This design comes from an exercise in tuning for small area on the open sky130 flow, not from production work. Function was checked by simulation only, so behaviour that the tests miss may differ from the original. The series may have gaps, and a smaller design here may also do less where the tests do not look. Power is estimated from default activity; no workload was simulated.

==> flow/design.v <==
module CompUnit #(
    parameter value_width = 16
) (
    input wire clk,
    input wire [2:0] instr,
    input wire [value_width-1:0] A1,
    input wire [value_width-1:0] A2,
    input wire [value_width-1:0] W1,
    input wire [value_width-1:0] W2,
    output reg [value_width-1:0] out1
);
localparam clear = 3'b000; 
localparam mult_acc_A1_W1_A2_W2 = 3'b111;
reg [value_width*2-1:0] _mult_result1;
reg [value_width*2-1:0] _mult_result2;
reg [value_width*2-1:0] _sum_result; 
always @(*) begin
    casex (instr) 
        3'b000: begin
            _mult_result1 = 0;
            _mult_result2 = 0;
        end
        3'b111: begin 
            _mult_result1 = A1 * W1;
            _mult_result2 = A2 * W2;
        end
        3'b110: begin
            _mult_result1 = 0;
            _mult_result2 = A2 * W2; 
        end
        3'b101: begin
            _mult_result1 = {16'b0, W1};
            _mult_result2 = {16'b0, W2};
        end
        default: begin
            _mult_result1 = out1;
            _mult_result2 = 0; 
        end 
    endcase
    _sum_result = _mult_result1 + _mult_result2 + (instr[2]? out1: 0); 
end
always @(posedge clk) begin
    out1 <= _sum_result; 
end
endmodule
==> flow/run.sh <==
#!/bin/bash
# synth_recipe.tcl (not shown) runs the flow's synth.tcl, then flattens the netlist and writes it again
# the make line also repeats each setting of config.mk as NAME=value (left out here)
make -C /OpenROAD-flow-scripts/flow DESIGN_CONFIG=/design/flow/config.mk WORK_HOME=/design/flow/orfs CLKGATE_MAP_FILE= SYNTH_SCRIPT=/design/flow/synth_recipe.tcl finish
==> flow/config.mk <==
export PLATFORM = sky130hd
export DESIGN_NAME = CompUnit
export DESIGN_NICKNAME = CompUnit
export VERILOG_FILES = /design/flow/design.v
export SDC_FILE = /design/flow/constraint.sdc
export NUM_CORES = 4
export LEC_CHECK = 0
export CAP_MARGIN = 20
export CORE_MARGIN = 2
export CORE_UTILIZATION = 40
export SLEW_MARGIN = 20
==> flow/constraint.sdc <==
create_clock -name core_clock -period 10.0 [get_ports {clk}]
set_input_delay 2.0000 -clock core_clock [delete_from_list [all_inputs] [get_ports {clk}]]
set_output_delay 2.0000 -clock core_clock [all_outputs]
set_load 0.01 [all_outputs]
Figure 1. PDN straps and rails (run 1).
Scale bar: 50 µm. Pins as bars on the die edge.
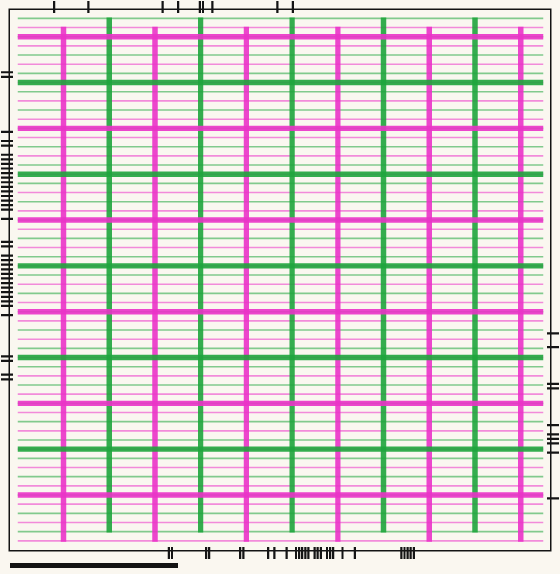
legend:
  magenta:
    net: VSS
  green:
    net: VDD
met5 straps: 11
met4 straps: 11
signal pins: 84
rows: 57
met1 rails: 58
Placeable Area: 24200 µm²
height of the die: 160 µm
die width: 160 µm

Figure 2. Placement by cell class (run 1).
Fill, decap, tap and diode cells in grey.
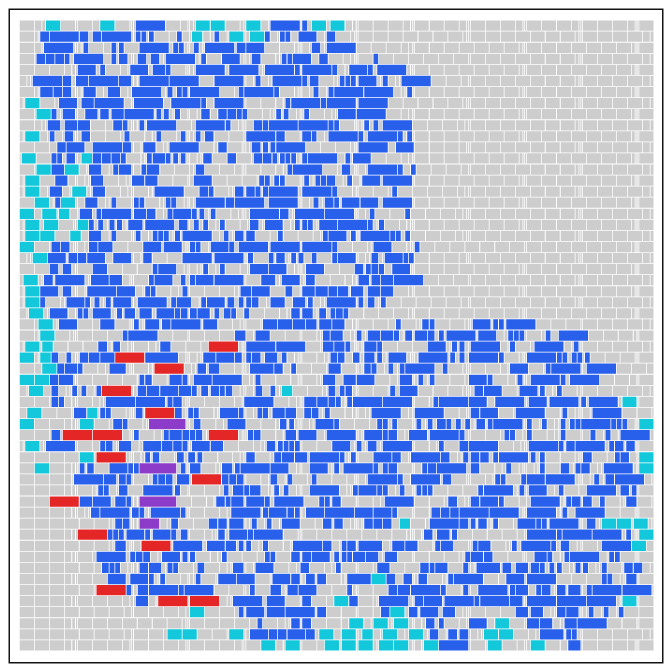
legend:
  red:
    class: flip-flops
    cells: 16
    share_of_their_area: 3.0%
  cyan:
    class: other buffers and delay cells
    cells: 94
    share_of_their_area: 8.6%
  blue:
    class: all other logic
    cells: 1106
    share_of_their_area: 88%
  purple:
    class: clock drivers and dummy loads
    cells: 4
    share_of_their_area: 0.84%
share of the core filled with cells in the final layout: 0.455
cell row count: 57
total non-filler cell area in the finished layout: 11000 µm²
share of cell area taken by flip-flops and latches: 0.0291

Figure 3. Clock wires, drivers and flops (run 1).
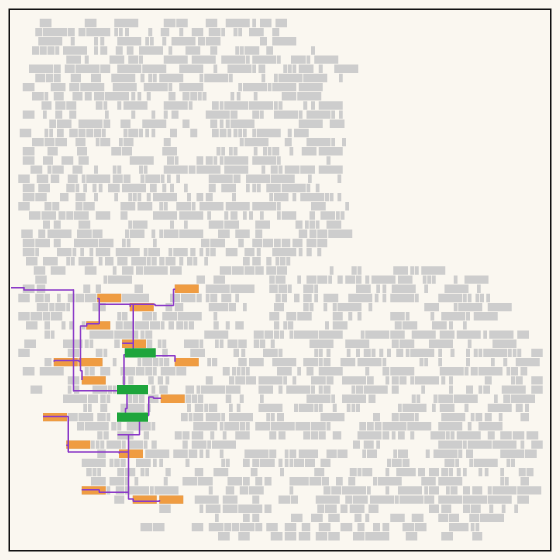
legend:
  green:
    item: cells driving clock nets
    count: 3
  purple:
    item: clock wires
    length: 290 µm
  orange:
    item: flip-flops
    count: 16
routed clock nets: 4
P_clk: 88.1 µW
final worst clock skew: 0.00372 ns

==> flow_summary.yaml, run 1 <==
yosys:
  syn-num-nets: 1520
  synth_top_area_frac: 0.361
  syn-mean-instance-area_um2: 8.39
  synth_top_cell_by_area: "fa_1"
  cell_area_synth_um2: 9770
  synth-seq-area-share: 0.0328
  synth.cells.most_frequent: "inv_1 (244), fa_1 (176), nand2_1 (159)"
  synthMostInstantiatedCell: "inv_1"
  async_reset_ff_frac: 0
  post_synth_edffs: 0
  synth.top_cells.by_area: "fa_1 (36%), ha_1 (14%), and2_1 (9.5%)"
  synth_flop_cell: "dfxtp_1"
  synth_cell_type_count: 56
  synth_cells: 1164
worst_setup_path:
  critPathMostFrequentCell: "fa_1"
  critical-path-top-delay-family: "adder cells"
  critPathCaptureType: "flip-flop"
  kind_of_start_point_of_the_critical_path: "primary input"
  rr_endpoint: "out1[15]"
  worst-endpoint-required_ns: 10.13
  critical_path_depth: 26
  r2r-start: "out1[0]"
  worstPathArrival_ns: 9.26
  worst_r2r_path_depth: 17
  setup.worst_path.class: "in2reg"
  critPathBufInv: 5
  timing.reg2reg.setup_slack_ns: 6.38
  critical_path.max_fanout: 16
global_route:
  grt_start_max_net_pins: 26
  first_global_vias: 8005
  met3_usage: 0.0164
  gr-usage-met2: 0.341
  grt_pass1_wl_mm: 42.1
  globalRouteMet1Util: 0.300
  globalRouteOverflowTotal: 0
  global_route.peak_usage_layer: "met2"
layout:
  final_nets: 1577
  flip_flop_count_of_the_largest_register_after_layout: 16
  num_antenna_cells: 0
  biggestRegsByFlops: "out1 (16)"
  final_cell_count_no_fill: 1544
  max_flop_register: "out1"
  area_used_by_sequential_logic_in_the_layout_um2: 320
  multi_input_area_um2: 8360
  synthToLayoutAreaGrowth_pct: 12.7
  nFillCells: 2390
sta:
  hold_ws_ns: 0.706
  report.final.setup_viol: 0
  period_minus_slack_ns: 9.13
  final_max_slew_viol_count: 0
  setup_total_negative_slack_ns: 0
  setup_repair_after_global_routing_missed_its_margin: "no"
  max_freq_ghz: 0.110
  finalHoldViolCount: 0
  slew_headroom: 0.509
routing:
  met1_length_mm: 12.3
  route.detailed.drc: 0
  antenna_violating_nets_post_route: 0
  vias_per_cell: 4.85
  routed-via-count: 7495
  routed-wl-met2_mm: 11.5
  routed.top_layer: "met4"
  routed_wl_mm: 24.9
  detail_route.wl_per_cell_um: 16.1
  drt_pass1_iterations: 4
clocking:
  clock_transition_time_at_the_flip_flop_clock_pins_of_the_worst_setup_and_hold_paths_ns: 0.05
  cts_tree: "yes"
  cts-resized-gates: 0
  clockBufferDepth: 2
  clk_latency_ns: 0.25
  cts_num_sinks: 16
  root_buffer: "clkbuf_16"
  postCtsSetupRepairBufs: 0
  cts.htree.levels: 1
  hold_buffers: 0
placement:
  place.port_buffers: 83
  place_congestion: 0.861
  hpwl_dp_mm: 20.6
  cell_count_after_placement: 1540
floorplanning:
  ioPinCount: 84
  starting_density_of_the_core: 0.404
min_path:
  worst_hold_startpoint: "out1[0]"
  timing.hold.worst_path_depth: 2
  hold_path_class: "reg2reg"
pwr:
  pwr_density_cell_nw_per_um2: 316
  worst_case_vdd_ir_drop_mv: 0.188
  power_leakage_nw: 5.41
run_status:
  outcome: "finished clean"
==> run 1: kinds of logic (layout without fill, tap and decap cells) <==
group / after synthesis / after routing / synth area share
AO/OA/AOI/OAI: 94 / 94 / 0.0612
XOR/XNOR: 89 / 89 / 0.0851
adder cells (fa/ha/maj): 288 / 288 / 0.504
buffers and inverters: 287 / 343 / 0.111
flip-flops: 16 / 16 / 0.0328
multiplexers: 12 / 12 / 0.0123
AND/OR/NAND/NOR: 378 / 378 / 0.193
==> run 1: through the flow <==
| step | worst slack [ns] | cell area, µm² |
|---|---|---|
| global placement | 0.725 | 10900 |
| global route | 0.471 | 11000 |
| floorplan | 1.78 | 9770 |
| detailed placement | 0.694 | 10900 |
| CTS | 0.908 | 11000 |
| finish | 0.868 | 11000 |
==> run 1: final cells by class <==
type | instances | area share
Clock buffer | 4 | 0.00807
Inverter | 245 | 0.0837
Multi-Input combinational cell | 861 | 0.759
Sequential cell | 16 | 0.0291
Tap cell | 324 | 0.0368
Timing Repair Buffer | 94 | 0.0830
==> run 1: power by group <==
| group | switching, mW | internal (mW) |
|---|---|---|
| combinational | 1.75 | 1.48 |
| sequential | 0.0375 | 0.116 |
| clock | 0.0273 | 0.0608 |
Figure 4. Cell placement (run 1).
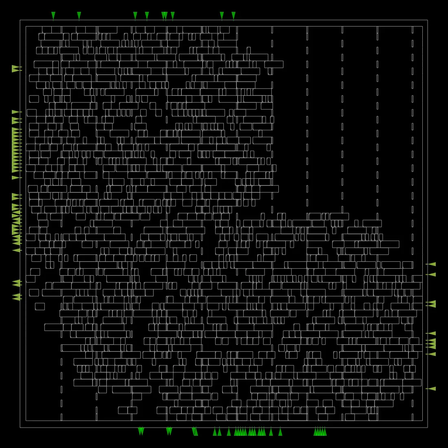

==> run 2: a larger rewrite; changed files in full <==
==> flow/design.v <==
module CompUnit #(
    parameter value_width = 16
) (
    input wire clk,
    input wire [2:0] instr,
    input wire [value_width-1:0] A1,
    input wire [value_width-1:0] A2,
    input wire [value_width-1:0] W1,
    input wire [value_width-1:0] W2,
    output reg [value_width-1:0] out1
);
wire t1;
wire tc2;
wire s3;
wire c4;
wire s5;
wire c6;
wire s7;
wire c8;
wire s9;
wire c10;
wire s11;
wire c12;
wire s13;
wire c14;
wire s15;
wire c16;
wire s17;
wire c18;
wire s19;
wire c20;
wire s21;
wire c22;
wire s23;
wire c24;
wire s25;
wire c26;
wire s27;
wire c28;
wire t29;
wire pa0_30;
wire qa0_31;
wire ra0_32;
wire za0_33;
wire na0_0_34;
wire na0_1_35;
wire na0_2_36;
wire na0_3_37;
wire na0_4_38;
wire na0_5_39;
wire na0_6_40;
wire na0_7_41;
wire na0_8_42;
wire na0_9_43;
wire na0_10_44;
wire na0_11_45;
wire na0_12_46;
wire na0_13_47;
wire na0_14_48;
wire na0_15_49;
wire pa1_50;
wire qa1_51;
wire ra1_52;
wire za1_53;
wire na1_0_54;
wire na1_1_55;
wire na1_2_56;
wire na1_3_57;
wire na1_4_58;
wire na1_5_59;
wire na1_6_60;
wire na1_7_61;
wire na1_8_62;
wire na1_9_63;
wire na1_10_64;
wire na1_11_65;
wire na1_12_66;
wire na1_13_67;
wire pa2_68;
wire qa2_69;
wire ra2_70;
wire za2_71;
wire na2_0_72;
wire na2_1_73;
wire na2_2_74;
wire na2_3_75;
wire na2_4_76;
wire na2_5_77;
wire na2_6_78;
wire na2_7_79;
wire na2_8_80;
wire na2_9_81;
wire na2_10_82;
wire na2_11_83;
wire pa3_84;
wire qa3_85;
wire ra3_86;
wire za3_87;
wire na3_0_88;
wire na3_1_89;
wire na3_2_90;
wire na3_3_91;
wire na3_4_92;
wire na3_5_93;
wire na3_6_94;
wire na3_7_95;
wire na3_8_96;
wire na3_9_97;
wire pa4_98;
wire qa4_99;
wire ra4_100;
wire za4_101;
wire na4_0_102;
wire na4_1_103;
wire na4_2_104;
wire na4_3_105;
wire na4_4_106;
wire na4_5_107;
wire na4_6_108;
wire na4_7_109;
wire pa5_110;
wire qa5_111;
wire ra5_112;
wire za5_113;
wire na5_0_114;
wire na5_1_115;
wire na5_2_116;
wire na5_3_117;
wire na5_4_118;
wire na5_5_119;
wire pa6_120;
wire qa6_121;
wire ra6_122;
wire za6_123;
wire na6_0_124;
wire na6_1_125;
wire na6_2_126;
wire na6_3_127;
wire pa7_128;
wire qa7_129;
wire ra7_130;
wire za7_131;
wire na7_0_132;
wire na7_1_133;
wire t134;
wire tc135;
wire s136;
wire c137;
wire s138;
wire c139;
wire s140;
wire c141;
wire s142;
wire c143;
wire s144;
wire c145;
wire s146;
wire c147;
wire s148;
wire c149;
wire s150;
wire c151;
wire s152;
wire c153;
wire s154;
wire c155;
wire s156;
wire c157;
wire s158;
wire c159;
wire s160;
wire c161;
wire t162;
wire pb0_163;
wire qb0_164;
wire rb0_165;
wire zb0_166;
wire nb0_0_167;
wire nb0_1_168;
wire nb0_2_169;
wire nb0_3_170;
wire nb0_4_171;
wire nb0_5_172;
wire nb0_6_173;
wire nb0_7_174;
wire nb0_8_175;
wire nb0_9_176;
wire nb0_10_177;
wire nb0_11_178;
wire nb0_12_179;
wire nb0_13_180;
wire nb0_14_181;
wire nb0_15_182;
wire pb1_183;
wire qb1_184;
wire rb1_185;
wire zb1_186;
wire nb1_0_187;
wire nb1_1_188;
wire nb1_2_189;
wire nb1_3_190;
wire nb1_4_191;
wire nb1_5_192;
wire nb1_6_193;
wire nb1_7_194;
wire nb1_8_195;
wire nb1_9_196;
wire nb1_10_197;
wire nb1_11_198;
wire nb1_12_199;
wire nb1_13_200;
wire pb2_201;
wire qb2_202;
wire rb2_203;
wire zb2_204;
wire nb2_0_205;
wire nb2_1_206;
wire nb2_2_207;
wire nb2_3_208;
wire nb2_4_209;
wire nb2_5_210;
wire nb2_6_211;
wire nb2_7_212;
wire nb2_8_213;
wire nb2_9_214;
wire nb2_10_215;
wire nb2_11_216;
wire pb3_217;
wire qb3_218;
wire rb3_219;
wire zb3_220;
wire nb3_0_221;
wire nb3_1_222;
wire nb3_2_223;
wire nb3_3_224;
wire nb3_4_225;
wire nb3_5_226;
wire nb3_6_227;
wire nb3_7_228;
wire nb3_8_229;
wire nb3_9_230;
wire pb4_231;
wire qb4_232;
wire rb4_233;
wire zb4_234;
wire nb4_0_235;
wire nb4_1_236;
wire nb4_2_237;
wire nb4_3_238;
wire nb4_4_239;
wire nb4_5_240;
wire nb4_6_241;
wire nb4_7_242;
wire pb5_243;
wire qb5_244;
wire rb5_245;
wire zb5_246;
wire nb5_0_247;
wire nb5_1_248;
wire nb5_2_249;
wire nb5_3_250;
wire nb5_4_251;
wire nb5_5_252;
wire pb6_253;
wire qb6_254;
wire rb6_255;
wire zb6_256;
wire nb6_0_257;
wire nb6_1_258;
wire nb6_2_259;
wire nb6_3_260;
wire pb7_261;
wire qb7_262;
wire rb7_263;
wire zb7_264;
wire nb7_0_265;
wire nb7_1_266;
wire nacc0_267;
wire nacc1_268;
wire nacc2_269;
wire nacc3_270;
wire nacc4_271;
wire nacc5_272;
wire nacc6_273;
wire nacc7_274;
wire nacc8_275;
wire nacc9_276;
wire nacc10_277;
wire nacc11_278;
wire nacc12_279;
wire nacc13_280;
wire nacc14_281;
wire nacc15_282;
wire s283;
wire c284;
wire hs285;
wire hc286;
wire s287;
wire c288;
wire s289;
wire c290;
wire s291;
wire c292;
wire s293;
wire c294;
wire hs295;
wire hc296;
wire s297;
wire c298;
wire s299;
wire c300;
wire s301;
wire c302;
wire s303;
wire c304;
wire s305;
wire c306;
wire s307;
wire c308;
wire s309;
wire c310;
wire s311;
wire c312;
wire hs313;
wire hc314;
wire s315;
wire c316;
wire s317;
wire c318;
wire s319;
wire c320;
wire s321;
wire c322;
wire s323;
wire c324;
wire s325;
wire c326;
wire s327;
wire c328;
wire s329;
wire c330;
wire s331;
wire c332;
wire s333;
wire c334;
wire s335;
wire c336;
wire s337;
wire c338;
wire hs339;
wire hc340;
wire s341;
wire c342;
wire s343;
wire c344;
wire s345;
wire c346;
wire s347;
wire c348;
wire s349;
wire c350;
wire s351;
wire c352;
wire s353;
wire c354;
wire s355;
wire c356;
wire s357;
wire c358;
wire s359;
wire c360;
wire s361;
wire c362;
wire s363;
wire c364;
wire s365;
wire c366;
wire s367;
wire c368;
wire s369;
wire c370;
wire s371;
wire c372;
wire hs373;
wire hc374;
wire s375;
wire c376;
wire s377;
wire c378;
wire s379;
wire c380;
wire s381;
wire c382;
wire s383;
wire c384;
wire s385;
wire c386;
wire s387;
wire c388;
wire s389;
wire c390;
wire s391;
wire c392;
wire s393;
wire c394;
wire s395;
wire c396;
wire s397;
wire c398;
wire s399;
wire c400;
wire s401;
wire c402;
wire s403;
wire c404;
wire s405;
wire c406;
wire s407;
wire c408;
wire s409;
wire c410;
wire s411;
wire c412;
wire s413;
wire c414;
wire hs415;
wire hc416;
wire s417;
wire c418;
wire s419;
wire c420;
wire s421;
wire c422;
wire s423;
wire c424;
wire s425;
wire c426;
wire s427;
wire c428;
wire s429;
wire c430;
wire s431;
wire c432;
wire s433;
wire c434;
wire s435;
wire c436;
wire s437;
wire c438;
wire s439;
wire c440;
wire s441;
wire c442;
wire s443;
wire c444;
wire s445;
wire c446;
wire s447;
wire c448;
wire s449;
wire c450;
wire s451;
wire c452;
wire s453;
wire c454;
wire s455;
wire c456;
wire s457;
wire c458;
wire s459;
wire c460;
wire s461;
wire c462;
wire s463;
wire c464;
wire hs465;
wire hc466;
wire s467;
wire c468;
wire s469;
wire c470;
wire s471;
wire c472;
wire s473;
wire c474;
wire s475;
wire c476;
wire s477;
wire c478;
wire s479;
wire c480;
wire s481;
wire c482;
wire s483;
wire c484;
wire s485;
wire c486;
wire s487;
wire c488;
wire s489;
wire c490;
wire s491;
wire c492;
wire s493;
wire c494;
wire s495;
wire c496;
wire s497;
wire c498;
wire s499;
wire c500;
wire s501;
wire c502;
wire s503;
wire c504;
wire s505;
wire c506;
wire s507;
wire c508;
wire s509;
wire c510;
wire s511;
wire c512;
wire s513;
wire c514;
wire s515;
wire c516;
wire s517;
wire c518;
wire s519;
wire c520;
wire s521;
wire c522;
wire x523;
wire x524;
wire x525;
wire x526;
wire x527;
wire x528;
wire x529;
wire x530;
wire x531;
wire x532;
wire x533;
wire x534;
wire x535;
wire x536;
wire x537;
wire x538;
wire x539;
wire x540;
wire x541;
wire x542;
wire x543;
wire x544;
wire x545;
wire x546;
wire x547;
wire x548;
wire x549;
wire x550;
wire x551;
wire x552;
wire x553;
wire i2 = instr[2], i1 = instr[1], i0 = instr[0];
wire en1 = i2 & i1 & i0;         
wire en2 = i2 & i1;              
wire one = i2 & ~i1 & i0;        
wire keep = i1 | i0;             
wire dbl = i2 & ~i1 & ~i0;       
assign t1 = W1[1] ^ W1[0];
assign tc2 = W1[1] & W1[0];
FullAdd us3 (.a(W1[1]), .b(W1[2]), .ci(tc2), .s(s3), .co(c4));
FullAdd us5 (.a(W1[2]), .b(W1[3]), .ci(c4), .s(s5), .co(c6));
FullAdd us7 (.a(W1[3]), .b(W1[4]), .ci(c6), .s(s7), .co(c8));
FullAdd us9 (.a(W1[4]), .b(W1[5]), .ci(c8), .s(s9), .co(c10));
FullAdd us11 (.a(W1[5]), .b(W1[6]), .ci(c10), .s(s11), .co(c12));
FullAdd us13 (.a(W1[6]), .b(W1[7]), .ci(c12), .s(s13), .co(c14));
FullAdd us15 (.a(W1[7]), .b(W1[8]), .ci(c14), .s(s15), .co(c16));
FullAdd us17 (.a(W1[8]), .b(W1[9]), .ci(c16), .s(s17), .co(c18));
FullAdd us19 (.a(W1[10]), .b(W1[9]), .ci(c18), .s(s19), .co(c20));
FullAdd us21 (.a(W1[10]), .b(W1[11]), .ci(c20), .s(s21), .co(c22));
FullAdd us23 (.a(W1[11]), .b(W1[12]), .ci(c22), .s(s23), .co(c24));
FullAdd us25 (.a(W1[12]), .b(W1[13]), .ci(c24), .s(s25), .co(c26));
FullAdd us27 (.a(W1[13]), .b(W1[14]), .ci(c26), .s(s27), .co(c28));
assign t29 = W1[15] ^ W1[14] ^ c28;
assign pa0_30 = (en1 & ~A1[1] & A1[0]) | one;
assign qa0_31 = en1 & A1[1] & ~A1[0];
assign ra0_32 = en1 & A1[1] & A1[0];
assign za0_33 = (en1 & A1[0]) | one;
assign na0_0_34 = ~(W1[0] & za0_33);
SelN una0_1_35 (.s1(pa0_30), .a(W1[1]), .s2(qa0_31), .b(W1[0]), .s3(ra0_32), .c(t1), .y(na0_1_35));
SelN una0_2_36 (.s1(pa0_30), .a(W1[2]), .s2(qa0_31), .b(W1[1]), .s3(ra0_32), .c(s3), .y(na0_2_36));
SelN una0_3_37 (.s1(pa0_30), .a(W1[3]), .s2(qa0_31), .b(W1[2]), .s3(ra0_32), .c(s5), .y(na0_3_37));
SelN una0_4_38 (.s1(pa0_30), .a(W1[4]), .s2(qa0_31), .b(W1[3]), .s3(ra0_32), .c(s7), .y(na0_4_38));
SelN una0_5_39 (.s1(pa0_30), .a(W1[5]), .s2(qa0_31), .b(W1[4]), .s3(ra0_32), .c(s9), .y(na0_5_39));
SelN una0_6_40 (.s1(pa0_30), .a(W1[6]), .s2(qa0_31), .b(W1[5]), .s3(ra0_32), .c(s11), .y(na0_6_40));
SelN una0_7_41 (.s1(pa0_30), .a(W1[7]), .s2(qa0_31), .b(W1[6]), .s3(ra0_32), .c(s13), .y(na0_7_41));
SelN una0_8_42 (.s1(pa0_30), .a(W1[8]), .s2(qa0_31), .b(W1[7]), .s3(ra0_32), .c(s15), .y(na0_8_42));
SelN una0_9_43 (.s1(pa0_30), .a(W1[9]), .s2(qa0_31), .b(W1[8]), .s3(ra0_32), .c(s17), .y(na0_9_43));
SelN una0_10_44 (.s1(pa0_30), .a(W1[10]), .s2(qa0_31), .b(W1[9]), .s3(ra0_32), .c(s19), .y(na0_10_44));
SelN una0_11_45 (.s1(pa0_30), .a(W1[11]), .s2(qa0_31), .b(W1[10]), .s3(ra0_32), .c(s21), .y(na0_11_45));
SelN una0_12_46 (.s1(pa0_30), .a(W1[12]), .s2(qa0_31), .b(W1[11]), .s3(ra0_32), .c(s23), .y(na0_12_46));
SelN una0_13_47 (.s1(pa0_30), .a(W1[13]), .s2(qa0_31), .b(W1[12]), .s3(ra0_32), .c(s25), .y(na0_13_47));
SelN una0_14_48 (.s1(pa0_30), .a(W1[14]), .s2(qa0_31), .b(W1[13]), .s3(ra0_32), .c(s27), .y(na0_14_48));
SelN una0_15_49 (.s1(pa0_30), .a(W1[15]), .s2(qa0_31), .b(W1[14]), .s3(ra0_32), .c(t29), .y(na0_15_49));
assign pa1_50 = (en1 & ~A1[3] & A1[2]);
assign qa1_51 = en1 & A1[3] & ~A1[2];
assign ra1_52 = en1 & A1[3] & A1[2];
assign za1_53 = (en1 & A1[2]);
assign na1_0_54 = ~(W1[0] & za1_53);
SelN una1_1_55 (.s1(pa1_50), .a(W1[1]), .s2(qa1_51), .b(W1[0]), .s3(ra1_52), .c(t1), .y(na1_1_55));
SelN una1_2_56 (.s1(pa1_50), .a(W1[2]), .s2(qa1_51), .b(W1[1]), .s3(ra1_52), .c(s3), .y(na1_2_56));
SelN una1_3_57 (.s1(pa1_50), .a(W1[3]), .s2(qa1_51), .b(W1[2]), .s3(ra1_52), .c(s5), .y(na1_3_57));
SelN una1_4_58 (.s1(pa1_50), .a(W1[4]), .s2(qa1_51), .b(W1[3]), .s3(ra1_52), .c(s7), .y(na1_4_58));
SelN una1_5_59 (.s1(pa1_50), .a(W1[5]), .s2(qa1_51), .b(W1[4]), .s3(ra1_52), .c(s9), .y(na1_5_59));
SelN una1_6_60 (.s1(pa1_50), .a(W1[6]), .s2(qa1_51), .b(W1[5]), .s3(ra1_52), .c(s11), .y(na1_6_60));
SelN una1_7_61 (.s1(pa1_50), .a(W1[7]), .s2(qa1_51), .b(W1[6]), .s3(ra1_52), .c(s13), .y(na1_7_61));
SelN una1_8_62 (.s1(pa1_50), .a(W1[8]), .s2(qa1_51), .b(W1[7]), .s3(ra1_52), .c(s15), .y(na1_8_62));
SelN una1_9_63 (.s1(pa1_50), .a(W1[9]), .s2(qa1_51), .b(W1[8]), .s3(ra1_52), .c(s17), .y(na1_9_63));
SelN una1_10_64 (.s1(pa1_50), .a(W1[10]), .s2(qa1_51), .b(W1[9]), .s3(ra1_52), .c(s19), .y(na1_10_64));
SelN una1_11_65 (.s1(pa1_50), .a(W1[11]), .s2(qa1_51), .b(W1[10]), .s3(ra1_52), .c(s21), .y(na1_11_65));
SelN una1_12_66 (.s1(pa1_50), .a(W1[12]), .s2(qa1_51), .b(W1[11]), .s3(ra1_52), .c(s23), .y(na1_12_66));
SelN una1_13_67 (.s1(pa1_50), .a(W1[13]), .s2(qa1_51), .b(W1[12]), .s3(ra1_52), .c(s25), .y(na1_13_67));
assign pa2_68 = (en1 & ~A1[5] & A1[4]);
assign qa2_69 = en1 & A1[5] & ~A1[4];
assign ra2_70 = en1 & A1[5] & A1[4];
assign za2_71 = (en1 & A1[4]);
assign na2_0_72 = ~(W1[0] & za2_71);
SelN una2_1_73 (.s1(pa2_68), .a(W1[1]), .s2(qa2_69), .b(W1[0]), .s3(ra2_70), .c(t1), .y(na2_1_73));
SelN una2_2_74 (.s1(pa2_68), .a(W1[2]), .s2(qa2_69), .b(W1[1]), .s3(ra2_70), .c(s3), .y(na2_2_74));
SelN una2_3_75 (.s1(pa2_68), .a(W1[3]), .s2(qa2_69), .b(W1[2]), .s3(ra2_70), .c(s5), .y(na2_3_75));
SelN una2_4_76 (.s1(pa2_68), .a(W1[4]), .s2(qa2_69), .b(W1[3]), .s3(ra2_70), .c(s7), .y(na2_4_76));
SelN una2_5_77 (.s1(pa2_68), .a(W1[5]), .s2(qa2_69), .b(W1[4]), .s3(ra2_70), .c(s9), .y(na2_5_77));
SelN una2_6_78 (.s1(pa2_68), .a(W1[6]), .s2(qa2_69), .b(W1[5]), .s3(ra2_70), .c(s11), .y(na2_6_78));
SelN una2_7_79 (.s1(pa2_68), .a(W1[7]), .s2(qa2_69), .b(W1[6]), .s3(ra2_70), .c(s13), .y(na2_7_79));
SelN una2_8_80 (.s1(pa2_68), .a(W1[8]), .s2(qa2_69), .b(W1[7]), .s3(ra2_70), .c(s15), .y(na2_8_80));
SelN una2_9_81 (.s1(pa2_68), .a(W1[9]), .s2(qa2_69), .b(W1[8]), .s3(ra2_70), .c(s17), .y(na2_9_81));
SelN una2_10_82 (.s1(pa2_68), .a(W1[10]), .s2(qa2_69), .b(W1[9]), .s3(ra2_70), .c(s19), .y(na2_10_82));
SelN una2_11_83 (.s1(pa2_68), .a(W1[11]), .s2(qa2_69), .b(W1[10]), .s3(ra2_70), .c(s21), .y(na2_11_83));
assign pa3_84 = (en1 & ~A1[7] & A1[6]);
assign qa3_85 = en1 & A1[7] & ~A1[6];
assign ra3_86 = en1 & A1[7] & A1[6];
assign za3_87 = (en1 & A1[6]);
assign na3_0_88 = ~(W1[0] & za3_87);
SelN una3_1_89 (.s1(pa3_84), .a(W1[1]), .s2(qa3_85), .b(W1[0]), .s3(ra3_86), .c(t1), .y(na3_1_89));
SelN una3_2_90 (.s1(pa3_84), .a(W1[2]), .s2(qa3_85), .b(W1[1]), .s3(ra3_86), .c(s3), .y(na3_2_90));
SelN una3_3_91 (.s1(pa3_84), .a(W1[3]), .s2(qa3_85), .b(W1[2]), .s3(ra3_86), .c(s5), .y(na3_3_91));
SelN una3_4_92 (.s1(pa3_84), .a(W1[4]), .s2(qa3_85), .b(W1[3]), .s3(ra3_86), .c(s7), .y(na3_4_92));
SelN una3_5_93 (.s1(pa3_84), .a(W1[5]), .s2(qa3_85), .b(W1[4]), .s3(ra3_86), .c(s9), .y(na3_5_93));
SelN una3_6_94 (.s1(pa3_84), .a(W1[6]), .s2(qa3_85), .b(W1[5]), .s3(ra3_86), .c(s11), .y(na3_6_94));
SelN una3_7_95 (.s1(pa3_84), .a(W1[7]), .s2(qa3_85), .b(W1[6]), .s3(ra3_86), .c(s13), .y(na3_7_95));
SelN una3_8_96 (.s1(pa3_84), .a(W1[8]), .s2(qa3_85), .b(W1[7]), .s3(ra3_86), .c(s15), .y(na3_8_96));
SelN una3_9_97 (.s1(pa3_84), .a(W1[9]), .s2(qa3_85), .b(W1[8]), .s3(ra3_86), .c(s17), .y(na3_9_97));
assign pa4_98 = (en1 & ~A1[9] & A1[8]);
assign qa4_99 = en1 & A1[9] & ~A1[8];
assign ra4_100 = en1 & A1[9] & A1[8];
assign za4_101 = (en1 & A1[8]);
assign na4_0_102 = ~(W1[0] & za4_101);
SelN una4_1_103 (.s1(pa4_98), .a(W1[1]), .s2(qa4_99), .b(W1[0]), .s3(ra4_100), .c(t1), .y(na4_1_103));
SelN una4_2_104 (.s1(pa4_98), .a(W1[2]), .s2(qa4_99), .b(W1[1]), .s3(ra4_100), .c(s3), .y(na4_2_104));
SelN una4_3_105 (.s1(pa4_98), .a(W1[3]), .s2(qa4_99), .b(W1[2]), .s3(ra4_100), .c(s5), .y(na4_3_105));
SelN una4_4_106 (.s1(pa4_98), .a(W1[4]), .s2(qa4_99), .b(W1[3]), .s3(ra4_100), .c(s7), .y(na4_4_106));
SelN una4_5_107 (.s1(pa4_98), .a(W1[5]), .s2(qa4_99), .b(W1[4]), .s3(ra4_100), .c(s9), .y(na4_5_107));
SelN una4_6_108 (.s1(pa4_98), .a(W1[6]), .s2(qa4_99), .b(W1[5]), .s3(ra4_100), .c(s11), .y(na4_6_108));
SelN una4_7_109 (.s1(pa4_98), .a(W1[7]), .s2(qa4_99), .b(W1[6]), .s3(ra4_100), .c(s13), .y(na4_7_109));
assign pa5_110 = (en1 & ~A1[11] & A1[10]);
assign qa5_111 = en1 & A1[11] & ~A1[10];
assign ra5_112 = en1 & A1[11] & A1[10];
assign za5_113 = (en1 & A1[10]);
assign na5_0_114 = ~(W1[0] & za5_113);
SelN una5_1_115 (.s1(pa5_110), .a(W1[1]), .s2(qa5_111), .b(W1[0]), .s3(ra5_112), .c(t1), .y(na5_1_115));
SelN una5_2_116 (.s1(pa5_110), .a(W1[2]), .s2(qa5_111), .b(W1[1]), .s3(ra5_112), .c(s3), .y(na5_2_116));
SelN una5_3_117 (.s1(pa5_110), .a(W1[3]), .s2(qa5_111), .b(W1[2]), .s3(ra5_112), .c(s5), .y(na5_3_117));
SelN una5_4_118 (.s1(pa5_110), .a(W1[4]), .s2(qa5_111), .b(W1[3]), .s3(ra5_112), .c(s7), .y(na5_4_118));
SelN una5_5_119 (.s1(pa5_110), .a(W1[5]), .s2(qa5_111), .b(W1[4]), .s3(ra5_112), .c(s9), .y(na5_5_119));
assign pa6_120 = (en1 & ~A1[13] & A1[12]);
assign qa6_121 = en1 & A1[13] & ~A1[12];
assign ra6_122 = en1 & A1[13] & A1[12];
assign za6_123 = (en1 & A1[12]);
assign na6_0_124 = ~(W1[0] & za6_123);
SelN una6_1_125 (.s1(pa6_120), .a(W1[1]), .s2(qa6_121), .b(W1[0]), .s3(ra6_122), .c(t1), .y(na6_1_125));
SelN una6_2_126 (.s1(pa6_120), .a(W1[2]), .s2(qa6_121), .b(W1[1]), .s3(ra6_122), .c(s3), .y(na6_2_126));
SelN una6_3_127 (.s1(pa6_120), .a(W1[3]), .s2(qa6_121), .b(W1[2]), .s3(ra6_122), .c(s5), .y(na6_3_127));
assign pa7_128 = (en1 & ~A1[15] & A1[14]);
assign qa7_129 = en1 & A1[15] & ~A1[14];
assign ra7_130 = en1 & A1[15] & A1[14];
assign za7_131 = (en1 & A1[14]);
assign na7_0_132 = ~(W1[0] & za7_131);
SelN una7_1_133 (.s1(pa7_128), .a(W1[1]), .s2(qa7_129), .b(W1[0]), .s3(ra7_130), .c(t1), .y(na7_1_133));
assign t134 = W2[1] ^ W2[0];
assign tc135 = W2[1] & W2[0];
FullAdd us136 (.a(W2[1]), .b(W2[2]), .ci(tc135), .s(s136), .co(c137));
FullAdd us138 (.a(W2[2]), .b(W2[3]), .ci(c137), .s(s138), .co(c139));
FullAdd us140 (.a(W2[3]), .b(W2[4]), .ci(c139), .s(s140), .co(c141));
FullAdd us142 (.a(W2[4]), .b(W2[5]), .ci(c141), .s(s142), .co(c143));
FullAdd us144 (.a(W2[5]), .b(W2[6]), .ci(c143), .s(s144), .co(c145));
FullAdd us146 (.a(W2[6]), .b(W2[7]), .ci(c145), .s(s146), .co(c147));
FullAdd us148 (.a(W2[7]), .b(W2[8]), .ci(c147), .s(s148), .co(c149));
FullAdd us150 (.a(W2[8]), .b(W2[9]), .ci(c149), .s(s150), .co(c151));
FullAdd us152 (.a(W2[10]), .b(W2[9]), .ci(c151), .s(s152), .co(c153));
FullAdd us154 (.a(W2[10]), .b(W2[11]), .ci(c153), .s(s154), .co(c155));
FullAdd us156 (.a(W2[11]), .b(W2[12]), .ci(c155), .s(s156), .co(c157));
FullAdd us158 (.a(W2[12]), .b(W2[13]), .ci(c157), .s(s158), .co(c159));
FullAdd us160 (.a(W2[13]), .b(W2[14]), .ci(c159), .s(s160), .co(c161));
assign t162 = W2[15] ^ W2[14] ^ c161;
assign pb0_163 = (en2 & ~A2[1] & A2[0]) | one;
assign qb0_164 = en2 & A2[1] & ~A2[0];
assign rb0_165 = en2 & A2[1] & A2[0];
assign zb0_166 = (en2 & A2[0]) | one;
assign nb0_0_167 = ~(W2[0] & zb0_166);
SelN unb0_1_168 (.s1(pb0_163), .a(W2[1]), .s2(qb0_164), .b(W2[0]), .s3(rb0_165), .c(t134), .y(nb0_1_168));
SelN unb0_2_169 (.s1(pb0_163), .a(W2[2]), .s2(qb0_164), .b(W2[1]), .s3(rb0_165), .c(s136), .y(nb0_2_169));
SelN unb0_3_170 (.s1(pb0_163), .a(W2[3]), .s2(qb0_164), .b(W2[2]), .s3(rb0_165), .c(s138), .y(nb0_3_170));
SelN unb0_4_171 (.s1(pb0_163), .a(W2[4]), .s2(qb0_164), .b(W2[3]), .s3(rb0_165), .c(s140), .y(nb0_4_171));
SelN unb0_5_172 (.s1(pb0_163), .a(W2[5]), .s2(qb0_164), .b(W2[4]), .s3(rb0_165), .c(s142), .y(nb0_5_172));
SelN unb0_6_173 (.s1(pb0_163), .a(W2[6]), .s2(qb0_164), .b(W2[5]), .s3(rb0_165), .c(s144), .y(nb0_6_173));
SelN unb0_7_174 (.s1(pb0_163), .a(W2[7]), .s2(qb0_164), .b(W2[6]), .s3(rb0_165), .c(s146), .y(nb0_7_174));
SelN unb0_8_175 (.s1(pb0_163), .a(W2[8]), .s2(qb0_164), .b(W2[7]), .s3(rb0_165), .c(s148), .y(nb0_8_175));
SelN unb0_9_176 (.s1(pb0_163), .a(W2[9]), .s2(qb0_164), .b(W2[8]), .s3(rb0_165), .c(s150), .y(nb0_9_176));
SelN unb0_10_177 (.s1(pb0_163), .a(W2[10]), .s2(qb0_164), .b(W2[9]), .s3(rb0_165), .c(s152), .y(nb0_10_177));
SelN unb0_11_178 (.s1(pb0_163), .a(W2[11]), .s2(qb0_164), .b(W2[10]), .s3(rb0_165), .c(s154), .y(nb0_11_178));
SelN unb0_12_179 (.s1(pb0_163), .a(W2[12]), .s2(qb0_164), .b(W2[11]), .s3(rb0_165), .c(s156), .y(nb0_12_179));
SelN unb0_13_180 (.s1(pb0_163), .a(W2[13]), .s2(qb0_164), .b(W2[12]), .s3(rb0_165), .c(s158), .y(nb0_13_180));
SelN unb0_14_181 (.s1(pb0_163), .a(W2[14]), .s2(qb0_164), .b(W2[13]), .s3(rb0_165), .c(s160), .y(nb0_14_181));
SelN unb0_15_182 (.s1(pb0_163), .a(W2[15]), .s2(qb0_164), .b(W2[14]), .s3(rb0_165), .c(t162), .y(nb0_15_182));
assign pb1_183 = (en2 & ~A2[3] & A2[2]);
assign qb1_184 = en2 & A2[3] & ~A2[2];
assign rb1_185 = en2 & A2[3] & A2[2];
assign zb1_186 = (en2 & A2[2]);
assign nb1_0_187 = ~(W2[0] & zb1_186);
SelN unb1_1_188 (.s1(pb1_183), .a(W2[1]), .s2(qb1_184), .b(W2[0]), .s3(rb1_185), .c(t134), .y(nb1_1_188));
SelN unb1_2_189 (.s1(pb1_183), .a(W2[2]), .s2(qb1_184), .b(W2[1]), .s3(rb1_185), .c(s136), .y(nb1_2_189));
SelN unb1_3_190 (.s1(pb1_183), .a(W2[3]), .s2(qb1_184), .b(W2[2]), .s3(rb1_185), .c(s138), .y(nb1_3_190));
SelN unb1_4_191 (.s1(pb1_183), .a(W2[4]), .s2(qb1_184), .b(W2[3]), .s3(rb1_185), .c(s140), .y(nb1_4_191));
SelN unb1_5_192 (.s1(pb1_183), .a(W2[5]), .s2(qb1_184), .b(W2[4]), .s3(rb1_185), .c(s142), .y(nb1_5_192));
SelN unb1_6_193 (.s1(pb1_183), .a(W2[6]), .s2(qb1_184), .b(W2[5]), .s3(rb1_185), .c(s144), .y(nb1_6_193));
SelN unb1_7_194 (.s1(pb1_183), .a(W2[7]), .s2(qb1_184), .b(W2[6]), .s3(rb1_185), .c(s146), .y(nb1_7_194));
SelN unb1_8_195 (.s1(pb1_183), .a(W2[8]), .s2(qb1_184), .b(W2[7]), .s3(rb1_185), .c(s148), .y(nb1_8_195));
SelN unb1_9_196 (.s1(pb1_183), .a(W2[9]), .s2(qb1_184), .b(W2[8]), .s3(rb1_185), .c(s150), .y(nb1_9_196));
SelN unb1_10_197 (.s1(pb1_183), .a(W2[10]), .s2(qb1_184), .b(W2[9]), .s3(rb1_185), .c(s152), .y(nb1_10_197));
SelN unb1_11_198 (.s1(pb1_183), .a(W2[11]), .s2(qb1_184), .b(W2[10]), .s3(rb1_185), .c(s154), .y(nb1_11_198));
SelN unb1_12_199 (.s1(pb1_183), .a(W2[12]), .s2(qb1_184), .b(W2[11]), .s3(rb1_185), .c(s156), .y(nb1_12_199));
SelN unb1_13_200 (.s1(pb1_183), .a(W2[13]), .s2(qb1_184), .b(W2[12]), .s3(rb1_185), .c(s158), .y(nb1_13_200));
assign pb2_201 = (en2 & ~A2[5] & A2[4]);
assign qb2_202 = en2 & A2[5] & ~A2[4];
assign rb2_203 = en2 & A2[5] & A2[4];
assign zb2_204 = (en2 & A2[4]);
assign nb2_0_205 = ~(W2[0] & zb2_204);
SelN unb2_1_206 (.s1(pb2_201), .a(W2[1]), .s2(qb2_202), .b(W2[0]), .s3(rb2_203), .c(t134), .y(nb2_1_206));
SelN unb2_2_207 (.s1(pb2_201), .a(W2[2]), .s2(qb2_202), .b(W2[1]), .s3(rb2_203), .c(s136), .y(nb2_2_207));
SelN unb2_3_208 (.s1(pb2_201), .a(W2[3]), .s2(qb2_202), .b(W2[2]), .s3(rb2_203), .c(s138), .y(nb2_3_208));
SelN unb2_4_209 (.s1(pb2_201), .a(W2[4]), .s2(qb2_202), .b(W2[3]), .s3(rb2_203), .c(s140), .y(nb2_4_209));
SelN unb2_5_210 (.s1(pb2_201), .a(W2[5]), .s2(qb2_202), .b(W2[4]), .s3(rb2_203), .c(s142), .y(nb2_5_210));
SelN unb2_6_211 (.s1(pb2_201), .a(W2[6]), .s2(qb2_202), .b(W2[5]), .s3(rb2_203), .c(s144), .y(nb2_6_211));
SelN unb2_7_212 (.s1(pb2_201), .a(W2[7]), .s2(qb2_202), .b(W2[6]), .s3(rb2_203), .c(s146), .y(nb2_7_212));
SelN unb2_8_213 (.s1(pb2_201), .a(W2[8]), .s2(qb2_202), .b(W2[7]), .s3(rb2_203), .c(s148), .y(nb2_8_213));
SelN unb2_9_214 (.s1(pb2_201), .a(W2[9]), .s2(qb2_202), .b(W2[8]), .s3(rb2_203), .c(s150), .y(nb2_9_214));
SelN unb2_10_215 (.s1(pb2_201), .a(W2[10]), .s2(qb2_202), .b(W2[9]), .s3(rb2_203), .c(s152), .y(nb2_10_215));
SelN unb2_11_216 (.s1(pb2_201), .a(W2[11]), .s2(qb2_202), .b(W2[10]), .s3(rb2_203), .c(s154), .y(nb2_11_216));
assign pb3_217 = (en2 & ~A2[7] & A2[6]);
assign qb3_218 = en2 & A2[7] & ~A2[6];
assign rb3_219 = en2 & A2[7] & A2[6];
assign zb3_220 = (en2 & A2[6]);
assign nb3_0_221 = ~(W2[0] & zb3_220);
SelN unb3_1_222 (.s1(pb3_217), .a(W2[1]), .s2(qb3_218), .b(W2[0]), .s3(rb3_219), .c(t134), .y(nb3_1_222));
SelN unb3_2_223 (.s1(pb3_217), .a(W2[2]), .s2(qb3_218), .b(W2[1]), .s3(rb3_219), .c(s136), .y(nb3_2_223));
SelN unb3_3_224 (.s1(pb3_217), .a(W2[3]), .s2(qb3_218), .b(W2[2]), .s3(rb3_219), .c(s138), .y(nb3_3_224));
SelN unb3_4_225 (.s1(pb3_217), .a(W2[4]), .s2(qb3_218), .b(W2[3]), .s3(rb3_219), .c(s140), .y(nb3_4_225));
SelN unb3_5_226 (.s1(pb3_217), .a(W2[5]), .s2(qb3_218), .b(W2[4]), .s3(rb3_219), .c(s142), .y(nb3_5_226));
SelN unb3_6_227 (.s1(pb3_217), .a(W2[6]), .s2(qb3_218), .b(W2[5]), .s3(rb3_219), .c(s144), .y(nb3_6_227));
SelN unb3_7_228 (.s1(pb3_217), .a(W2[7]), .s2(qb3_218), .b(W2[6]), .s3(rb3_219), .c(s146), .y(nb3_7_228));
SelN unb3_8_229 (.s1(pb3_217), .a(W2[8]), .s2(qb3_218), .b(W2[7]), .s3(rb3_219), .c(s148), .y(nb3_8_229));
SelN unb3_9_230 (.s1(pb3_217), .a(W2[9]), .s2(qb3_218), .b(W2[8]), .s3(rb3_219), .c(s150), .y(nb3_9_230));
assign pb4_231 = (en2 & ~A2[9] & A2[8]);
assign qb4_232 = en2 & A2[9] & ~A2[8];
assign rb4_233 = en2 & A2[9] & A2[8];
assign zb4_234 = (en2 & A2[8]);
assign nb4_0_235 = ~(W2[0] & zb4_234);
SelN unb4_1_236 (.s1(pb4_231), .a(W2[1]), .s2(qb4_232), .b(W2[0]), .s3(rb4_233), .c(t134), .y(nb4_1_236));
SelN unb4_2_237 (.s1(pb4_231), .a(W2[2]), .s2(qb4_232), .b(W2[1]), .s3(rb4_233), .c(s136), .y(nb4_2_237));
SelN unb4_3_238 (.s1(pb4_231), .a(W2[3]), .s2(qb4_232), .b(W2[2]), .s3(rb4_233), .c(s138), .y(nb4_3_238));
SelN unb4_4_239 (.s1(pb4_231), .a(W2[4]), .s2(qb4_232), .b(W2[3]), .s3(rb4_233), .c(s140), .y(nb4_4_239));
SelN unb4_5_240 (.s1(pb4_231), .a(W2[5]), .s2(qb4_232), .b(W2[4]), .s3(rb4_233), .c(s142), .y(nb4_5_240));
SelN unb4_6_241 (.s1(pb4_231), .a(W2[6]), .s2(qb4_232), .b(W2[5]), .s3(rb4_233), .c(s144), .y(nb4_6_241));
SelN unb4_7_242 (.s1(pb4_231), .a(W2[7]), .s2(qb4_232), .b(W2[6]), .s3(rb4_233), .c(s146), .y(nb4_7_242));
assign pb5_243 = (en2 & ~A2[11] & A2[10]);
assign qb5_244 = en2 & A2[11] & ~A2[10];
assign rb5_245 = en2 & A2[11] & A2[10];
assign zb5_246 = (en2 & A2[10]);
assign nb5_0_247 = ~(W2[0] & zb5_246);
SelN unb5_1_248 (.s1(pb5_243), .a(W2[1]), .s2(qb5_244), .b(W2[0]), .s3(rb5_245), .c(t134), .y(nb5_1_248));
SelN unb5_2_249 (.s1(pb5_243), .a(W2[2]), .s2(qb5_244), .b(W2[1]), .s3(rb5_245), .c(s136), .y(nb5_2_249));
SelN unb5_3_250 (.s1(pb5_243), .a(W2[3]), .s2(qb5_244), .b(W2[2]), .s3(rb5_245), .c(s138), .y(nb5_3_250));
SelN unb5_4_251 (.s1(pb5_243), .a(W2[4]), .s2(qb5_244), .b(W2[3]), .s3(rb5_245), .c(s140), .y(nb5_4_251));
SelN unb5_5_252 (.s1(pb5_243), .a(W2[5]), .s2(qb5_244), .b(W2[4]), .s3(rb5_245), .c(s142), .y(nb5_5_252));
assign pb6_253 = (en2 & ~A2[13] & A2[12]);
assign qb6_254 = en2 & A2[13] & ~A2[12];
assign rb6_255 = en2 & A2[13] & A2[12];
assign zb6_256 = (en2 & A2[12]);
assign nb6_0_257 = ~(W2[0] & zb6_256);
SelN unb6_1_258 (.s1(pb6_253), .a(W2[1]), .s2(qb6_254), .b(W2[0]), .s3(rb6_255), .c(t134), .y(nb6_1_258));
SelN unb6_2_259 (.s1(pb6_253), .a(W2[2]), .s2(qb6_254), .b(W2[1]), .s3(rb6_255), .c(s136), .y(nb6_2_259));
SelN unb6_3_260 (.s1(pb6_253), .a(W2[3]), .s2(qb6_254), .b(W2[2]), .s3(rb6_255), .c(s138), .y(nb6_3_260));
assign pb7_261 = (en2 & ~A2[15] & A2[14]);
assign qb7_262 = en2 & A2[15] & ~A2[14];
assign rb7_263 = en2 & A2[15] & A2[14];
assign zb7_264 = (en2 & A2[14]);
assign nb7_0_265 = ~(W2[0] & zb7_264);
SelN unb7_1_266 (.s1(pb7_261), .a(W2[1]), .s2(qb7_262), .b(W2[0]), .s3(rb7_263), .c(t134), .y(nb7_1_266));
assign nacc0_267 = ~(keep & out1[0]);
assign nacc1_268 = ~((keep & out1[1]) | (dbl & out1[0]));
assign nacc2_269 = ~((keep & out1[2]) | (dbl & out1[1]));
assign nacc3_270 = ~((keep & out1[3]) | (dbl & out1[2]));
assign nacc4_271 = ~((keep & out1[4]) | (dbl & out1[3]));
assign nacc5_272 = ~((keep & out1[5]) | (dbl & out1[4]));
assign nacc6_273 = ~((keep & out1[6]) | (dbl & out1[5]));
assign nacc7_274 = ~((keep & out1[7]) | (dbl & out1[6]));
assign nacc8_275 = ~((keep & out1[8]) | (dbl & out1[7]));
assign nacc9_276 = ~((keep & out1[9]) | (dbl & out1[8]));
assign nacc10_277 = ~((keep & out1[10]) | (dbl & out1[9]));
assign nacc11_278 = ~((keep & out1[11]) | (dbl & out1[10]));
assign nacc12_279 = ~((keep & out1[12]) | (dbl & out1[11]));
assign nacc13_280 = ~((keep & out1[13]) | (dbl & out1[12]));
assign nacc14_281 = ~((keep & out1[14]) | (dbl & out1[13]));
assign nacc15_282 = ~((keep & out1[15]) | (dbl & out1[14]));
FullAdd us283 (.a(nacc0_267), .b(na0_0_34), .ci(nb0_0_167), .s(s283), .co(c284));
XnorN uhs285 (.a(nacc1_268), .b(na0_1_35), .y(hs285));
OrN uhc286 (.a(nacc1_268), .b(na0_1_35), .y(hc286));
FullAdd us287 (.a(nb0_1_168), .b(hs285), .ci(c284), .s(s287), .co(c288));
FullAdd us289 (.a(nacc2_269), .b(na1_0_54), .ci(nb1_0_187), .s(s289), .co(c290));
FullAdd us291 (.a(na0_2_36), .b(nb0_2_169), .ci(hc286), .s(s291), .co(c292));
FullAdd us293 (.a(s289), .b(s291), .ci(c288), .s(s293), .co(c294));
XnorN uhs295 (.a(nacc3_270), .b(na1_1_55), .y(hs295));
OrN uhc296 (.a(nacc3_270), .b(na1_1_55), .y(hc296));
FullAdd us297 (.a(nb1_1_188), .b(hs295), .ci(c290), .s(s297), .co(c298));
FullAdd us299 (.a(na0_3_37), .b(nb0_3_170), .ci(c292), .s(s299), .co(c300));
FullAdd us301 (.a(s297), .b(s299), .ci(c294), .s(s301), .co(c302));
FullAdd us303 (.a(nacc4_271), .b(na2_0_72), .ci(nb2_0_205), .s(s303), .co(c304));
FullAdd us305 (.a(na1_2_56), .b(nb1_2_189), .ci(hc296), .s(s305), .co(c306));
FullAdd us307 (.a(s303), .b(s305), .ci(c298), .s(s307), .co(c308));
FullAdd us309 (.a(na0_4_38), .b(nb0_4_171), .ci(c300), .s(s309), .co(c310));
FullAdd us311 (.a(s307), .b(s309), .ci(c302), .s(s311), .co(c312));
XnorN uhs313 (.a(nacc5_272), .b(na2_1_73), .y(hs313));
OrN uhc314 (.a(nacc5_272), .b(na2_1_73), .y(hc314));
FullAdd us315 (.a(nb2_1_206), .b(hs313), .ci(c304), .s(s315), .co(c316));
FullAdd us317 (.a(na1_3_57), .b(nb1_3_190), .ci(c306), .s(s317), .co(c318));
FullAdd us319 (.a(s315), .b(s317), .ci(c308), .s(s319), .co(c320));
FullAdd us321 (.a(na0_5_39), .b(nb0_5_172), .ci(c310), .s(s321), .co(c322));
FullAdd us323 (.a(s319), .b(s321), .ci(c312), .s(s323), .co(c324));
FullAdd us325 (.a(nacc6_273), .b(na3_0_88), .ci(nb3_0_221), .s(s325), .co(c326));
FullAdd us327 (.a(na2_2_74), .b(nb2_2_207), .ci(hc314), .s(s327), .co(c328));
FullAdd us329 (.a(s325), .b(s327), .ci(c316), .s(s329), .co(c330));
FullAdd us331 (.a(na1_4_58), .b(nb1_4_191), .ci(c318), .s(s331), .co(c332));
FullAdd us333 (.a(s329), .b(s331), .ci(c320), .s(s333), .co(c334));
FullAdd us335 (.a(na0_6_40), .b(nb0_6_173), .ci(c322), .s(s335), .co(c336));
FullAdd us337 (.a(s333), .b(s335), .ci(c324), .s(s337), .co(c338));
XnorN uhs339 (.a(nacc7_274), .b(na3_1_89), .y(hs339));
OrN uhc340 (.a(nacc7_274), .b(na3_1_89), .y(hc340));
FullAdd us341 (.a(nb3_1_222), .b(hs339), .ci(c326), .s(s341), .co(c342));
FullAdd us343 (.a(na2_3_75), .b(nb2_3_208), .ci(c328), .s(s343), .co(c344));
FullAdd us345 (.a(s341), .b(s343), .ci(c330), .s(s345), .co(c346));
FullAdd us347 (.a(na1_5_59), .b(nb1_5_192), .ci(c332), .s(s347), .co(c348));
FullAdd us349 (.a(s345), .b(s347), .ci(c334), .s(s349), .co(c350));
FullAdd us351 (.a(na0_7_41), .b(nb0_7_174), .ci(c336), .s(s351), .co(c352));
FullAdd us353 (.a(s349), .b(s351), .ci(c338), .s(s353), .co(c354));
FullAdd us355 (.a(nacc8_275), .b(na4_0_102), .ci(nb4_0_235), .s(s355), .co(c356));
FullAdd us357 (.a(na3_2_90), .b(nb3_2_223), .ci(hc340), .s(s357), .co(c358));
FullAdd us359 (.a(s355), .b(s357), .ci(c342), .s(s359), .co(c360));
FullAdd us361 (.a(na2_4_76), .b(nb2_4_209), .ci(c344), .s(s361), .co(c362));
FullAdd us363 (.a(s359), .b(s361), .ci(c346), .s(s363), .co(c364));
FullAdd us365 (.a(na1_6_60), .b(nb1_6_193), .ci(c348), .s(s365), .co(c366));
FullAdd us367 (.a(s363), .b(s365), .ci(c350), .s(s367), .co(c368));
FullAdd us369 (.a(na0_8_42), .b(nb0_8_175), .ci(c352), .s(s369), .co(c370));
FullAdd us371 (.a(s367), .b(s369), .ci(c354), .s(s371), .co(c372));
XnorN uhs373 (.a(nacc9_276), .b(na4_1_103), .y(hs373));
OrN uhc374 (.a(nacc9_276), .b(na4_1_103), .y(hc374));
FullAdd us375 (.a(nb4_1_236), .b(hs373), .ci(c356), .s(s375), .co(c376));
FullAdd us377 (.a(na3_3_91), .b(nb3_3_224), .ci(c358), .s(s377), .co(c378));
FullAdd us379 (.a(s375), .b(s377), .ci(c360), .s(s379), .co(c380));
FullAdd us381 (.a(na2_5_77), .b(nb2_5_210), .ci(c362), .s(s381), .co(c382));
FullAdd us383 (.a(s379), .b(s381), .ci(c364), .s(s383), .co(c384));
FullAdd us385 (.a(na1_7_61), .b(nb1_7_194), .ci(c366), .s(s385), .co(c386));
FullAdd us387 (.a(s383), .b(s385), .ci(c368), .s(s387), .co(c388));
FullAdd us389 (.a(na0_9_43), .b(nb0_9_176), .ci(c370), .s(s389), .co(c390));
FullAdd us391 (.a(s387), .b(s389), .ci(c372), .s(s391), .co(c392));
FullAdd us393 (.a(nacc10_277), .b(na5_0_114), .ci(nb5_0_247), .s(s393), .co(c394));
FullAdd us395 (.a(na4_2_104), .b(nb4_2_237), .ci(hc374), .s(s395), .co(c396));
FullAdd us397 (.a(s393), .b(s395), .ci(c376), .s(s397), .co(c398));
FullAdd us399 (.a(na3_4_92), .b(nb3_4_225), .ci(c378), .s(s399), .co(c400));
FullAdd us401 (.a(s397), .b(s399), .ci(c380), .s(s401), .co(c402));
FullAdd us403 (.a(na2_6_78), .b(nb2_6_211), .ci(c382), .s(s403), .co(c404));
FullAdd us405 (.a(s401), .b(s403), .ci(c384), .s(s405), .co(c406));
FullAdd us407 (.a(na1_8_62), .b(nb1_8_195), .ci(c386), .s(s407), .co(c408));
FullAdd us409 (.a(s405), .b(s407), .ci(c388), .s(s409), .co(c410));
FullAdd us411 (.a(na0_10_44), .b(nb0_10_177), .ci(c390), .s(s411), .co(c412));
FullAdd us413 (.a(s409), .b(s411), .ci(c392), .s(s413), .co(c414));
XnorN uhs415 (.a(nacc11_278), .b(na5_1_115), .y(hs415));
OrN uhc416 (.a(nacc11_278), .b(na5_1_115), .y(hc416));
FullAdd us417 (.a(nb5_1_248), .b(hs415), .ci(c394), .s(s417), .co(c418));
FullAdd us419 (.a(na4_3_105), .b(nb4_3_238), .ci(c396), .s(s419), .co(c420));
FullAdd us421 (.a(s417), .b(s419), .ci(c398), .s(s421), .co(c422));
FullAdd us423 (.a(na3_5_93), .b(nb3_5_226), .ci(c400), .s(s423), .co(c424));
FullAdd us425 (.a(s421), .b(s423), .ci(c402), .s(s425), .co(c426));
FullAdd us427 (.a(na2_7_79), .b(nb2_7_212), .ci(c404), .s(s427), .co(c428));
FullAdd us429 (.a(s425), .b(s427), .ci(c406), .s(s429), .co(c430));
FullAdd us431 (.a(na1_9_63), .b(nb1_9_196), .ci(c408), .s(s431), .co(c432));
FullAdd us433 (.a(s429), .b(s431), .ci(c410), .s(s433), .co(c434));
FullAdd us435 (.a(na0_11_45), .b(nb0_11_178), .ci(c412), .s(s435), .co(c436));
FullAdd us437 (.a(s433), .b(s435), .ci(c414), .s(s437), .co(c438));
FullAdd us439 (.a(nacc12_279), .b(na6_0_124), .ci(nb6_0_257), .s(s439), .co(c440));
FullAdd us441 (.a(na5_2_116), .b(nb5_2_249), .ci(hc416), .s(s441), .co(c442));
FullAdd us443 (.a(s439), .b(s441), .ci(c418), .s(s443), .co(c444));
FullAdd us445 (.a(na4_4_106), .b(nb4_4_239), .ci(c420), .s(s445), .co(c446));
FullAdd us447 (.a(s443), .b(s445), .ci(c422), .s(s447), .co(c448));
FullAdd us449 (.a(na3_6_94), .b(nb3_6_227), .ci(c424), .s(s449), .co(c450));
FullAdd us451 (.a(s447), .b(s449), .ci(c426), .s(s451), .co(c452));
FullAdd us453 (.a(na2_8_80), .b(nb2_8_213), .ci(c428), .s(s453), .co(c454));
FullAdd us455 (.a(s451), .b(s453), .ci(c430), .s(s455), .co(c456));
FullAdd us457 (.a(na1_10_64), .b(nb1_10_197), .ci(c432), .s(s457), .co(c458));
FullAdd us459 (.a(s455), .b(s457), .ci(c434), .s(s459), .co(c460));
FullAdd us461 (.a(na0_12_46), .b(nb0_12_179), .ci(c436), .s(s461), .co(c462));
FullAdd us463 (.a(s459), .b(s461), .ci(c438), .s(s463), .co(c464));
XnorN uhs465 (.a(nacc13_280), .b(na6_1_125), .y(hs465));
OrN uhc466 (.a(nacc13_280), .b(na6_1_125), .y(hc466));
FullAdd us467 (.a(nb6_1_258), .b(hs465), .ci(c440), .s(s467), .co(c468));
FullAdd us469 (.a(na5_3_117), .b(nb5_3_250), .ci(c442), .s(s469), .co(c470));
FullAdd us471 (.a(s467), .b(s469), .ci(c444), .s(s471), .co(c472));
FullAdd us473 (.a(na4_5_107), .b(nb4_5_240), .ci(c446), .s(s473), .co(c474));
FullAdd us475 (.a(s471), .b(s473), .ci(c448), .s(s475), .co(c476));
FullAdd us477 (.a(na3_7_95), .b(nb3_7_228), .ci(c450), .s(s477), .co(c478));
FullAdd us479 (.a(s475), .b(s477), .ci(c452), .s(s479), .co(c480));
FullAdd us481 (.a(na2_9_81), .b(nb2_9_214), .ci(c454), .s(s481), .co(c482));
FullAdd us483 (.a(s479), .b(s481), .ci(c456), .s(s483), .co(c484));
FullAdd us485 (.a(na1_11_65), .b(nb1_11_198), .ci(c458), .s(s485), .co(c486));
FullAdd us487 (.a(s483), .b(s485), .ci(c460), .s(s487), .co(c488));
FullAdd us489 (.a(na0_13_47), .b(nb0_13_180), .ci(c462), .s(s489), .co(c490));
FullAdd us491 (.a(s487), .b(s489), .ci(c464), .s(s491), .co(c492));
FullAdd us493 (.a(nacc14_281), .b(na7_0_132), .ci(nb7_0_265), .s(s493), .co(c494));
FullAdd us495 (.a(na6_2_126), .b(nb6_2_259), .ci(hc466), .s(s495), .co(c496));
FullAdd us497 (.a(s493), .b(s495), .ci(c468), .s(s497), .co(c498));
FullAdd us499 (.a(na5_4_118), .b(nb5_4_251), .ci(c470), .s(s499), .co(c500));
FullAdd us501 (.a(s497), .b(s499), .ci(c472), .s(s501), .co(c502));
FullAdd us503 (.a(na4_6_108), .b(nb4_6_241), .ci(c474), .s(s503), .co(c504));
FullAdd us505 (.a(s501), .b(s503), .ci(c476), .s(s505), .co(c506));
FullAdd us507 (.a(na3_8_96), .b(nb3_8_229), .ci(c478), .s(s507), .co(c508));
FullAdd us509 (.a(s505), .b(s507), .ci(c480), .s(s509), .co(c510));
FullAdd us511 (.a(na2_10_82), .b(nb2_10_215), .ci(c482), .s(s511), .co(c512));
FullAdd us513 (.a(s509), .b(s511), .ci(c484), .s(s513), .co(c514));
FullAdd us515 (.a(na1_12_66), .b(nb1_12_199), .ci(c486), .s(s515), .co(c516));
FullAdd us517 (.a(s513), .b(s515), .ci(c488), .s(s517), .co(c518));
FullAdd us519 (.a(na0_14_48), .b(nb0_14_181), .ci(c490), .s(s519), .co(c520));
FullAdd us521 (.a(s517), .b(s519), .ci(c492), .s(s521), .co(c522));
XorN ux523 (.a(nacc15_282), .b(na7_1_133), .y(x523));
XorN ux524 (.a(nb7_1_266), .b(x523), .y(x524));
XorN ux525 (.a(x524), .b(c494), .y(x525));
XorN ux526 (.a(na6_3_127), .b(nb6_3_260), .y(x526));
XorN ux527 (.a(c496), .b(x525), .y(x527));
XorN ux528 (.a(x526), .b(x527), .y(x528));
XorN ux529 (.a(x528), .b(c498), .y(x529));
XorN ux530 (.a(na5_5_119), .b(nb5_5_252), .y(x530));
XorN ux531 (.a(c500), .b(x529), .y(x531));
XorN ux532 (.a(x530), .b(x531), .y(x532));
XorN ux533 (.a(x532), .b(c502), .y(x533));
XorN ux534 (.a(na4_7_109), .b(nb4_7_242), .y(x534));
XorN ux535 (.a(c504), .b(x533), .y(x535));
XorN ux536 (.a(x534), .b(x535), .y(x536));
XorN ux537 (.a(x536), .b(c506), .y(x537));
XorN ux538 (.a(na3_9_97), .b(nb3_9_230), .y(x538));
XorN ux539 (.a(c508), .b(x537), .y(x539));
XorN ux540 (.a(x538), .b(x539), .y(x540));
XorN ux541 (.a(x540), .b(c510), .y(x541));
XorN ux542 (.a(na2_11_83), .b(nb2_11_216), .y(x542));
XorN ux543 (.a(c512), .b(x541), .y(x543));
XorN ux544 (.a(x542), .b(x543), .y(x544));
XorN ux545 (.a(x544), .b(c514), .y(x545));
XorN ux546 (.a(na1_13_67), .b(nb1_13_200), .y(x546));
XorN ux547 (.a(c516), .b(x545), .y(x547));
XorN ux548 (.a(x546), .b(x547), .y(x548));
XorN ux549 (.a(na0_15_49), .b(nb0_15_182), .y(x549));
XorN ux550 (.a(x548), .b(c518), .y(x550));
XorN ux551 (.a(x549), .b(c520), .y(x551));
XorN ux552 (.a(x550), .b(x551), .y(x552));
XorN ux553 (.a(x552), .b(c522), .y(x553));
wire [15:0] nxt = {x553, ~s521, ~s491, ~s463, ~s437, ~s413, ~s391, ~s371, ~s353, ~s337, ~s323, ~s311, ~s301, ~s293, ~s287, ~s283};
always @(posedge clk) begin
    out1 <= nxt;
end
endmodule
module FullAdd (
    input wire a,
    input wire b,
    input wire ci,
    output wire s,
    output wire co
);
assign s = a ^ b ^ ci;
assign co = (a & b) | (ci & (a ^ b));
endmodule
module SelN (
    input wire s1,
    input wire a,
    input wire s2,
    input wire b,
    input wire s3,
    input wire c,
    output wire y
);
assign y = ~((s1 & a) | (s2 & b) | (s3 & c));
endmodule
module XnorN (
    input wire a,
    input wire b,
    output wire y
);
assign y = ~(a ^ b);
endmodule
module XorN (
    input wire a,
    input wire b,
    output wire y
);
assign y = a ^ b;
endmodule
module OrN (
    input wire a,
    input wire b,
    output wire y
);
assign y = a | b;
endmodule
==> flow/config.mk <==
export PLATFORM = sky130hd
export DESIGN_NAME = CompUnit
export DESIGN_NICKNAME = CompUnit
export VERILOG_FILES = /design/flow/design.v
export SDC_FILE = /design/flow/constraint.sdc
export NUM_CORES = 4
export LEC_CHECK = 0
export ABC_CLOCK_PERIOD_IN_PS = 10000
export CAP_MARGIN = 20
export CORE_MARGIN = 2
export CORE_UTILIZATION = 40
export SLEW_MARGIN = 20
export SYNTH_HIERARCHICAL = 1
Figure 5. Cell placement (run 2).
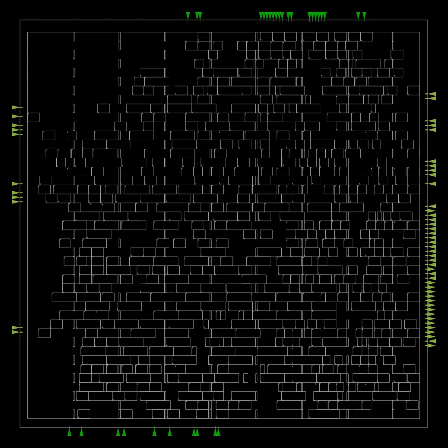
final instance count without filler cells: 777
Placeable Area: 13900 µm²

==> flow_summary.yaml, run 2 <==
layout:
  num_antenna_cells: 0
  nFillCells: 1253
  synthToLayoutAreaGrowth_pct: 25.8
  comb.multi_input.count: 426
  biggestRegsByFlops: "out1 (16)"
  final_cell_mix: "fa_1 (139), a222oi_1 (128), clkdlybuf4s50_1 (83), buf_4 (52), xor2_1 (31)"
  fin_util: 0.517
  total_non_filler_cell_area_in_the_finished_layout_um2: 7170
  fraction_of_standard_cell_area_in_multi_input_logic: 0.733
  nClkBuffers: 4
  nonClockBufferCount: 135
  max_flop_register: "out1"
  layout.area.top_class: "multi-input combinational cells"
  post_route_cells_drive_above_1_share: 0.117
  inverters: 16
  flip_flop_count_of_the_largest_register_after_layout: 16
  area_used_by_sequential_logic_in_the_layout_um2: 320
  multi_input_area_um2: 5260
  clk_share: 0.0124
  share_of_cell_area_taken_by_flip_flops_and_latches: 0.0447
  numSequentialCells: 16
  mostFrequentLayoutCell: "fa_1"
  bufAreaShareNonClock: 0.170
  final_nets: 807
clocking:
  cts_num_sinks: 16
  clockBufferDepth: 2
  postCtsSetupRepairBufs: 0
  cts.htree.levels: 1
  cts-resized-gates: 0
  hold_buffers: 0
  cts_inserted_buffers: 3
  clock_transition_time_at_the_flip_flop_clock_pins_of_the_worst_setup_and_hold_paths_ns: 0.05
  cts_tree: "yes"
  clk_latency_ns: 0.24
  root_buffer: "clkbuf_16"
routing:
  routed-via-count: 5615
  drt-initial-drc-count: 1442
  routed_wl_mm: 20.7
  vias_per_cell: 7.23
  drt_pass1_iterations: 11
  antenna_violating_nets_post_route: 0
  route.detailed.drc: 0
  detail_route.wl_per_cell_um: 26.7
yosys:
  synth_top_area_frac: 0.488
  synth.cells.most_frequent: "fa_1 (139), a222oi_1 (128), xor2_1 (31)"
  syn-num-nets: 679
  synth_top_cell_by_area: "fa_1"
  synth-seq-area-share: 0.0562
  synth-seq-cells: 16
  syn-mean-instance-area_um2: 12.1
  synth_cell_type_count: 30
  synth_flop_cell: "dfxtp_1"
  synthMostInstantiatedCell: "fa_1"
  synth.top_cells.by_area: "fa_1 (49%), a222oi_1 (22%), dfxtp_1 (5.6%)"
  synth_cells: 470
  post_synth_edffs: 0
  cell_area_synth_um2: 5700
  async_reset_ff_frac: 0
min_path:
  worst_hold_startpoint: "out1[0]"
  timing.hold.worst_path_depth: 3
  hold_path_class: "reg2reg"
  holdPathEnd: "out1[0]"
worst_setup_path:
  critPathMostFrequentCell: "fa_1"
  setup.worst_path.class: "in2reg"
  r2r-start: "out1[0]"
  critPathSlowestCell: "fa_1"
  timing.reg2reg.setup_slack_ns: 3.24
  kind_of_start_point_of_the_critical_path: "primary input"
  worstPathArrival_ns: 9.61
  rr_endpoint: "out1[15]"
  setup.worst_path.start: "W2[1]"
  worst-endpoint-required_ns: 10.13
  worst_r2r_path_depth: 17
  critPathCaptureType: "flip-flop"
  timing.critical_path.to: "out1[15]"
  critical_path_depth: 19
  critPathBufInv: 2
  critical-path-top-delay-family: "adder cells"
  critical_path.max_fanout: 6
pwr:
  power.sequential.fraction: 0.105
  power_frac_clock: 0.058
  swShare: 0.503
  power_leakage_nw: 2.04
  top_power_group: "combinational cells"
  report.power.total_mw: 1.47
  netSwitchingPower_uw: 741
  pg_seq_uw: 155
  power_combinational_mw: 1.23
  comb_power_share: 0.837
  p_int_uw: 732
  pwr_density_cell_nw_per_um2: 205
  pwr.group.clock_uw: 85.4
sta:
  final_max_slew_viol_count: 0
  finalHoldViolCount: 0
  setup_total_negative_slack_ns: 0
  period_minus_slack_ns: 9.49
  setup_ws_ns: 0.513
  slew_headroom: 0.525
  report.final.setup_viol: 0
  max_freq_ghz: 0.105
  tightest_slew_ns: 0.709
  setup_repair_after_global_routing_missed_its_margin: "no"
  clock_skew_ns: 0.00111
  hold_ws_ns: 0.693
placement:
  place_ws_ns: 0.234
  place.port_buffers: 83
  place_congestion: 0.914
  placedInstanceArea_um2: 7080
  hpwl_dp_mm: 16.6
  cell_count_after_placement: 773
global_route:
  initial_antenna_violation_count: 0
  first_global_vias: 5614
  globalRouteOverflowTotal: 0
  grt_start_max_net_pins: 21
  grt_pass1_wl_mm: 31.9
  grtUsageTotal: 0.276
floorplanning:
  row_count: 43
  starting_density_of_the_core: 0.410
  ioPinCount: 84
  floorplan.tapcells: 180
run_status:
  outcome: "finished clean"
Figure 6. PDN straps and rails (run 2).
Scale bar: 20 µm. Pins as bars on the die edge.
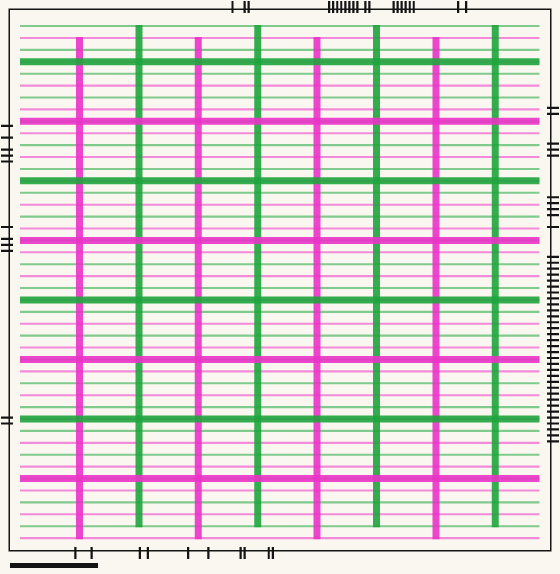
legend:
  magenta:
    net: VSS
  green:
    net: VDD
signal pins: 84
met1 rails: 44
met5 straps: 8
worst-case vdd ir drop: 0.142 mV
height of the die: 123 µm
die width: 123 µm

==> run 2: cell count changes after synthesis, sizes merged, moves of 29 or more <==
| cell | previous run | this run |
|---|---|---|
| inv | 244 | 16 |
| and2 | 150 | 1 |
| nand2 | 164 | 18 |
| a222oi | 0 | 128 |
| ha | 112 | 2 |
| xnor2 | 70 | 11 |
| clkbuf | 38 | 1 |
| fa | 176 | 139 |
| nor2 | 32 | 1 |
| nor3b | 1 | 30 |
==> run 2: layer usage <==
metal,vias to the layer above,GRT usage,share of wire
met3,50,0.0304,0.11
met1,2792,0.387,0.39
met4,0,0.0803,0.032
met2,505,0.451,0.47
li1,2268,-,-
met5,-,0,0
==> run 2: cell families (layout without fill, tap and decap cells) <==
kind of cell / after synthesis / after routing / synth area share
AO/OA/AOI/OAI: 163 / 163 / 0.267
adder cells (fa/ha/maj): 141 / 141 / 0.493
AND/OR/NAND/NOR: 80 / 80 / 0.0971
XOR/XNOR: 42 / 42 / 0.0646
buffers and inverters: 28 / 155 / 0.0224
flip-flops: 16 / 16 / 0.0562
Figure 7. Wiring by layer (run 2).
Only two layers are drawn.
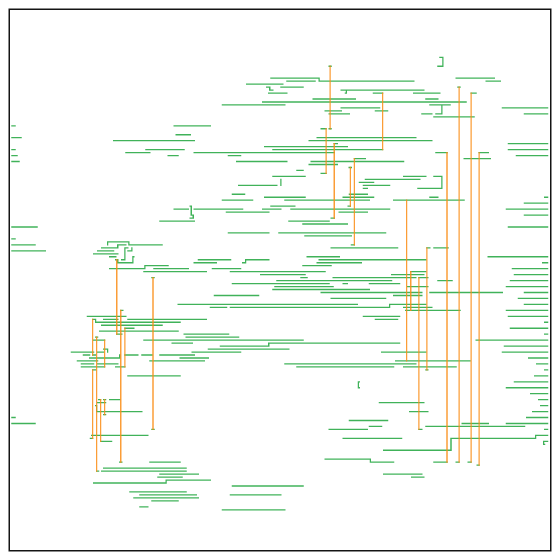

--- run 3 (diff from run 2) ---
--- a/flow/design.v
+++ b/flow/design.v
@@ -811,17 +811,17 @@
 assign nacc0_267 = ~(keep & out1[0]);
-assign nacc1_268 = ~((keep & out1[1]) | (dbl & out1[0]));
-assign nacc2_269 = ~((keep & out1[2]) | (dbl & out1[1]));
-assign nacc3_270 = ~((keep & out1[3]) | (dbl & out1[2]));
-assign nacc4_271 = ~((keep & out1[4]) | (dbl & out1[3]));
-assign nacc5_272 = ~((keep & out1[5]) | (dbl & out1[4]));
-assign nacc6_273 = ~((keep & out1[6]) | (dbl & out1[5]));
-assign nacc7_274 = ~((keep & out1[7]) | (dbl & out1[6]));
-assign nacc8_275 = ~((keep & out1[8]) | (dbl & out1[7]));
-assign nacc9_276 = ~((keep & out1[9]) | (dbl & out1[8]));
-assign nacc10_277 = ~((keep & out1[10]) | (dbl & out1[9]));
-assign nacc11_278 = ~((keep & out1[11]) | (dbl & out1[10]));
-assign nacc12_279 = ~((keep & out1[12]) | (dbl & out1[11]));
-assign nacc13_280 = ~((keep & out1[13]) | (dbl & out1[12]));
-assign nacc14_281 = ~((keep & out1[14]) | (dbl & out1[13]));
-assign nacc15_282 = ~((keep & out1[15]) | (dbl & out1[14]));
+AccSelN unacc1_268 (.k(keep), .a(out1[1]), .d(dbl), .b(out1[0]), .y(nacc1_268));
+AccSelN unacc2_269 (.k(keep), .a(out1[2]), .d(dbl), .b(out1[1]), .y(nacc2_269));
+AccSelN unacc3_270 (.k(keep), .a(out1[3]), .d(dbl), .b(out1[2]), .y(nacc3_270));
+AccSelN unacc4_271 (.k(keep), .a(out1[4]), .d(dbl), .b(out1[3]), .y(nacc4_271));
+AccSelN unacc5_272 (.k(keep), .a(out1[5]), .d(dbl), .b(out1[4]), .y(nacc5_272));
+AccSelN unacc6_273 (.k(keep), .a(out1[6]), .d(dbl), .b(out1[5]), .y(nacc6_273));
+AccSelN unacc7_274 (.k(keep), .a(out1[7]), .d(dbl), .b(out1[6]), .y(nacc7_274));
+AccSelN unacc8_275 (.k(keep), .a(out1[8]), .d(dbl), .b(out1[7]), .y(nacc8_275));
+AccSelN unacc9_276 (.k(keep), .a(out1[9]), .d(dbl), .b(out1[8]), .y(nacc9_276));
+AccSelN unacc10_277 (.k(keep), .a(out1[10]), .d(dbl), .b(out1[9]), .y(nacc10_277));
+AccSelN unacc11_278 (.k(keep), .a(out1[11]), .d(dbl), .b(out1[10]), .y(nacc11_278));
+AccSelN unacc12_279 (.k(keep), .a(out1[12]), .d(dbl), .b(out1[11]), .y(nacc12_279));
+AccSelN unacc13_280 (.k(keep), .a(out1[13]), .d(dbl), .b(out1[12]), .y(nacc13_280));
+AccSelN unacc14_281 (.k(keep), .a(out1[14]), .d(dbl), .b(out1[13]), .y(nacc14_281));
+AccSelN unacc15_282 (.k(keep), .a(out1[15]), .d(dbl), .b(out1[14]), .y(nacc15_282));
 FullAdd us283 (.a(nacc0_267), .b(na0_0_34), .ci(nb0_0_167), .s(s283), .co(c284));
@@ -1010,2 +1010,11 @@
 endmodule
+module AccSelN (
+    input wire k,
+    input wire a,
+    input wire d,
+    input wire b,
+    output wire y
+);
+assign y = ~((k & a) | (d & b));
+endmodule
 module XnorN (
==> flow/flow/run.sh (new file) <==
#!/bin/bash
# The standard layout (standard.sh), with two changes:
#  - ABC sees a light load on each output of a module, so it keeps the
#    smallest drive strength instead of upsizing every module output;
#  - the port buffers are the smallest buffer cell.
# Each step's full output goes to its own log in this folder.
set -euo pipefail
export BUFFER_PORTS_ARGS="-buffer_cell sky130_fd_sc_hd__buf_1"
bash standard.sh ABC_LOAD_IN_FF=0.005 synth > synth.log 2>&1
bash standard.sh ABC_LOAD_IN_FF=0.005 finish > finish.log 2>&1
==> flow/standard.sh (new file) <==
#!/bin/bash
# synth_recipe.tcl (not shown) runs the flow's synth.tcl, then flattens the netlist and writes it again
# the make line also repeats each setting of config.mk as NAME=value (left out here)
make -C /OpenROAD-flow-scripts/flow DESIGN_CONFIG=/design/flow/config.mk WORK_HOME=/design/flow/orfs CLKGATE_MAP_FILE= SYNTH_SCRIPT=/design/flow/synth_recipe.tcl "${@:-finish}"
--- a/flow/config.mk
+++ b/flow/config.mk
@@ -8,6 +8,9 @@
 export ABC_CLOCK_PERIOD_IN_PS = 10000
-export CAP_MARGIN = 20
+export CAP_MARGIN = 0
 export CORE_MARGIN = 2
 export CORE_UTILIZATION = 40
-export SLEW_MARGIN = 20
+export CTS_BUF_LIST = sky130_fd_sc_hd__clkbuf_4
+export GPL_TIMING_DRIVEN = 0
+export PLACE_DENSITY = 0.5
+export SLEW_MARGIN = 0
 export SYNTH_HIERARCHICAL = 1
removed: flow/run.sh
Figure 8. Wiring by layer (run 3).
Only two layers are drawn.
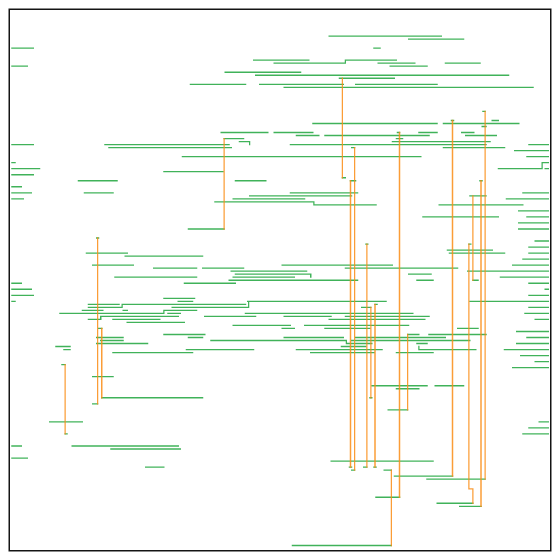
legend:
  orange:
    layer: met4
    wire_length: 788 µm
  green:
    layer: met3
    wire_length: 2100 µm
wire per inst: 26.1 µm
wire length after detailed routing: 18.8 mm

==> flow_summary.yaml, run 3 <==
floorplanning:
  die_y_um: 122
  ioPinCount: 84
  dieArea_um2: 14800
  coreArea_um2: 13700
  starting_density_of_the_core: 0.405
  die_width_um: 122
  floorplan.tapcells: 180
layout:
  biggestRegsByFlops: "out1 (16)"
  nonClockBufferCount: 90
  synthToLayoutAreaGrowth_pct: 11.3
  nFillCells: 1364
  max_flop_register: "out1"
  inverters: 16
  layout.area.top_class: "multi-input combinational cells"
  final_cell_count_no_fill: 721
  share_of_cell_area_taken_by_flip_flops_and_latches: 0.0518
  multi_input_area_um2: 5180
  fraction_of_standard_cell_area_in_multi_input_logic: 0.838
  final_cell_mix: "fa_1 (139), a222oi_1 (128), buf_1 (83), xor2_1 (31), nor3b_1 (20)"
  num_antenna_cells: 0
  flip_flop_count_of_the_largest_register_after_layout: 16
  post_route_cells_drive_above_1_share: 0.0462
  total_non_filler_cell_area_in_the_finished_layout_um2: 6180
  comb.multi_input.count: 415
  final_nets: 751
  nClkBuffers: 3
  area_used_by_sequential_logic_in_the_layout_um2: 320
  mostFrequentLayoutCell: "fa_1"
  bufAreaShareNonClock: 0.0599
  clk_share: 0.00425
routing:
  drt_pass1_iterations: 11
  routed-wl-met2_mm: 8.69
  routed_length_on_met3_mm: 2.10
  vias_per_cell: 7.15
  antenna_violating_nets_post_route: 0
  routed-via-count: 5155
  met1_length_mm: 7.23
  route.detailed.drc: 0
  drt-initial-drc-count: 1254
  routed.top_layer: "met4"
yosys:
  muxShareOfSynthArea: 0
  cell_area_synth_um2: 5550
  synthMostInstantiatedCell: "fa_1"
  synthesis.yosys.warnings: 7
  combinational_family_with_the_most_area_after_synthesis: "adder cells"
  post_synth_edffs: 0
  synth_top_area_frac: 0.501
  synth_xor_area_frac: 0.0662
  synth_top_cell_by_area: "fa_1"
  synth_cells: 453
  synth.top_cells.by_area: "fa_1 (50%), a222oi_1 (23%), dfxtp_1 (5.8%)"
  synth_cell_type_count: 28
  syn-mean-instance-area_um2: 12.3
  async_reset_ff_frac: 0
  synth-adder-area-share: 0.506
  synth-simple-area-share: 0.0969
  synth-seq-area-share: 0.0577
  synth_flop_cell: "dfxtp_1"
  synth_compound_gate_area_share: 0.254
  syn-num-nets: 662
  synth-seq-cells: 16
  synth.cells.most_frequent: "fa_1 (139), a222oi_1 (128), xor2_1 (31)"
clocking:
  clockBufferDepth: 2
  root_buffer: "clkbuf_4"
  cts_tree: "yes"
  postCtsSetupRepairBufs: 0
  clk_latency_ns: 0.29
  cts-resized-gates: 0
  hold_buffers: 0
  cts_num_sinks: 16
  cts_inserted_buffers: 3
  cts.htree.levels: 1
  clock_transition_time_at_the_flip_flop_clock_pins_of_the_worst_setup_and_hold_paths_ns: 0.09
pwr:
  pwr.group.clock_uw: 33.6
  power.sequential.fraction: 0.112
  worst_case_vdd_ir_drop_mv: 0.186
  power_leakage_nw: 1.55
  power_frac_clock: 0.026
  swShare: 0.539
  netSwitchingPower_uw: 695
  power_combinational_mw: 1.11
  top_power_group: "combinational cells"
  comb_power_share: 0.862
  p_int_uw: 595
  pwr_density_cell_nw_per_um2: 209
  pg_seq_uw: 145
  report.power.total_mw: 1.29
worst_setup_path:
  setup.worst_path.class: "in2reg"
  slowest_cell_delay_on_critical_path_ns: 0.72
  critPathMostFrequentCell: "fa_1"
  worst-endpoint-required_ns: 10.17
  r2r-start: "out1[1]"
  timing.critical_path.cells: "buf_1 -> ha_1 -> fa_1 -> a222oi_1 -> fa_1 -> fa_1 -> fa_1 -> fa_1 -> fa_1 -> fa_1 -> fa_1 -> fa_1 -> fa_1 -> fa_1 -> fa_1 -> fa_1 -> fa_1 -> fa_1 -> xor2_1"
  worstPathArrival_ns: 9.86
  critPathBufInv: 1
  rr_endpoint: "out1[15]"
  critPathSlowestCell: "buf_1"
  kind_of_start_point_of_the_critical_path: "primary input"
  critical-path-top-delay-family: "adder cells"
  timing.reg2reg.setup_slack_ns: 3.33
  worst_r2r_path_depth: 17
  critical_path.max_fanout: 17
  critPathCaptureType: "flip-flop"
sta:
  final_max_slew_viol_count: 0
  period_minus_slack_ns: 9.69
  period_share: 0.969
  report.final.setup_viol: 0
  clock_skew_ns: 0.00941
  max_freq_ghz: 0.103
  setup_ws_ns: 0.311
  slew_headroom: 0.155
  finalHoldViolCount: 0
  tightest_slew_ns: 1.27
  setup_repair_after_global_routing_missed_its_margin: "no"
placement:
  cell_count_after_placement: 717
  hpwl_dp_mm: 15.4
  place.port_buffers: 83
  place_congestion: 0.829
  placedInstanceArea_um2: 6130
  place_ws_ns: 0.0232
min_path:
  worst_hold_startpoint: "out1[0]"
  timing.hold.worst_path_depth: 3
  holdPathEnd: "out1[0]"
  hold_path_class: "reg2reg"
global_route:
  globalRouteMet1Util: 0.366
  global_route.peak_usage_layer: "met2"
  globalRouteOverflowTotal: 0
  grt_start_max_net_pins: 18
  first_global_vias: 5172
  gr-usage-met2: 0.408
  grt_pass1_wl_mm: 29.1
  initial_antenna_violation_count: 0
  met3_usage: 0.0295
  grtUsageTotal: 0.258
run_status:
  outcome: "finished clean"
run:
  cap_violations: 0
Figure 9. Cell placement (run 3).
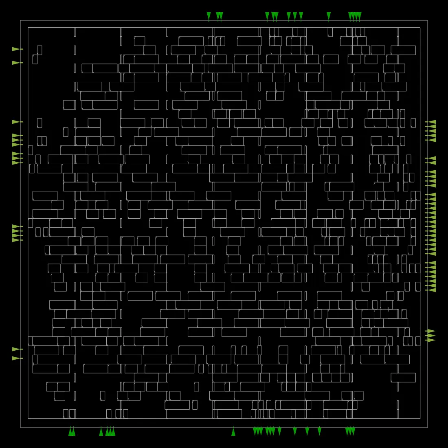
Seq Cell Count: 16
cell row count: 43

==> run 3: cell count changes after synthesis, sizes merged, moves of 2 or more <==
cell,delta
a22oi,+15
a31oi,-15
o21a,-15
buf,-5
nand2,+2
nor2,+2
==> run 3: per-stage QoR <==
step / util / hold WS, ns / TNS [ns]
final: 0.450 / 0.662 / 0
after global routing: 0.450 / 0.721 / 0
after CTS: 0.448 / 0.679 / 0
after detailed placement: 0.447 / 0.666 / 0
after global placement: 0.444 / 0.643 / -0.776
after floorplan: - / 0.655 / 0
==> run 3: how the worst max path moves through the flow <==
stage,startpoint,to,slack (ns),depth (start not counted)
6_report,W2[1],out1[15],0.31,19
5_1_grt,instr[0],out1[15],0.09,20
4_1_cts,instr[0],out1[15],0.32,20
3_5_place_dp,instr[0],out1[15],0.02,20
3_3_place_gp,instr[0],out1[15],-0.39,20
2_1_floorplan,instr[2],out1[15],0.77,20
==> run 3: per-module statistics from Yosys, one instance, submodules excluded, a selection <==
module / flops+latches / times used / area [µm²]
AccSelN: 0 / 15 / 7.51
SelN: 0 / 128 / 10.0
OrN: 0 / 7 / 6.26
XnorN: 0 / 7 / 8.76
XorN: 0 / 31 / 8.76
CompUnit: 16 / 1 / 1000
Figure 10. Clock tree after CTS (run 3).
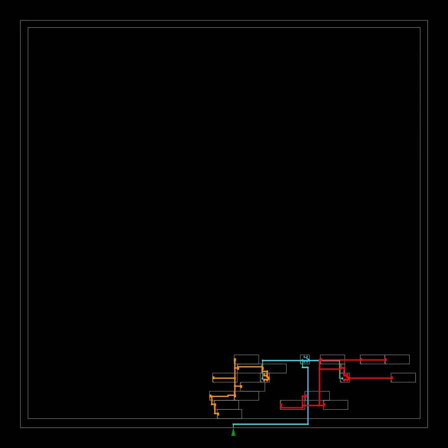

--- run 4: outline of the changes from run 3 ---
flow/design.v: 1040 -> 1032 lines; modules unchanged: 6
  CompUnit: edited, 989 -> 981 lines
--- a/flow/config.mk
+++ b/flow/config.mk
@@ -8,7 +8,10 @@
 export ABC_CLOCK_PERIOD_IN_PS = 10000
 export CAP_MARGIN = 0
+export CELL_PAD_IN_SITES_DETAIL_PLACEMENT = 1
+export CELL_PAD_IN_SITES_GLOBAL_PLACEMENT = 1
 export CORE_MARGIN = 2
 export CORE_UTILIZATION = 40
 export CTS_BUF_LIST = sky130_fd_sc_hd__clkbuf_4
+export CTS_CLUSTER_SIZE = 20
 export GPL_TIMING_DRIVEN = 0
 export PLACE_DENSITY = 0.5
Figure 11. Clock tree after CTS (run 4).
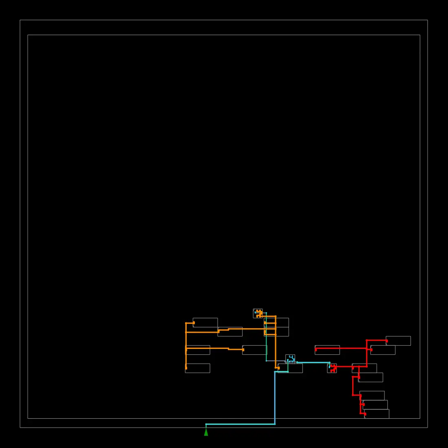
number of levels the H-tree was split into: 1
clock root cell: clkbuf_4
cts bufs inserted: 3
clock sinks: 16

Figure 12. Cell placement (run 4).
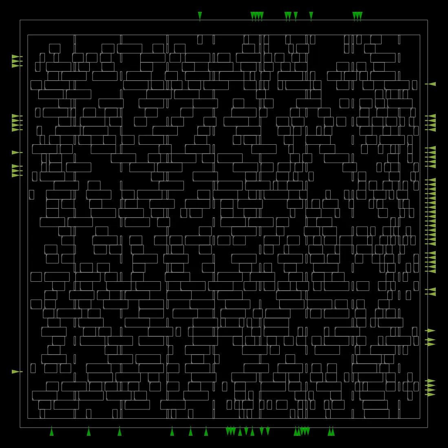
share of cell area taken by flip-flops and latches: 0.0519
number of tap cells inserted: 176
cell row count: 42

==> flow_summary.yaml, run 4 <==
yosys:
  post_synth_edffs: 0
  synth_cell_type_count: 28
  synthesis.yosys.warnings: 7
  synth_cells: 451
  synth_compound_gate_area_share: 0.252
  syn-mean-instance-area_um2: 12.2
  synthMostInstantiatedCell: "fa_1"
  cell_area_synth_um2: 5510
  async_reset_ff_frac: 0
  synth_flop_cell: "dfxtp_1"
  synth_top_area_frac: 0.505
  synth_xor_area_frac: 0.0699
  combinational_family_with_the_most_area_after_synthesis: "adder cells"
  synth-adder-area-share: 0.509
  synth_top_cell_by_area: "fa_1"
  synth-seq-area-share: 0.0581
  synth.cells.most_frequent: "fa_1 (139), a222oi_1 (126), xor2_1 (33)"
  synth-seq-cells: 16
  syn-num-nets: 660
  muxShareOfSynthArea: 0
  synth.top_cells.by_area: "fa_1 (50%), a222oi_1 (23%), dfxtp_1 (5.8%)"
  synth-simple-area-share: 0.0910
sta:
  max_freq_ghz: 0.103
  hold_ws_ns: 0.655
  period_share: 0.972
  clock_skew_ns: 0.0101
  finalHoldViolCount: 0
  tightest_slew_ns: 1.28
  report.final.setup_viol: 0
  period_minus_slack_ns: 9.72
  setup_repair_after_global_routing_missed_its_margin: "no"
  final_max_slew_viol_count: 0
  slew_headroom: 0.144
global_route:
  globalRouteMet1Util: 0.416
  met3_usage: 0.0320
  gr-usage-met2: 0.451
  global_route.peak_usage_layer: "met2"
  grt_pass1_wl_mm: 31.8
  grtUsageTotal: 0.287
  first_global_vias: 5473
  grt_start_max_net_pins: 18
  initial_antenna_violation_count: 0
  globalRouteOverflowTotal: 0
pwr:
  pwr_density_cell_nw_per_um2: 225
  power_frac_clock: 0.025
  power_combinational_mw: 1.21
  comb_power_share: 0.870
  netSwitchingPower_uw: 759
  pg_seq_uw: 146
  top_power_group: "combinational cells"
  power_leakage_nw: 1.56
  p_int_uw: 627
  report.power.total_mw: 1.39
  worst_case_vdd_ir_drop_mv: 0.185
  power.sequential.fraction: 0.105
  swShare: 0.547
  pwr.group.clock_uw: 34.2
routing:
  routed_wl_mm: 21.0
  route.detailed.drc: 0
  met1_length_mm: 8.32
  detail_route.wl_per_cell_um: 29.3
  routed.top_layer: "met4"
  drt-initial-drc-count: 1051
  vias_per_cell: 7.27
  antenna_violating_nets_post_route: 0
  routed_length_on_met3_mm: 2.33
  routed-wl-met2_mm: 9.66
  routed-via-count: 5223
  drt_pass1_iterations: 12
run:
  cap_violations: 0
layout:
  post_route_cells_drive_above_1_share: 0.0554
  fin_util: 0.463
  flip_flop_count_of_the_largest_register_after_layout: 16
  biggestRegsByFlops: "out1 (16)"
  nFillCells: 1469
  area_used_by_sequential_logic_in_the_layout_um2: 320
  final_nets: 753
  mostFrequentLayoutCell: "fa_1"
  final_cell_mix: "fa_1 (139), a222oi_1 (126), buf_1 (83), xor2_1 (33), nand2_1 (21)"
  multi_input_area_um2: 5140
  final_cell_count_no_fill: 718
  synthToLayoutAreaGrowth_pct: 12.0
  total_non_filler_cell_area_in_the_finished_layout_um2: 6170
  max_flop_register: "out1"
  num_antenna_cells: 0
floorplanning:
  starting_density_of_the_core: 0.413
  die_y_um: 121
  coreArea_um2: 13300
  ioPinCount: 84
  die_width_um: 121
  dieArea_um2: 14700
clocking:
  cts_tree: "yes"
  clock_transition_time_at_the_flip_flop_clock_pins_of_the_worst_setup_and_hold_paths_ns: 0.08
  postCtsSetupRepairBufs: 0
  clk_latency_ns: 0.29
  cts-resized-gates: 0
  hold_buffers: 0
  clockBufferDepth: 2
worst_setup_path:
  worstPathArrival_ns: 9.88
  critical_path.max_fanout: 17
  timing.critical_path.to: "out1[15]"
  timing.critical_path.cells: "buf_1 -> ha_1 -> fa_1 -> a222oi_1 -> fa_1 -> fa_1 -> fa_1 -> fa_1 -> fa_1 -> fa_1 -> fa_1 -> fa_1 -> fa_1 -> fa_1 -> fa_1 -> fa_1 -> fa_1 -> fa_1 -> xor2_1"
  critical_path_depth: 19
  setup.worst_path.class: "in2reg"
  critPathCaptureType: "flip-flop"
  critPathSlowestCell: "buf_1"
  slowest_cell_delay_on_critical_path_ns: 0.71
  kind_of_start_point_of_the_critical_path: "primary input"
  rr_endpoint: "out1[15]"
  worst-endpoint-required_ns: 10.17
  critical-path-top-delay-family: "adder cells"
  worst_r2r_path_depth: 17
  critPathMostFrequentCell: "fa_1"
  r2r-start: "out1[1]"
  critPathBufInv: 1
  setup.worst_path.start: "W2[1]"
  timing.reg2reg.setup_slack_ns: 3.25
min_path:
  hold_path_class: "reg2reg"
  worst_hold_startpoint: "out1[0]"
  holdPathEnd: "out1[0]"
  timing.hold.worst_path_depth: 3
placement:
  place_congestion: 0.893
  cell_count_after_placement: 715
  placedInstanceArea_um2: 6130
  hpwl_dp_mm: 16.8
  place.port_buffers: 83
run_status:
  outcome: "finished clean"
-- run 4: layout make-up --
| class | instances | share of cell area |
|---|---|---|
| timing repair buffer | 88 | 0.0586 |
| buffer | 6 | 0.00770 |
| multi-input combinational | 413 | 0.833 |
| tap | 176 | 0.0357 |
| inverter | 16 | 0.00973 |
| clock buffer | 3 | 0.00365 |
| sequential | 16 | 0.0519 |
-- run 4: per-module statistics from Yosys (local to each module, per instance) --
module	flops+latches	times used	cells inside	area, µm²
SelN	0	126	1	10.0
FullAdd	0	139	1	20.0
XorN	0	33	1	8.76
AccSelN	0	15	1	7.51
OrN	0	7	1	6.26
XnorN	0	7	1	8.76
CompUnit	16	1	124	963
-- run 4: through the flow --
stage | worst slack, ns | TNS (ns)
floorplan | 0.773 | 0
global placement | -0.646 | -1.49
detailed placement | -0.110 | -0.182
CTS | 0.183 | 0
global route | 0.0618 | 0
finish | 0.284 | 0
-- run 4: cell families (layout without fill, tap and decap cells) --
| group | after synthesis | count (layout) |
|---|---|---|
| compound gates | 144 | 144 |
| fa+ha+maj | 141 | 141 |
| simple gates | 84 | 84 |
| xor+xnor | 44 | 44 |
| buf+inv | 22 | 113 |
| flops | 16 | 16 |
Figure 13. PDN straps and rails (run 4).
Scale bar: 20 µm. Pins as bars on the die edge.
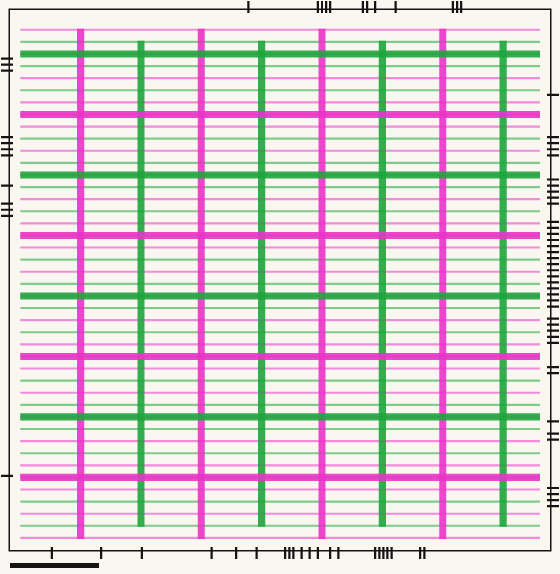

--- run 5 (diff from run 4) ---
--- a/flow/config.mk
+++ b/flow/config.mk
@@ -9,4 +9,2 @@
 export CAP_MARGIN = 0
-export CELL_PAD_IN_SITES_DETAIL_PLACEMENT = 1
-export CELL_PAD_IN_SITES_GLOBAL_PLACEMENT = 1
 export CORE_MARGIN = 2
Figure 14. PDN straps and rails (run 5).
Scale bar: 20 µm. Pins as bars on the die edge.
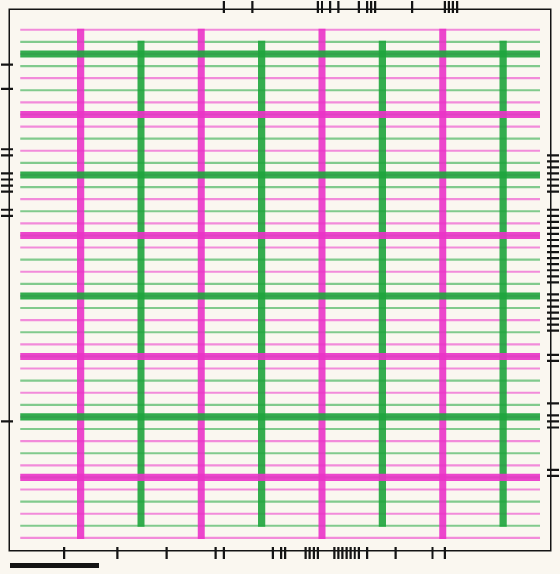
legend:
  green:
    net: VDD
  magenta:
    net: VSS
met4 straps: 8
met1 rails: 43
met5 straps: 8
rows: 42
signal pins: 84
die width: 121 µm
Placeable Area: 13300 µm²
height of the die: 121 µm
worst-case vdd ir drop: 0.182 mV

==> flow_summary.yaml, run 5 <==
placement:
  cell_count_after_placement: 713
  place_congestion: 0.858
  hpwl_dp_mm: 15.6
  placedInstanceArea_um2: 6090
  place.port_buffers: 83
  place_ws_ns: -0.112
global_route:
  first_global_vias: 5232
  grtUsageTotal: 0.276
  grt_start_max_net_pins: 18
  globalRouteOverflowTotal: 0
  initial_antenna_violation_count: 0
  grt_pass1_wl_mm: 30.8
clocking:
  clk_latency_ns: 0.29
  cts_tree: "yes"
  postCtsSetupRepairBufs: 0
  clockBufferDepth: 2
  hold_buffers: 0
  clock_transition_time_at_the_flip_flop_clock_pins_of_the_worst_setup_and_hold_paths_ns: 0.09
  cts-resized-gates: 0
  cts.htree.levels: 1
  root_buffer: "clkbuf_4"
  cts_inserted_buffers: 3
  cts_num_sinks: 16
run:
  cap_violations: 0
yosys:
  syn-num-nets: 660
  async_reset_ff_frac: 0
  synthMostInstantiatedCell: "fa_1"
  synthesis.yosys.warnings: 7
  cell_area_synth_um2: 5510
  syn-mean-instance-area_um2: 12.2
  synth_top_area_frac: 0.505
  synth-seq-area-share: 0.0581
  synth-seq-cells: 16
  synth_top_cell_by_area: "fa_1"
  post_synth_edffs: 0
  synth_cells: 451
  synth.cells.most_frequent: "fa_1 (139), a222oi_1 (126), xor2_1 (33)"
  synth_flop_cell: "dfxtp_1"
  synth_cell_type_count: 28
  synth.top_cells.by_area: "fa_1 (50%), a222oi_1 (23%), dfxtp_1 (5.8%)"
layout:
  final_cell_count_no_fill: 718
  final_nets: 752
  biggestRegsByFlops: "out1 (16)"
  post_route_cells_drive_above_1_share: 0.0517
  num_antenna_cells: 0
  nFillCells: 1304
  final_cell_mix: "fa_1 (139), a222oi_1 (126), buf_1 (82), xor2_1 (33), nand2_1 (21)"
  max_flop_register: "out1"
  flip_flop_count_of_the_largest_register_after_layout: 16
  synthToLayoutAreaGrowth_pct: 11.7
  mostFrequentLayoutCell: "fa_1"
min_path:
  timing.hold.worst_path_depth: 3
  holdPathEnd: "out1[0]"
  hold_path_class: "reg2reg"
  worst_hold_startpoint: "out1[0]"
floorplanning:
  dieArea_um2: 14700
  ioPinCount: 84
  starting_density_of_the_core: 0.413
  row_count: 42
worst_setup_path:
  critPathBufInv: 1
  slowest_cell_delay_on_critical_path_ns: 0.63
  critical-path-top-delay-family: "adder cells"
  kind_of_start_point_of_the_critical_path: "primary input"
  critical_path.max_fanout: 17
  setup.worst_path.start: "W1[1]"
  worst_r2r_path_depth: 17
  setup.worst_path.class: "in2reg"
  timing.critical_path.to: "out1[15]"
  critical_path_depth: 19
  worstPathArrival_ns: 9.86
  critPathSlowestCell: "buf_1"
  timing.critical_path.cells: "buf_1 -> ha_1 -> fa_1 -> a222oi_1 -> fa_1 -> fa_1 -> fa_1 -> fa_1 -> fa_1 -> fa_1 -> fa_1 -> fa_1 -> fa_1 -> fa_1 -> fa_1 -> fa_1 -> fa_1 -> fa_1 -> xor2_1"
  r2r-start: "out1[1]"
  timing.reg2reg.setup_slack_ns: 3.22
  critPathMostFrequentCell: "fa_1"
  rr_endpoint: "out1[15]"
  critPathCaptureType: "flip-flop"
  worst-endpoint-required_ns: 10.19
sta:
  period_minus_slack_ns: 9.67
  tightest_slew_ns: 1.32
  slew_headroom: 0.115
  setup_ws_ns: 0.331
  finalHoldViolCount: 0
  hold_ws_ns: 0.656
  max_freq_ghz: 0.103
  setup_repair_after_global_routing_missed_its_margin: "no"
  period_share: 0.967
  final_max_slew_viol_count: 0
  setup_total_negative_slack_ns: 0
  report.final.setup_viol: 0
  clock_skew_ns: 0.00147
pwr:
  comb_power_share: 0.871
  power_frac_clock: 0.025
  top_power_group: "combinational cells"
  p_int_uw: 629
  pg_seq_uw: 144
  report.power.total_mw: 1.39
  pwr_density_cell_nw_per_um2: 225
  power_leakage_nw: 1.56
  swShare: 0.547
  power.sequential.fraction: 0.104
  netSwitchingPower_uw: 760
  pwr.group.clock_uw: 35.2
  power_combinational_mw: 1.21
routing:
  drt_pass1_iterations: 11
  antenna_violating_nets_post_route: 0
  detail_route.wl_per_cell_um: 27.7
  vias_per_cell: 7.20
  route.detailed.drc: 0
  routed_wl_mm: 19.9
  routed-via-count: 5170
  drt-initial-drc-count: 1222
run_status:
  outcome: "finished clean"
Figure 15. Placement by cell class (run 5).
Fill, decap, tap and diode cells in grey.
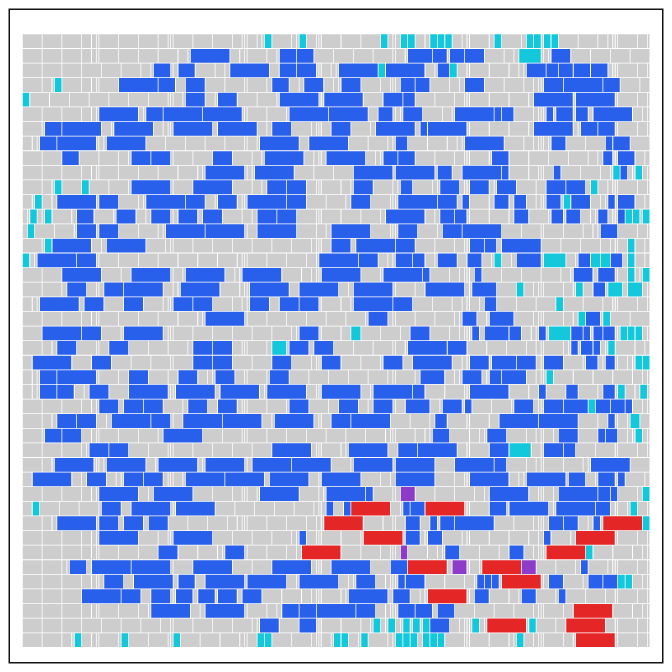
legend:
  cyan:
    class: other buffers and delay cells
    cells: 93
    share_of_their_area: 6.7%
  red:
    class: flip-flops
    cells: 16
    share_of_their_area: 5.4%
  purple:
    class: clock drivers and dummy loads
    cells: 4
    share_of_their_area: 0.44%
  blue:
    class: all other logic
    cells: 429
    share_of_their_area: 88%
share of the core filled with cells in the final layout: 0.461
total non-filler cell area in the finished layout: 6160 µm²
share of cell area taken by flip-flops and latches: 0.0520

==> run 5: cell counts after synthesis <==
No cell type changed its count.
==> run 5: per-layer routing <==
layer / track usage / share of wire
met4: 0.0582 / 0.018
met2: 0.440 / 0.47
met3: 0.0390 / 0.12
met5: 0 / 0
met1: 0.401 / 0.39
==> run 5: cell type report <==
| cell class | instances | area [µm²] | share of cell area |
|---|---|---|---|
| multi-input combinational | 413 | 5130 | 0.834 |
| timing repair buffer | 87 | 348 | 0.0565 |
| sequential | 16 | 320 | 0.0520 |
| tap | 176 | 220 | 0.0358 |
| inverter | 16 | 60.1 | 0.00975 |
| buffer | 6 | 47.5 | 0.00772 |
| clock buffer | 3 | 22.5 | 0.00366 |
| clock inverter | 1 | 3.75 | 0.000610 |
==> run 5: cells by family (layout without fill, tap and decap cells) <==
kind of cell,Yosys count,count (layout),synth area share
AND/OR/NAND/NOR,84,84,0.0910
buffers and inverters,22,113,0.0195
adder cells (fa/ha/maj),141,141,0.509
AO/OA/AOI/OAI,144,144,0.252
XOR/XNOR,44,44,0.0699
flip-flops,16,16,0.0581
Figure 16. Cell placement (run 5).
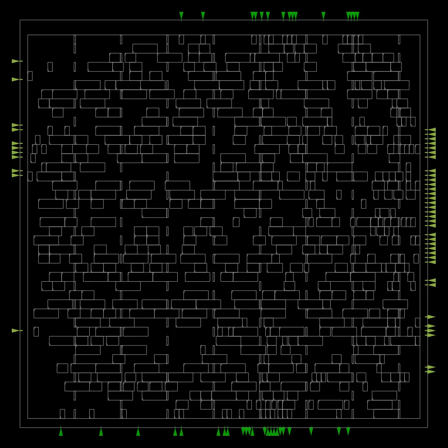

--- run 6 (diff from run 5) ---
--- a/flow/config.mk
+++ b/flow/config.mk
@@ -9,8 +9,8 @@
 export CAP_MARGIN = 0
+export CELL_PAD_IN_SITES_DETAIL_PLACEMENT = 1
 export CORE_MARGIN = 2
-export CORE_UTILIZATION = 40
+export CORE_UTILIZATION = 55
 export CTS_BUF_LIST = sky130_fd_sc_hd__clkbuf_4
-export CTS_CLUSTER_SIZE = 20
 export GPL_TIMING_DRIVEN = 0
-export PLACE_DENSITY = 0.5
+export PLACE_DENSITY = 0.7
 export SLEW_MARGIN = 0
Figure 17. Cell placement (run 6).
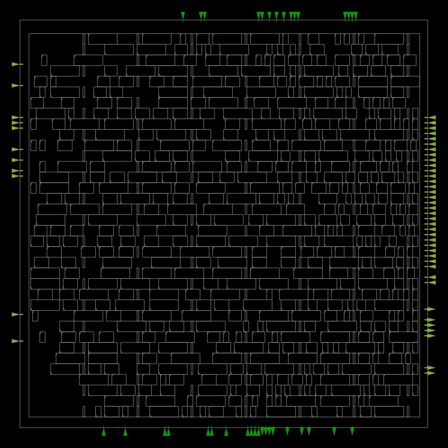
number of tap cells inserted: 133
Placeable Area: 9770 µm²

==> flow_summary.yaml, run 6 <==
run_status:
  outcome: "finished clean"
worst_setup_path:
  critPathCaptureType: "flip-flop"
  critPathSlowestCell: "nor3b_1"
  setup.worst_path.class: "in2reg"
  timing.critical_path.cells: "buf_1 -> buf_4 -> nand3_2 -> buf_6 -> nor3b_1 -> a222oi_1 -> or2_0 -> fa_1 -> fa_1 -> fa_1 -> fa_1 -> fa_1 -> fa_1 -> fa_1 -> fa_1 -> xor2_1 -> xor2_1 -> xor2_1 -> xor2_1 -> xor2_1 -> xor2_1 -> xor2_1 -> xor2_1 -> xor2_1"
  timing.critical_path.to: "out1[15]"
  r2r-start: "out1[0]"
  rr_endpoint: "out1[15]"
  critical-path-top-delay-family: "adder cells"
  critical_path.max_fanout: 10
  worstPathArrival_ns: 9.87
  worst_r2r_path_depth: 17
  kind_of_start_point_of_the_critical_path: "primary input"
pwr:
  worst_case_vdd_ir_drop_mv: 0.167
  pg_seq_uw: 144
  top_power_group: "combinational cells"
  swShare: 0.554
  pwr.group.clock_uw: 35.3
  p_int_uw: 632
  comb_power_share: 0.874
  power_frac_clock: 0.025
  report.power.total_mw: 1.42
  pwr_density_cell_nw_per_um2: 232
  netSwitchingPower_uw: 784
clocking:
  clockBufferDepth: 2
  root_buffer: "clkbuf_4"
  cts_inserted_buffers: 3
  cts.htree.levels: 1
  clock_transition_time_at_the_flip_flop_clock_pins_of_the_worst_setup_and_hold_paths_ns: 0.09
  hold_buffers: 0
  cts_num_sinks: 16
  cts_tree: "yes"
yosys:
  cell_area_synth_um2: 5510
  synth_flop_cell: "dfxtp_1"
  synthMostInstantiatedCell: "fa_1"
  async_reset_ff_frac: 0
  synth_top_cell_by_area: "fa_1"
  syn-mean-instance-area_um2: 12.2
  synth-seq-cells: 16
  synth-seq-area-share: 0.0581
  syn-num-nets: 660
  synth_cells: 451
sta:
  final_max_slew_viol_count: 0
  max_freq_ghz: 0.103
  slew_headroom: 0.142
  finalHoldViolCount: 0
  tightest_slew_ns: 1.28
  period_share: 0.968
  setup_ws_ns: 0.321
global_route:
  met3_usage: 0.0564
  grt_start_max_net_pins: 18
  globalRouteOverflowTotal: 0
  gr-usage-met2: 0.640
  globalRouteMet1Util: 0.512
  grtUsageTotal: 0.390
  first_global_vias: 5936
routing:
  vias_per_cell: 8.06
  met1_length_mm: 7.03
  detail_route.wl_per_cell_um: 30.7
  antenna_violating_nets_post_route: 0
  drt_pass1_iterations: 13
  routed-wl-met2_mm: 9.93
  routed_wl_mm: 20.7
  drt-initial-drc-count: 1272
layout:
  max_flop_register: "out1"
  flip_flop_count_of_the_largest_register_after_layout: 16
  mostFrequentLayoutCell: "fa_1"
  nFillCells: 1076
  final_nets: 751
  post_route_cells_drive_above_1_share: 0.0536
  final_cell_count_no_fill: 674
  synthToLayoutAreaGrowth_pct: 10.6
  total_non_filler_cell_area_in_the_finished_layout_um2: 6100
run:
  cap_violations: 0
placement:
  cell_count_after_placement: 668
  place_congestion: 0.892
floorplanning:
  ioPinCount: 84
min_path:
  hold_path_class: "reg2reg"
Figure 18. Clock tree after CTS (run 6).
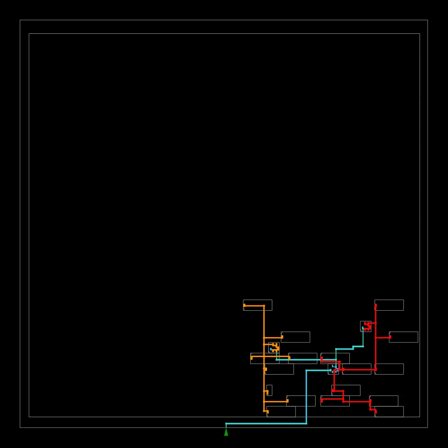

==> run 6: cell counts after synthesis <==
Identical to the previous run, type by type.
==> run 6: final cells by class <==
cell class / instances / area, µm² / area share
plain buffers: 6 / 47.5 / 0.00779
clock buffers: 3 / 22.5 / 0.00369
clock inverters: 1 / 3.75 / 0.000615
inverters: 16 / 60.1 / 0.00984
multi-input cells: 413 / 5140 / 0.842
flip-flops and latches: 16 / 320 / 0.0525
well taps: 133 / 166 / 0.0273
repair buffers: 86 / 342 / 0.0560
==> run 6: worst reg2reg max path, stage by stage, from the launching register on <==
cell and delay [ns]:
dfxtp_1 0.37, nand2_1 0.10, fa_1 0.49, fa_1 0.41, fa_1 0.39, fa_1 0.41, fa_1 0.41, fa_1 0.39
fa_1 0.41, fa_1 0.39, fa_1 0.39, fa_1 0.39, fa_1 0.39, fa_1 0.39, fa_1 0.40, fa_1 0.41
fa_1 0.40, xor2_1 0.26
==> run 6: cells by family after synthesis <==
kind of cell               Yosys count  synth area share
AOI/OAI and AO/OA                  144             0.252
xor gates and xnor gates            44            0.0699
adders and majority gates          141             0.509
buffers and inverters               22            0.0195
DFF                                 16            0.0581
and+or+nand+nor                     84            0.0910
Figure 19. Placement by cell class (run 6).
Fill, decap, tap and diode cells in grey.
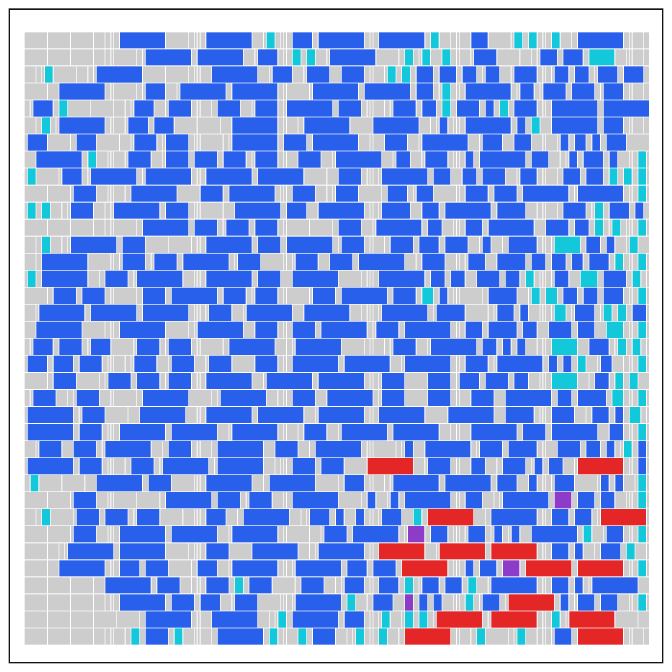

## Run 7: large edit since run 6, in outline
flow/design.v: 1032 -> 1070 lines; modules unchanged: 6
  CompUnit: edited, 981 -> 968 lines
  InstrDec: new, 18 lines
  AndNN3: new, 8 lines
  And3: new, 8 lines
  Nand3: new, 8 lines
  HalfAdd: new, 9 lines
==> module InstrDec as of run 7 <==
module InstrDec (
    input wire [2:0] instr,
    output wire en1,     
    output wire en1_n,
    output wire en2,     
    output wire en2_n,
    output wire one,     
    output wire keep,    
    output wire dbl      
);
assign en1 = instr[2] & instr[1] & instr[0];
assign en1_n = ~en1;
assign en2 = instr[2] & instr[1];
assign en2_n = ~en2;
assign one = instr[2] & ~instr[1] & instr[0];
assign keep = instr[1] | instr[0];
assign dbl = instr[2] & ~instr[1] & ~instr[0];
endmodule
==> module HalfAdd as of run 7 <==
module HalfAdd (
    input wire a,
    input wire b,
    output wire s,
    output wire co
);
assign s = a ^ b;
assign co = a & b;
endmodule
==> module And3 as of run 7 <==
module And3 (
    input wire a,
    input wire b,
    input wire c,
    output wire y
);
assign y = a & b & c;
endmodule
==> module AndNN3 as of run 7 <==
module AndNN3 (
    input wire a_n,
    input wire b_n,
    input wire c,
    output wire y
);
assign y = ~a_n & ~b_n & c;
endmodule
==> module Nand3 as of run 7 <==
module Nand3 (
    input wire a,
    input wire b,
    input wire c,
    output wire y
);
assign y = ~(a & b & c);
endmodule
--- a/flow/config.mk
+++ b/flow/config.mk
@@ -8,10 +8,10 @@
 export ABC_CLOCK_PERIOD_IN_PS = 10000
 export CAP_MARGIN = 0
-export CELL_PAD_IN_SITES_DETAIL_PLACEMENT = 1
 export CORE_MARGIN = 2
-export CORE_UTILIZATION = 55
+export CORE_UTILIZATION = 40
 export CTS_BUF_LIST = sky130_fd_sc_hd__clkbuf_4
+export CTS_CLUSTER_SIZE = 20
 export GPL_TIMING_DRIVEN = 0
-export PLACE_DENSITY = 0.7
+export PLACE_DENSITY = 0.5
 export SLEW_MARGIN = 0
 export SYNTH_HIERARCHICAL = 1
Figure 20. Placement by cell class (run 7).
Fill, decap, tap and diode cells in grey.
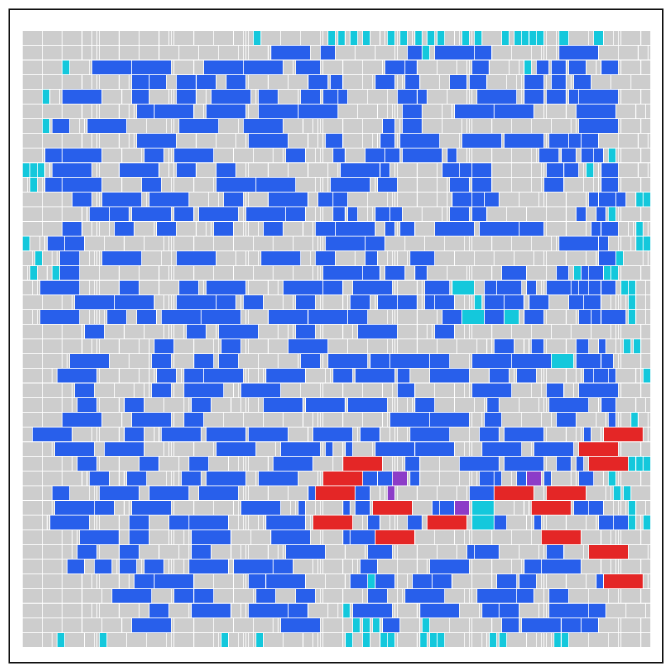
legend:
  purple:
    class: clock drivers and dummy loads
    cells: 4
    share_of_their_area: 0.44%
  red:
    class: flip-flops
    cells: 16
    share_of_their_area: 5.4%
  blue:
    class: all other logic
    cells: 422
    share_of_their_area: 88%
  cyan:
    class: other buffers and delay cells
    cells: 89
    share_of_their_area: 6.4%
share of the core filled with cells in the final layout: 0.461
total non-filler cell area in the finished layout: 6130 µm²

Figure 21. Cell placement (run 7).
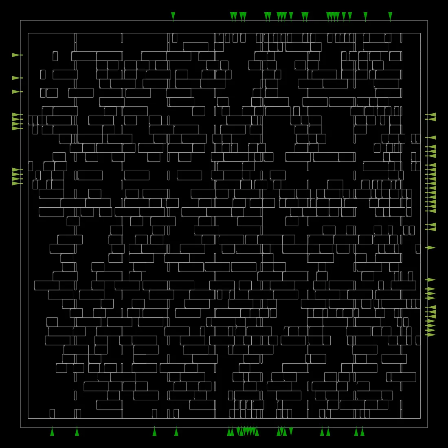
fillers: 1300
share of cell area taken by flip-flops and latches: 0.0522
number of tap cells inserted: 176
Placeable Area: 13300 µm²

==> flow_summary.yaml, run 7 <==
yosys:
  syn-num-nets: 647
  syn-mean-instance-area_um2: 12.5
  synth-seq-area-share: 0.0587
  synth_flop_cell: "dfxtp_1"
  synth-seq-cells: 16
  synthMostInstantiatedCell: "fa_1"
  cell_area_synth_um2: 5460
  synth_cells: 438
  synth_top_cell_by_area: "fa_1"
worst_setup_path:
  timing.critical_path.to: "out1[15]"
  rr_endpoint: "out1[15]"
  worstPathArrival_ns: 9.83
  setup.worst_path.class: "in2reg"
  critPathSlowestCell: "a21o_1"
  r2r-start: "out1[1]"
  kind_of_start_point_of_the_critical_path: "primary input"
  critical_path.max_fanout: 17
  critical_path_depth: 21
  critPathCaptureType: "flip-flop"
  critical-path-top-delay-family: "adder cells"
  timing.critical_path.cells: "buf_1 -> and3_2 -> and2_1 -> a21o_1 -> a222oi_1 -> or2_0 -> fa_1 -> fa_1 -> fa_1 -> fa_1 -> fa_1 -> fa_1 -> fa_1 -> fa_1 -> fa_1 -> fa_1 -> fa_1 -> fa_1 -> fa_1 -> fa_1 -> xor2_1"
routing:
  vias_per_cell: 7.25
  drt-initial-drc-count: 1120
  antenna_violating_nets_post_route: 0
  route.detailed.drc: 0
  detail_route.wl_per_cell_um: 28.2
  drt_pass1_iterations: 10
  met1_length_mm: 7.90
  routed-wl-met2_mm: 9.38
  routed_wl_mm: 19.9
layout:
  numSequentialCells: 16
  area_used_by_sequential_logic_in_the_layout_um2: 320
  bufAreaShareNonClock: 0.0616
  nonClockBufferCount: 89
  flip_flop_count_of_the_largest_register_after_layout: 16
  synthToLayoutAreaGrowth_pct: 12.5
  biggestRegsByFlops: "out1 (16)"
  multi_input_area_um2: 5130
  max_flop_register: "out1"
  fraction_of_standard_cell_area_in_multi_input_logic: 0.836
  nClkBuffers: 3
  clk_share: 0.00428
  comb.multi_input.count: 405
  post_route_cells_drive_above_1_share: 0.0452
  mostFrequentLayoutCell: "fa_1"
  inverters: 17
  layout.area.top_class: "multi-input combinational cells"
global_route:
  globalRouteMet1Util: 0.406
  gr-usage-met2: 0.443
  met3_usage: 0.0453
  grt_start_max_net_pins: 18
  first_global_vias: 5035
  grtUsageTotal: 0.278
  globalRouteOverflowTotal: 0
clocking:
  cts_num_sinks: 16
  cts_inserted_buffers: 3
  hold_buffers: 0
  root_buffer: "clkbuf_4"
  cts.htree.levels: 1
  cts_tree: "yes"
  clock_transition_time_at_the_flip_flop_clock_pins_of_the_worst_setup_and_hold_paths_ns: 0.10
  clockBufferDepth: 2
min_path:
  hold_path_class: "reg2reg"
sta:
  final_max_slew_viol_count: 0
  hold_ws_ns: 0.653
  slew_headroom: 0.175
  clock_skew_ns: 0.00652
  period_minus_slack_ns: 9.65
  finalHoldViolCount: 0
  tightest_slew_ns: 1.24
  period_share: 0.965
  max_freq_ghz: 0.104
run:
  cap_violations: 0
run_status:
  outcome: "finished clean"
pwr:
  pwr.group.clock_uw: 35.2
  pg_seq_uw: 147
  comb_power_share: 0.864
  swShare: 0.544
  power_frac_clock: 0.026
  top_power_group: "combinational cells"
  p_int_uw: 612
  netSwitchingPower_uw: 729
  worst_case_vdd_ir_drop_mv: 0.142
  pwr_density_cell_nw_per_um2: 219
placement:
  place_congestion: 0.882
  placedInstanceArea_um2: 6100
floorplanning:
  die_width_um: 121
  ioPinCount: 84
  starting_density_of_the_core: 0.410
run 7: cell types whose count changed after synthesis, moves of 2 or more:
cell / delta
a21oi_1: -2
buf_2: -2
buf_4: -2
buf_6: -2
nand2_1: -19
nand2b_1: -3
nand3_1: +16
nor2_1: -3
nor3b_1: +2
o21ai_0: +2
xnor2_1: -4
xor2_1: +4
run 7: cell families (layout without fill, tap and decap cells):
kind of cell,Yosys count,count (layout),share of synthesized area
compound gates,145,145,0.256
xor+xnor,44,44,0.0706
fa+ha+maj,141,141,0.515
buf+inv,17,110,0.0117
flops,16,16,0.0587
simple gates,75,75,0.0878
run 7: through the flow:
| stage | worst slack [ns] | utilization | std cells | TNS [ns] | power [mW] |
|---|---|---|---|---|---|
| 3_3_place_gp | -1.05 | 0.450 | 697 | -2.85 | 1.31 |
| 3_5_place_dp | -0.253 | 0.458 | 703 | -0.464 | 1.31 |
| 4_1_cts | 0.0539 | 0.460 | 707 | 0 | 1.35 |
| 6_report | 0.351 | 0.461 | 707 | 0 | 1.34 |
| 5_1_grt | 0.0559 | 0.461 | 707 | 0 | 1.48 |
| 2_1_floorplan | 0.565 | - | 438 | 0 | 0.912 |

==> notes/layouts.md <==
Pictures saved along the way, in no particular order.

PDN straps and rails.
Scale bar: 20 µm. Pins as bars on the die edge.
picture 1
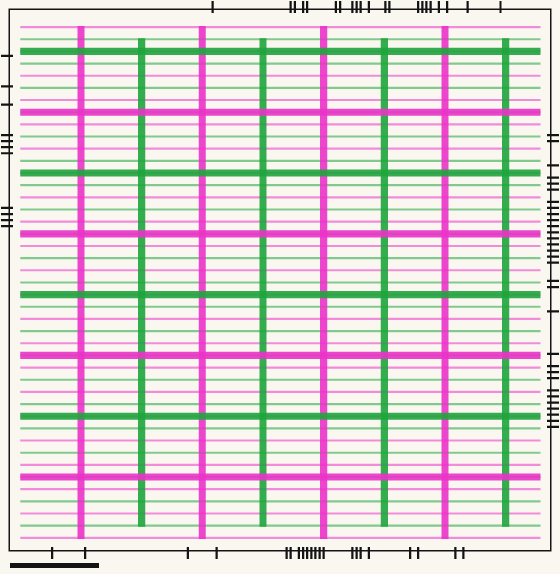
picture 2
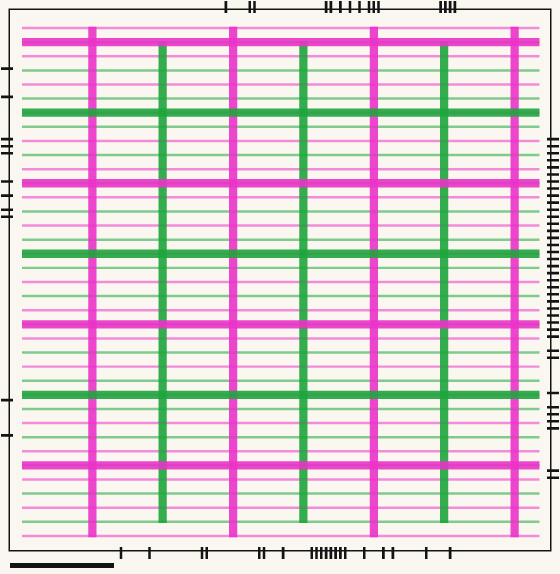
The one with the largest die is picture 1.
Picture 1 comes from run 7.
Picture 2 comes from run 6.

Key to picture 1:
legend:
  green:
    net: VDD
  magenta:
    net: VSS
met4 straps: 8
met5 straps: 8


## Gallery

Wiring by layer.
Only two layers are drawn.
shot_01.png
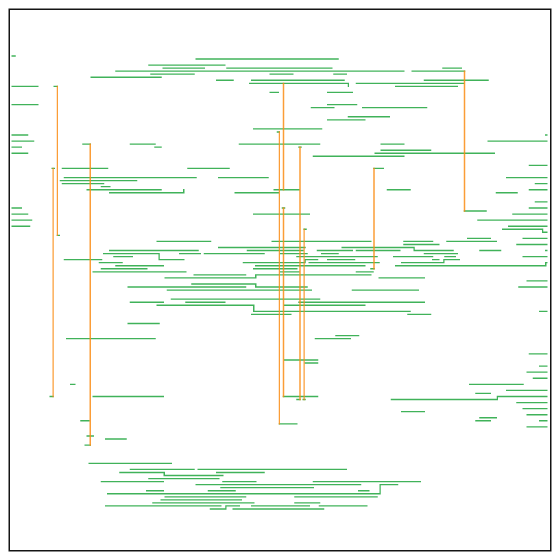
shot_02.png
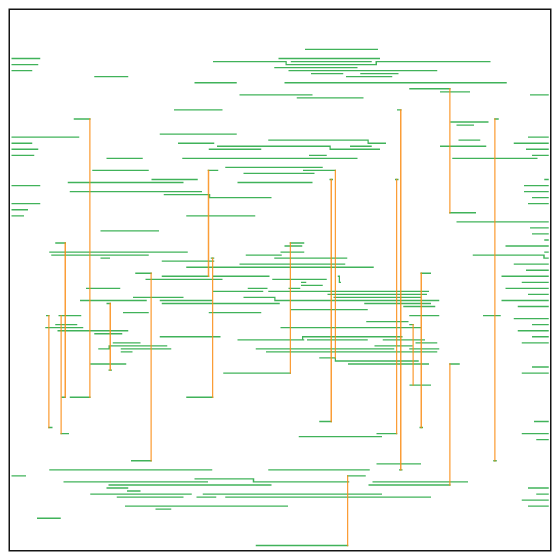
shot_03.png
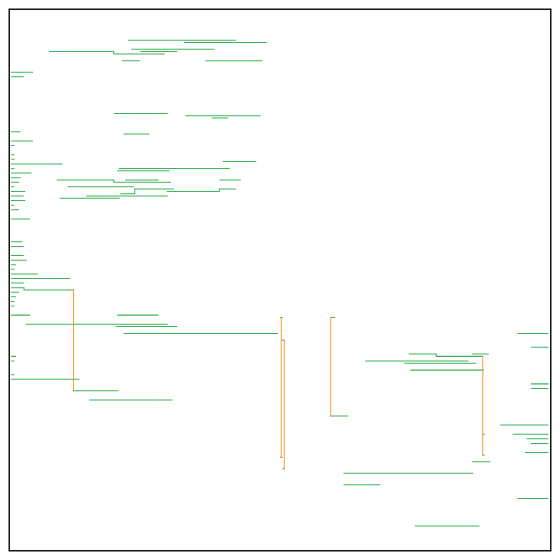
shot_04.png
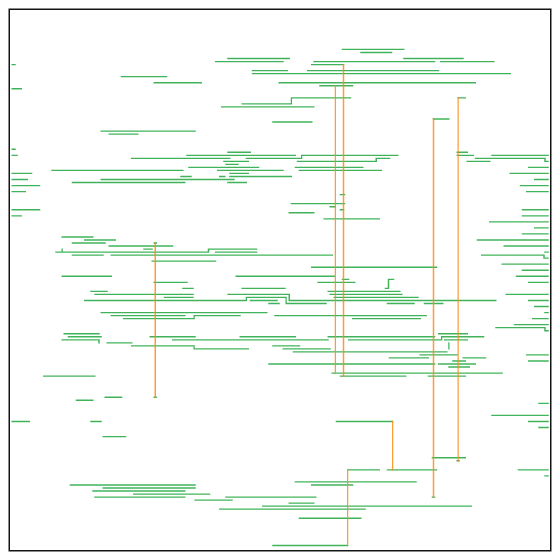
shot_05.png
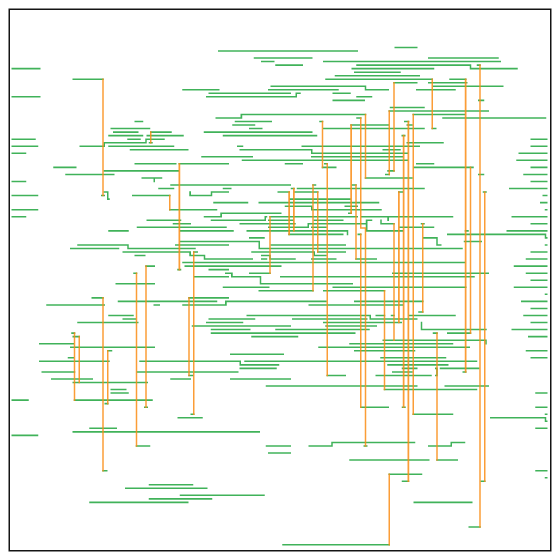
- most wire: shot_03.png
shot_02.png comes from run 4.
shot_01.png comes from run 7.
shot_03.png comes from run 1.
shot_04.png comes from run 5.
shot_05.png comes from run 6.

Key to shot_01.png:
legend:
  green:
    layer: met3
    wire_length: 2190 µm
  orange:
    layer: met4
    wire_length: 431 µm

## port drivers added, routing unchanged
How much do the figures lean on ideal ports? The routed layouts below were timed once more, with nothing changed but the port constraints. Step 1: set_driving_cell puts a clkbuf_16 on clk and a buf_2 on each other input, an assumption about the parent block. Step 2, shift: input delay + t, output delay - t, t = (earliest + latest rising clock arrival at the registers) / 2. This alone moves slack from input paths to output paths. Slacks: ideal / step 1 / step 2; pairs: ideal / step 1.
run	shift t [ns]	slack for setup (ns)	latest minus earliest clock arrival (ns)	worst data-port slew with drivers (ns)	cell pins on the clock port's net
run 1	0.278	0.868 / 0.878 / 0.600	0.003 / 0.004	0.04	1
run 2	0.275	0.513 / 0.520 / 0.246	0.002 / 0.001	0.04	1
run 3	0.301	0.311 / 0.299 / -0.002	0.009 / 0.009	0.04	1
run 4	0.306	0.284 / 0.278 / -0.028	0.010 / 0.010	0.05	1
run 5	0.308	0.331 / 0.324 / 0.016	0.002 / 0.001	0.05	1
run 6	0.308	0.321 / 0.319 / 0.011	0.003 / 0.004	0.05	1
run 7	0.307	0.351 / 0.349 / 0.042	0.007 / 0.007	0.05	1
With both steps, setup timing fails in run 3 and run 4, where it was met with ideal ports. The setup slack of run 5, which loses most, moves by -0.007 ns with the drivers and by -0.315 ns with both steps.
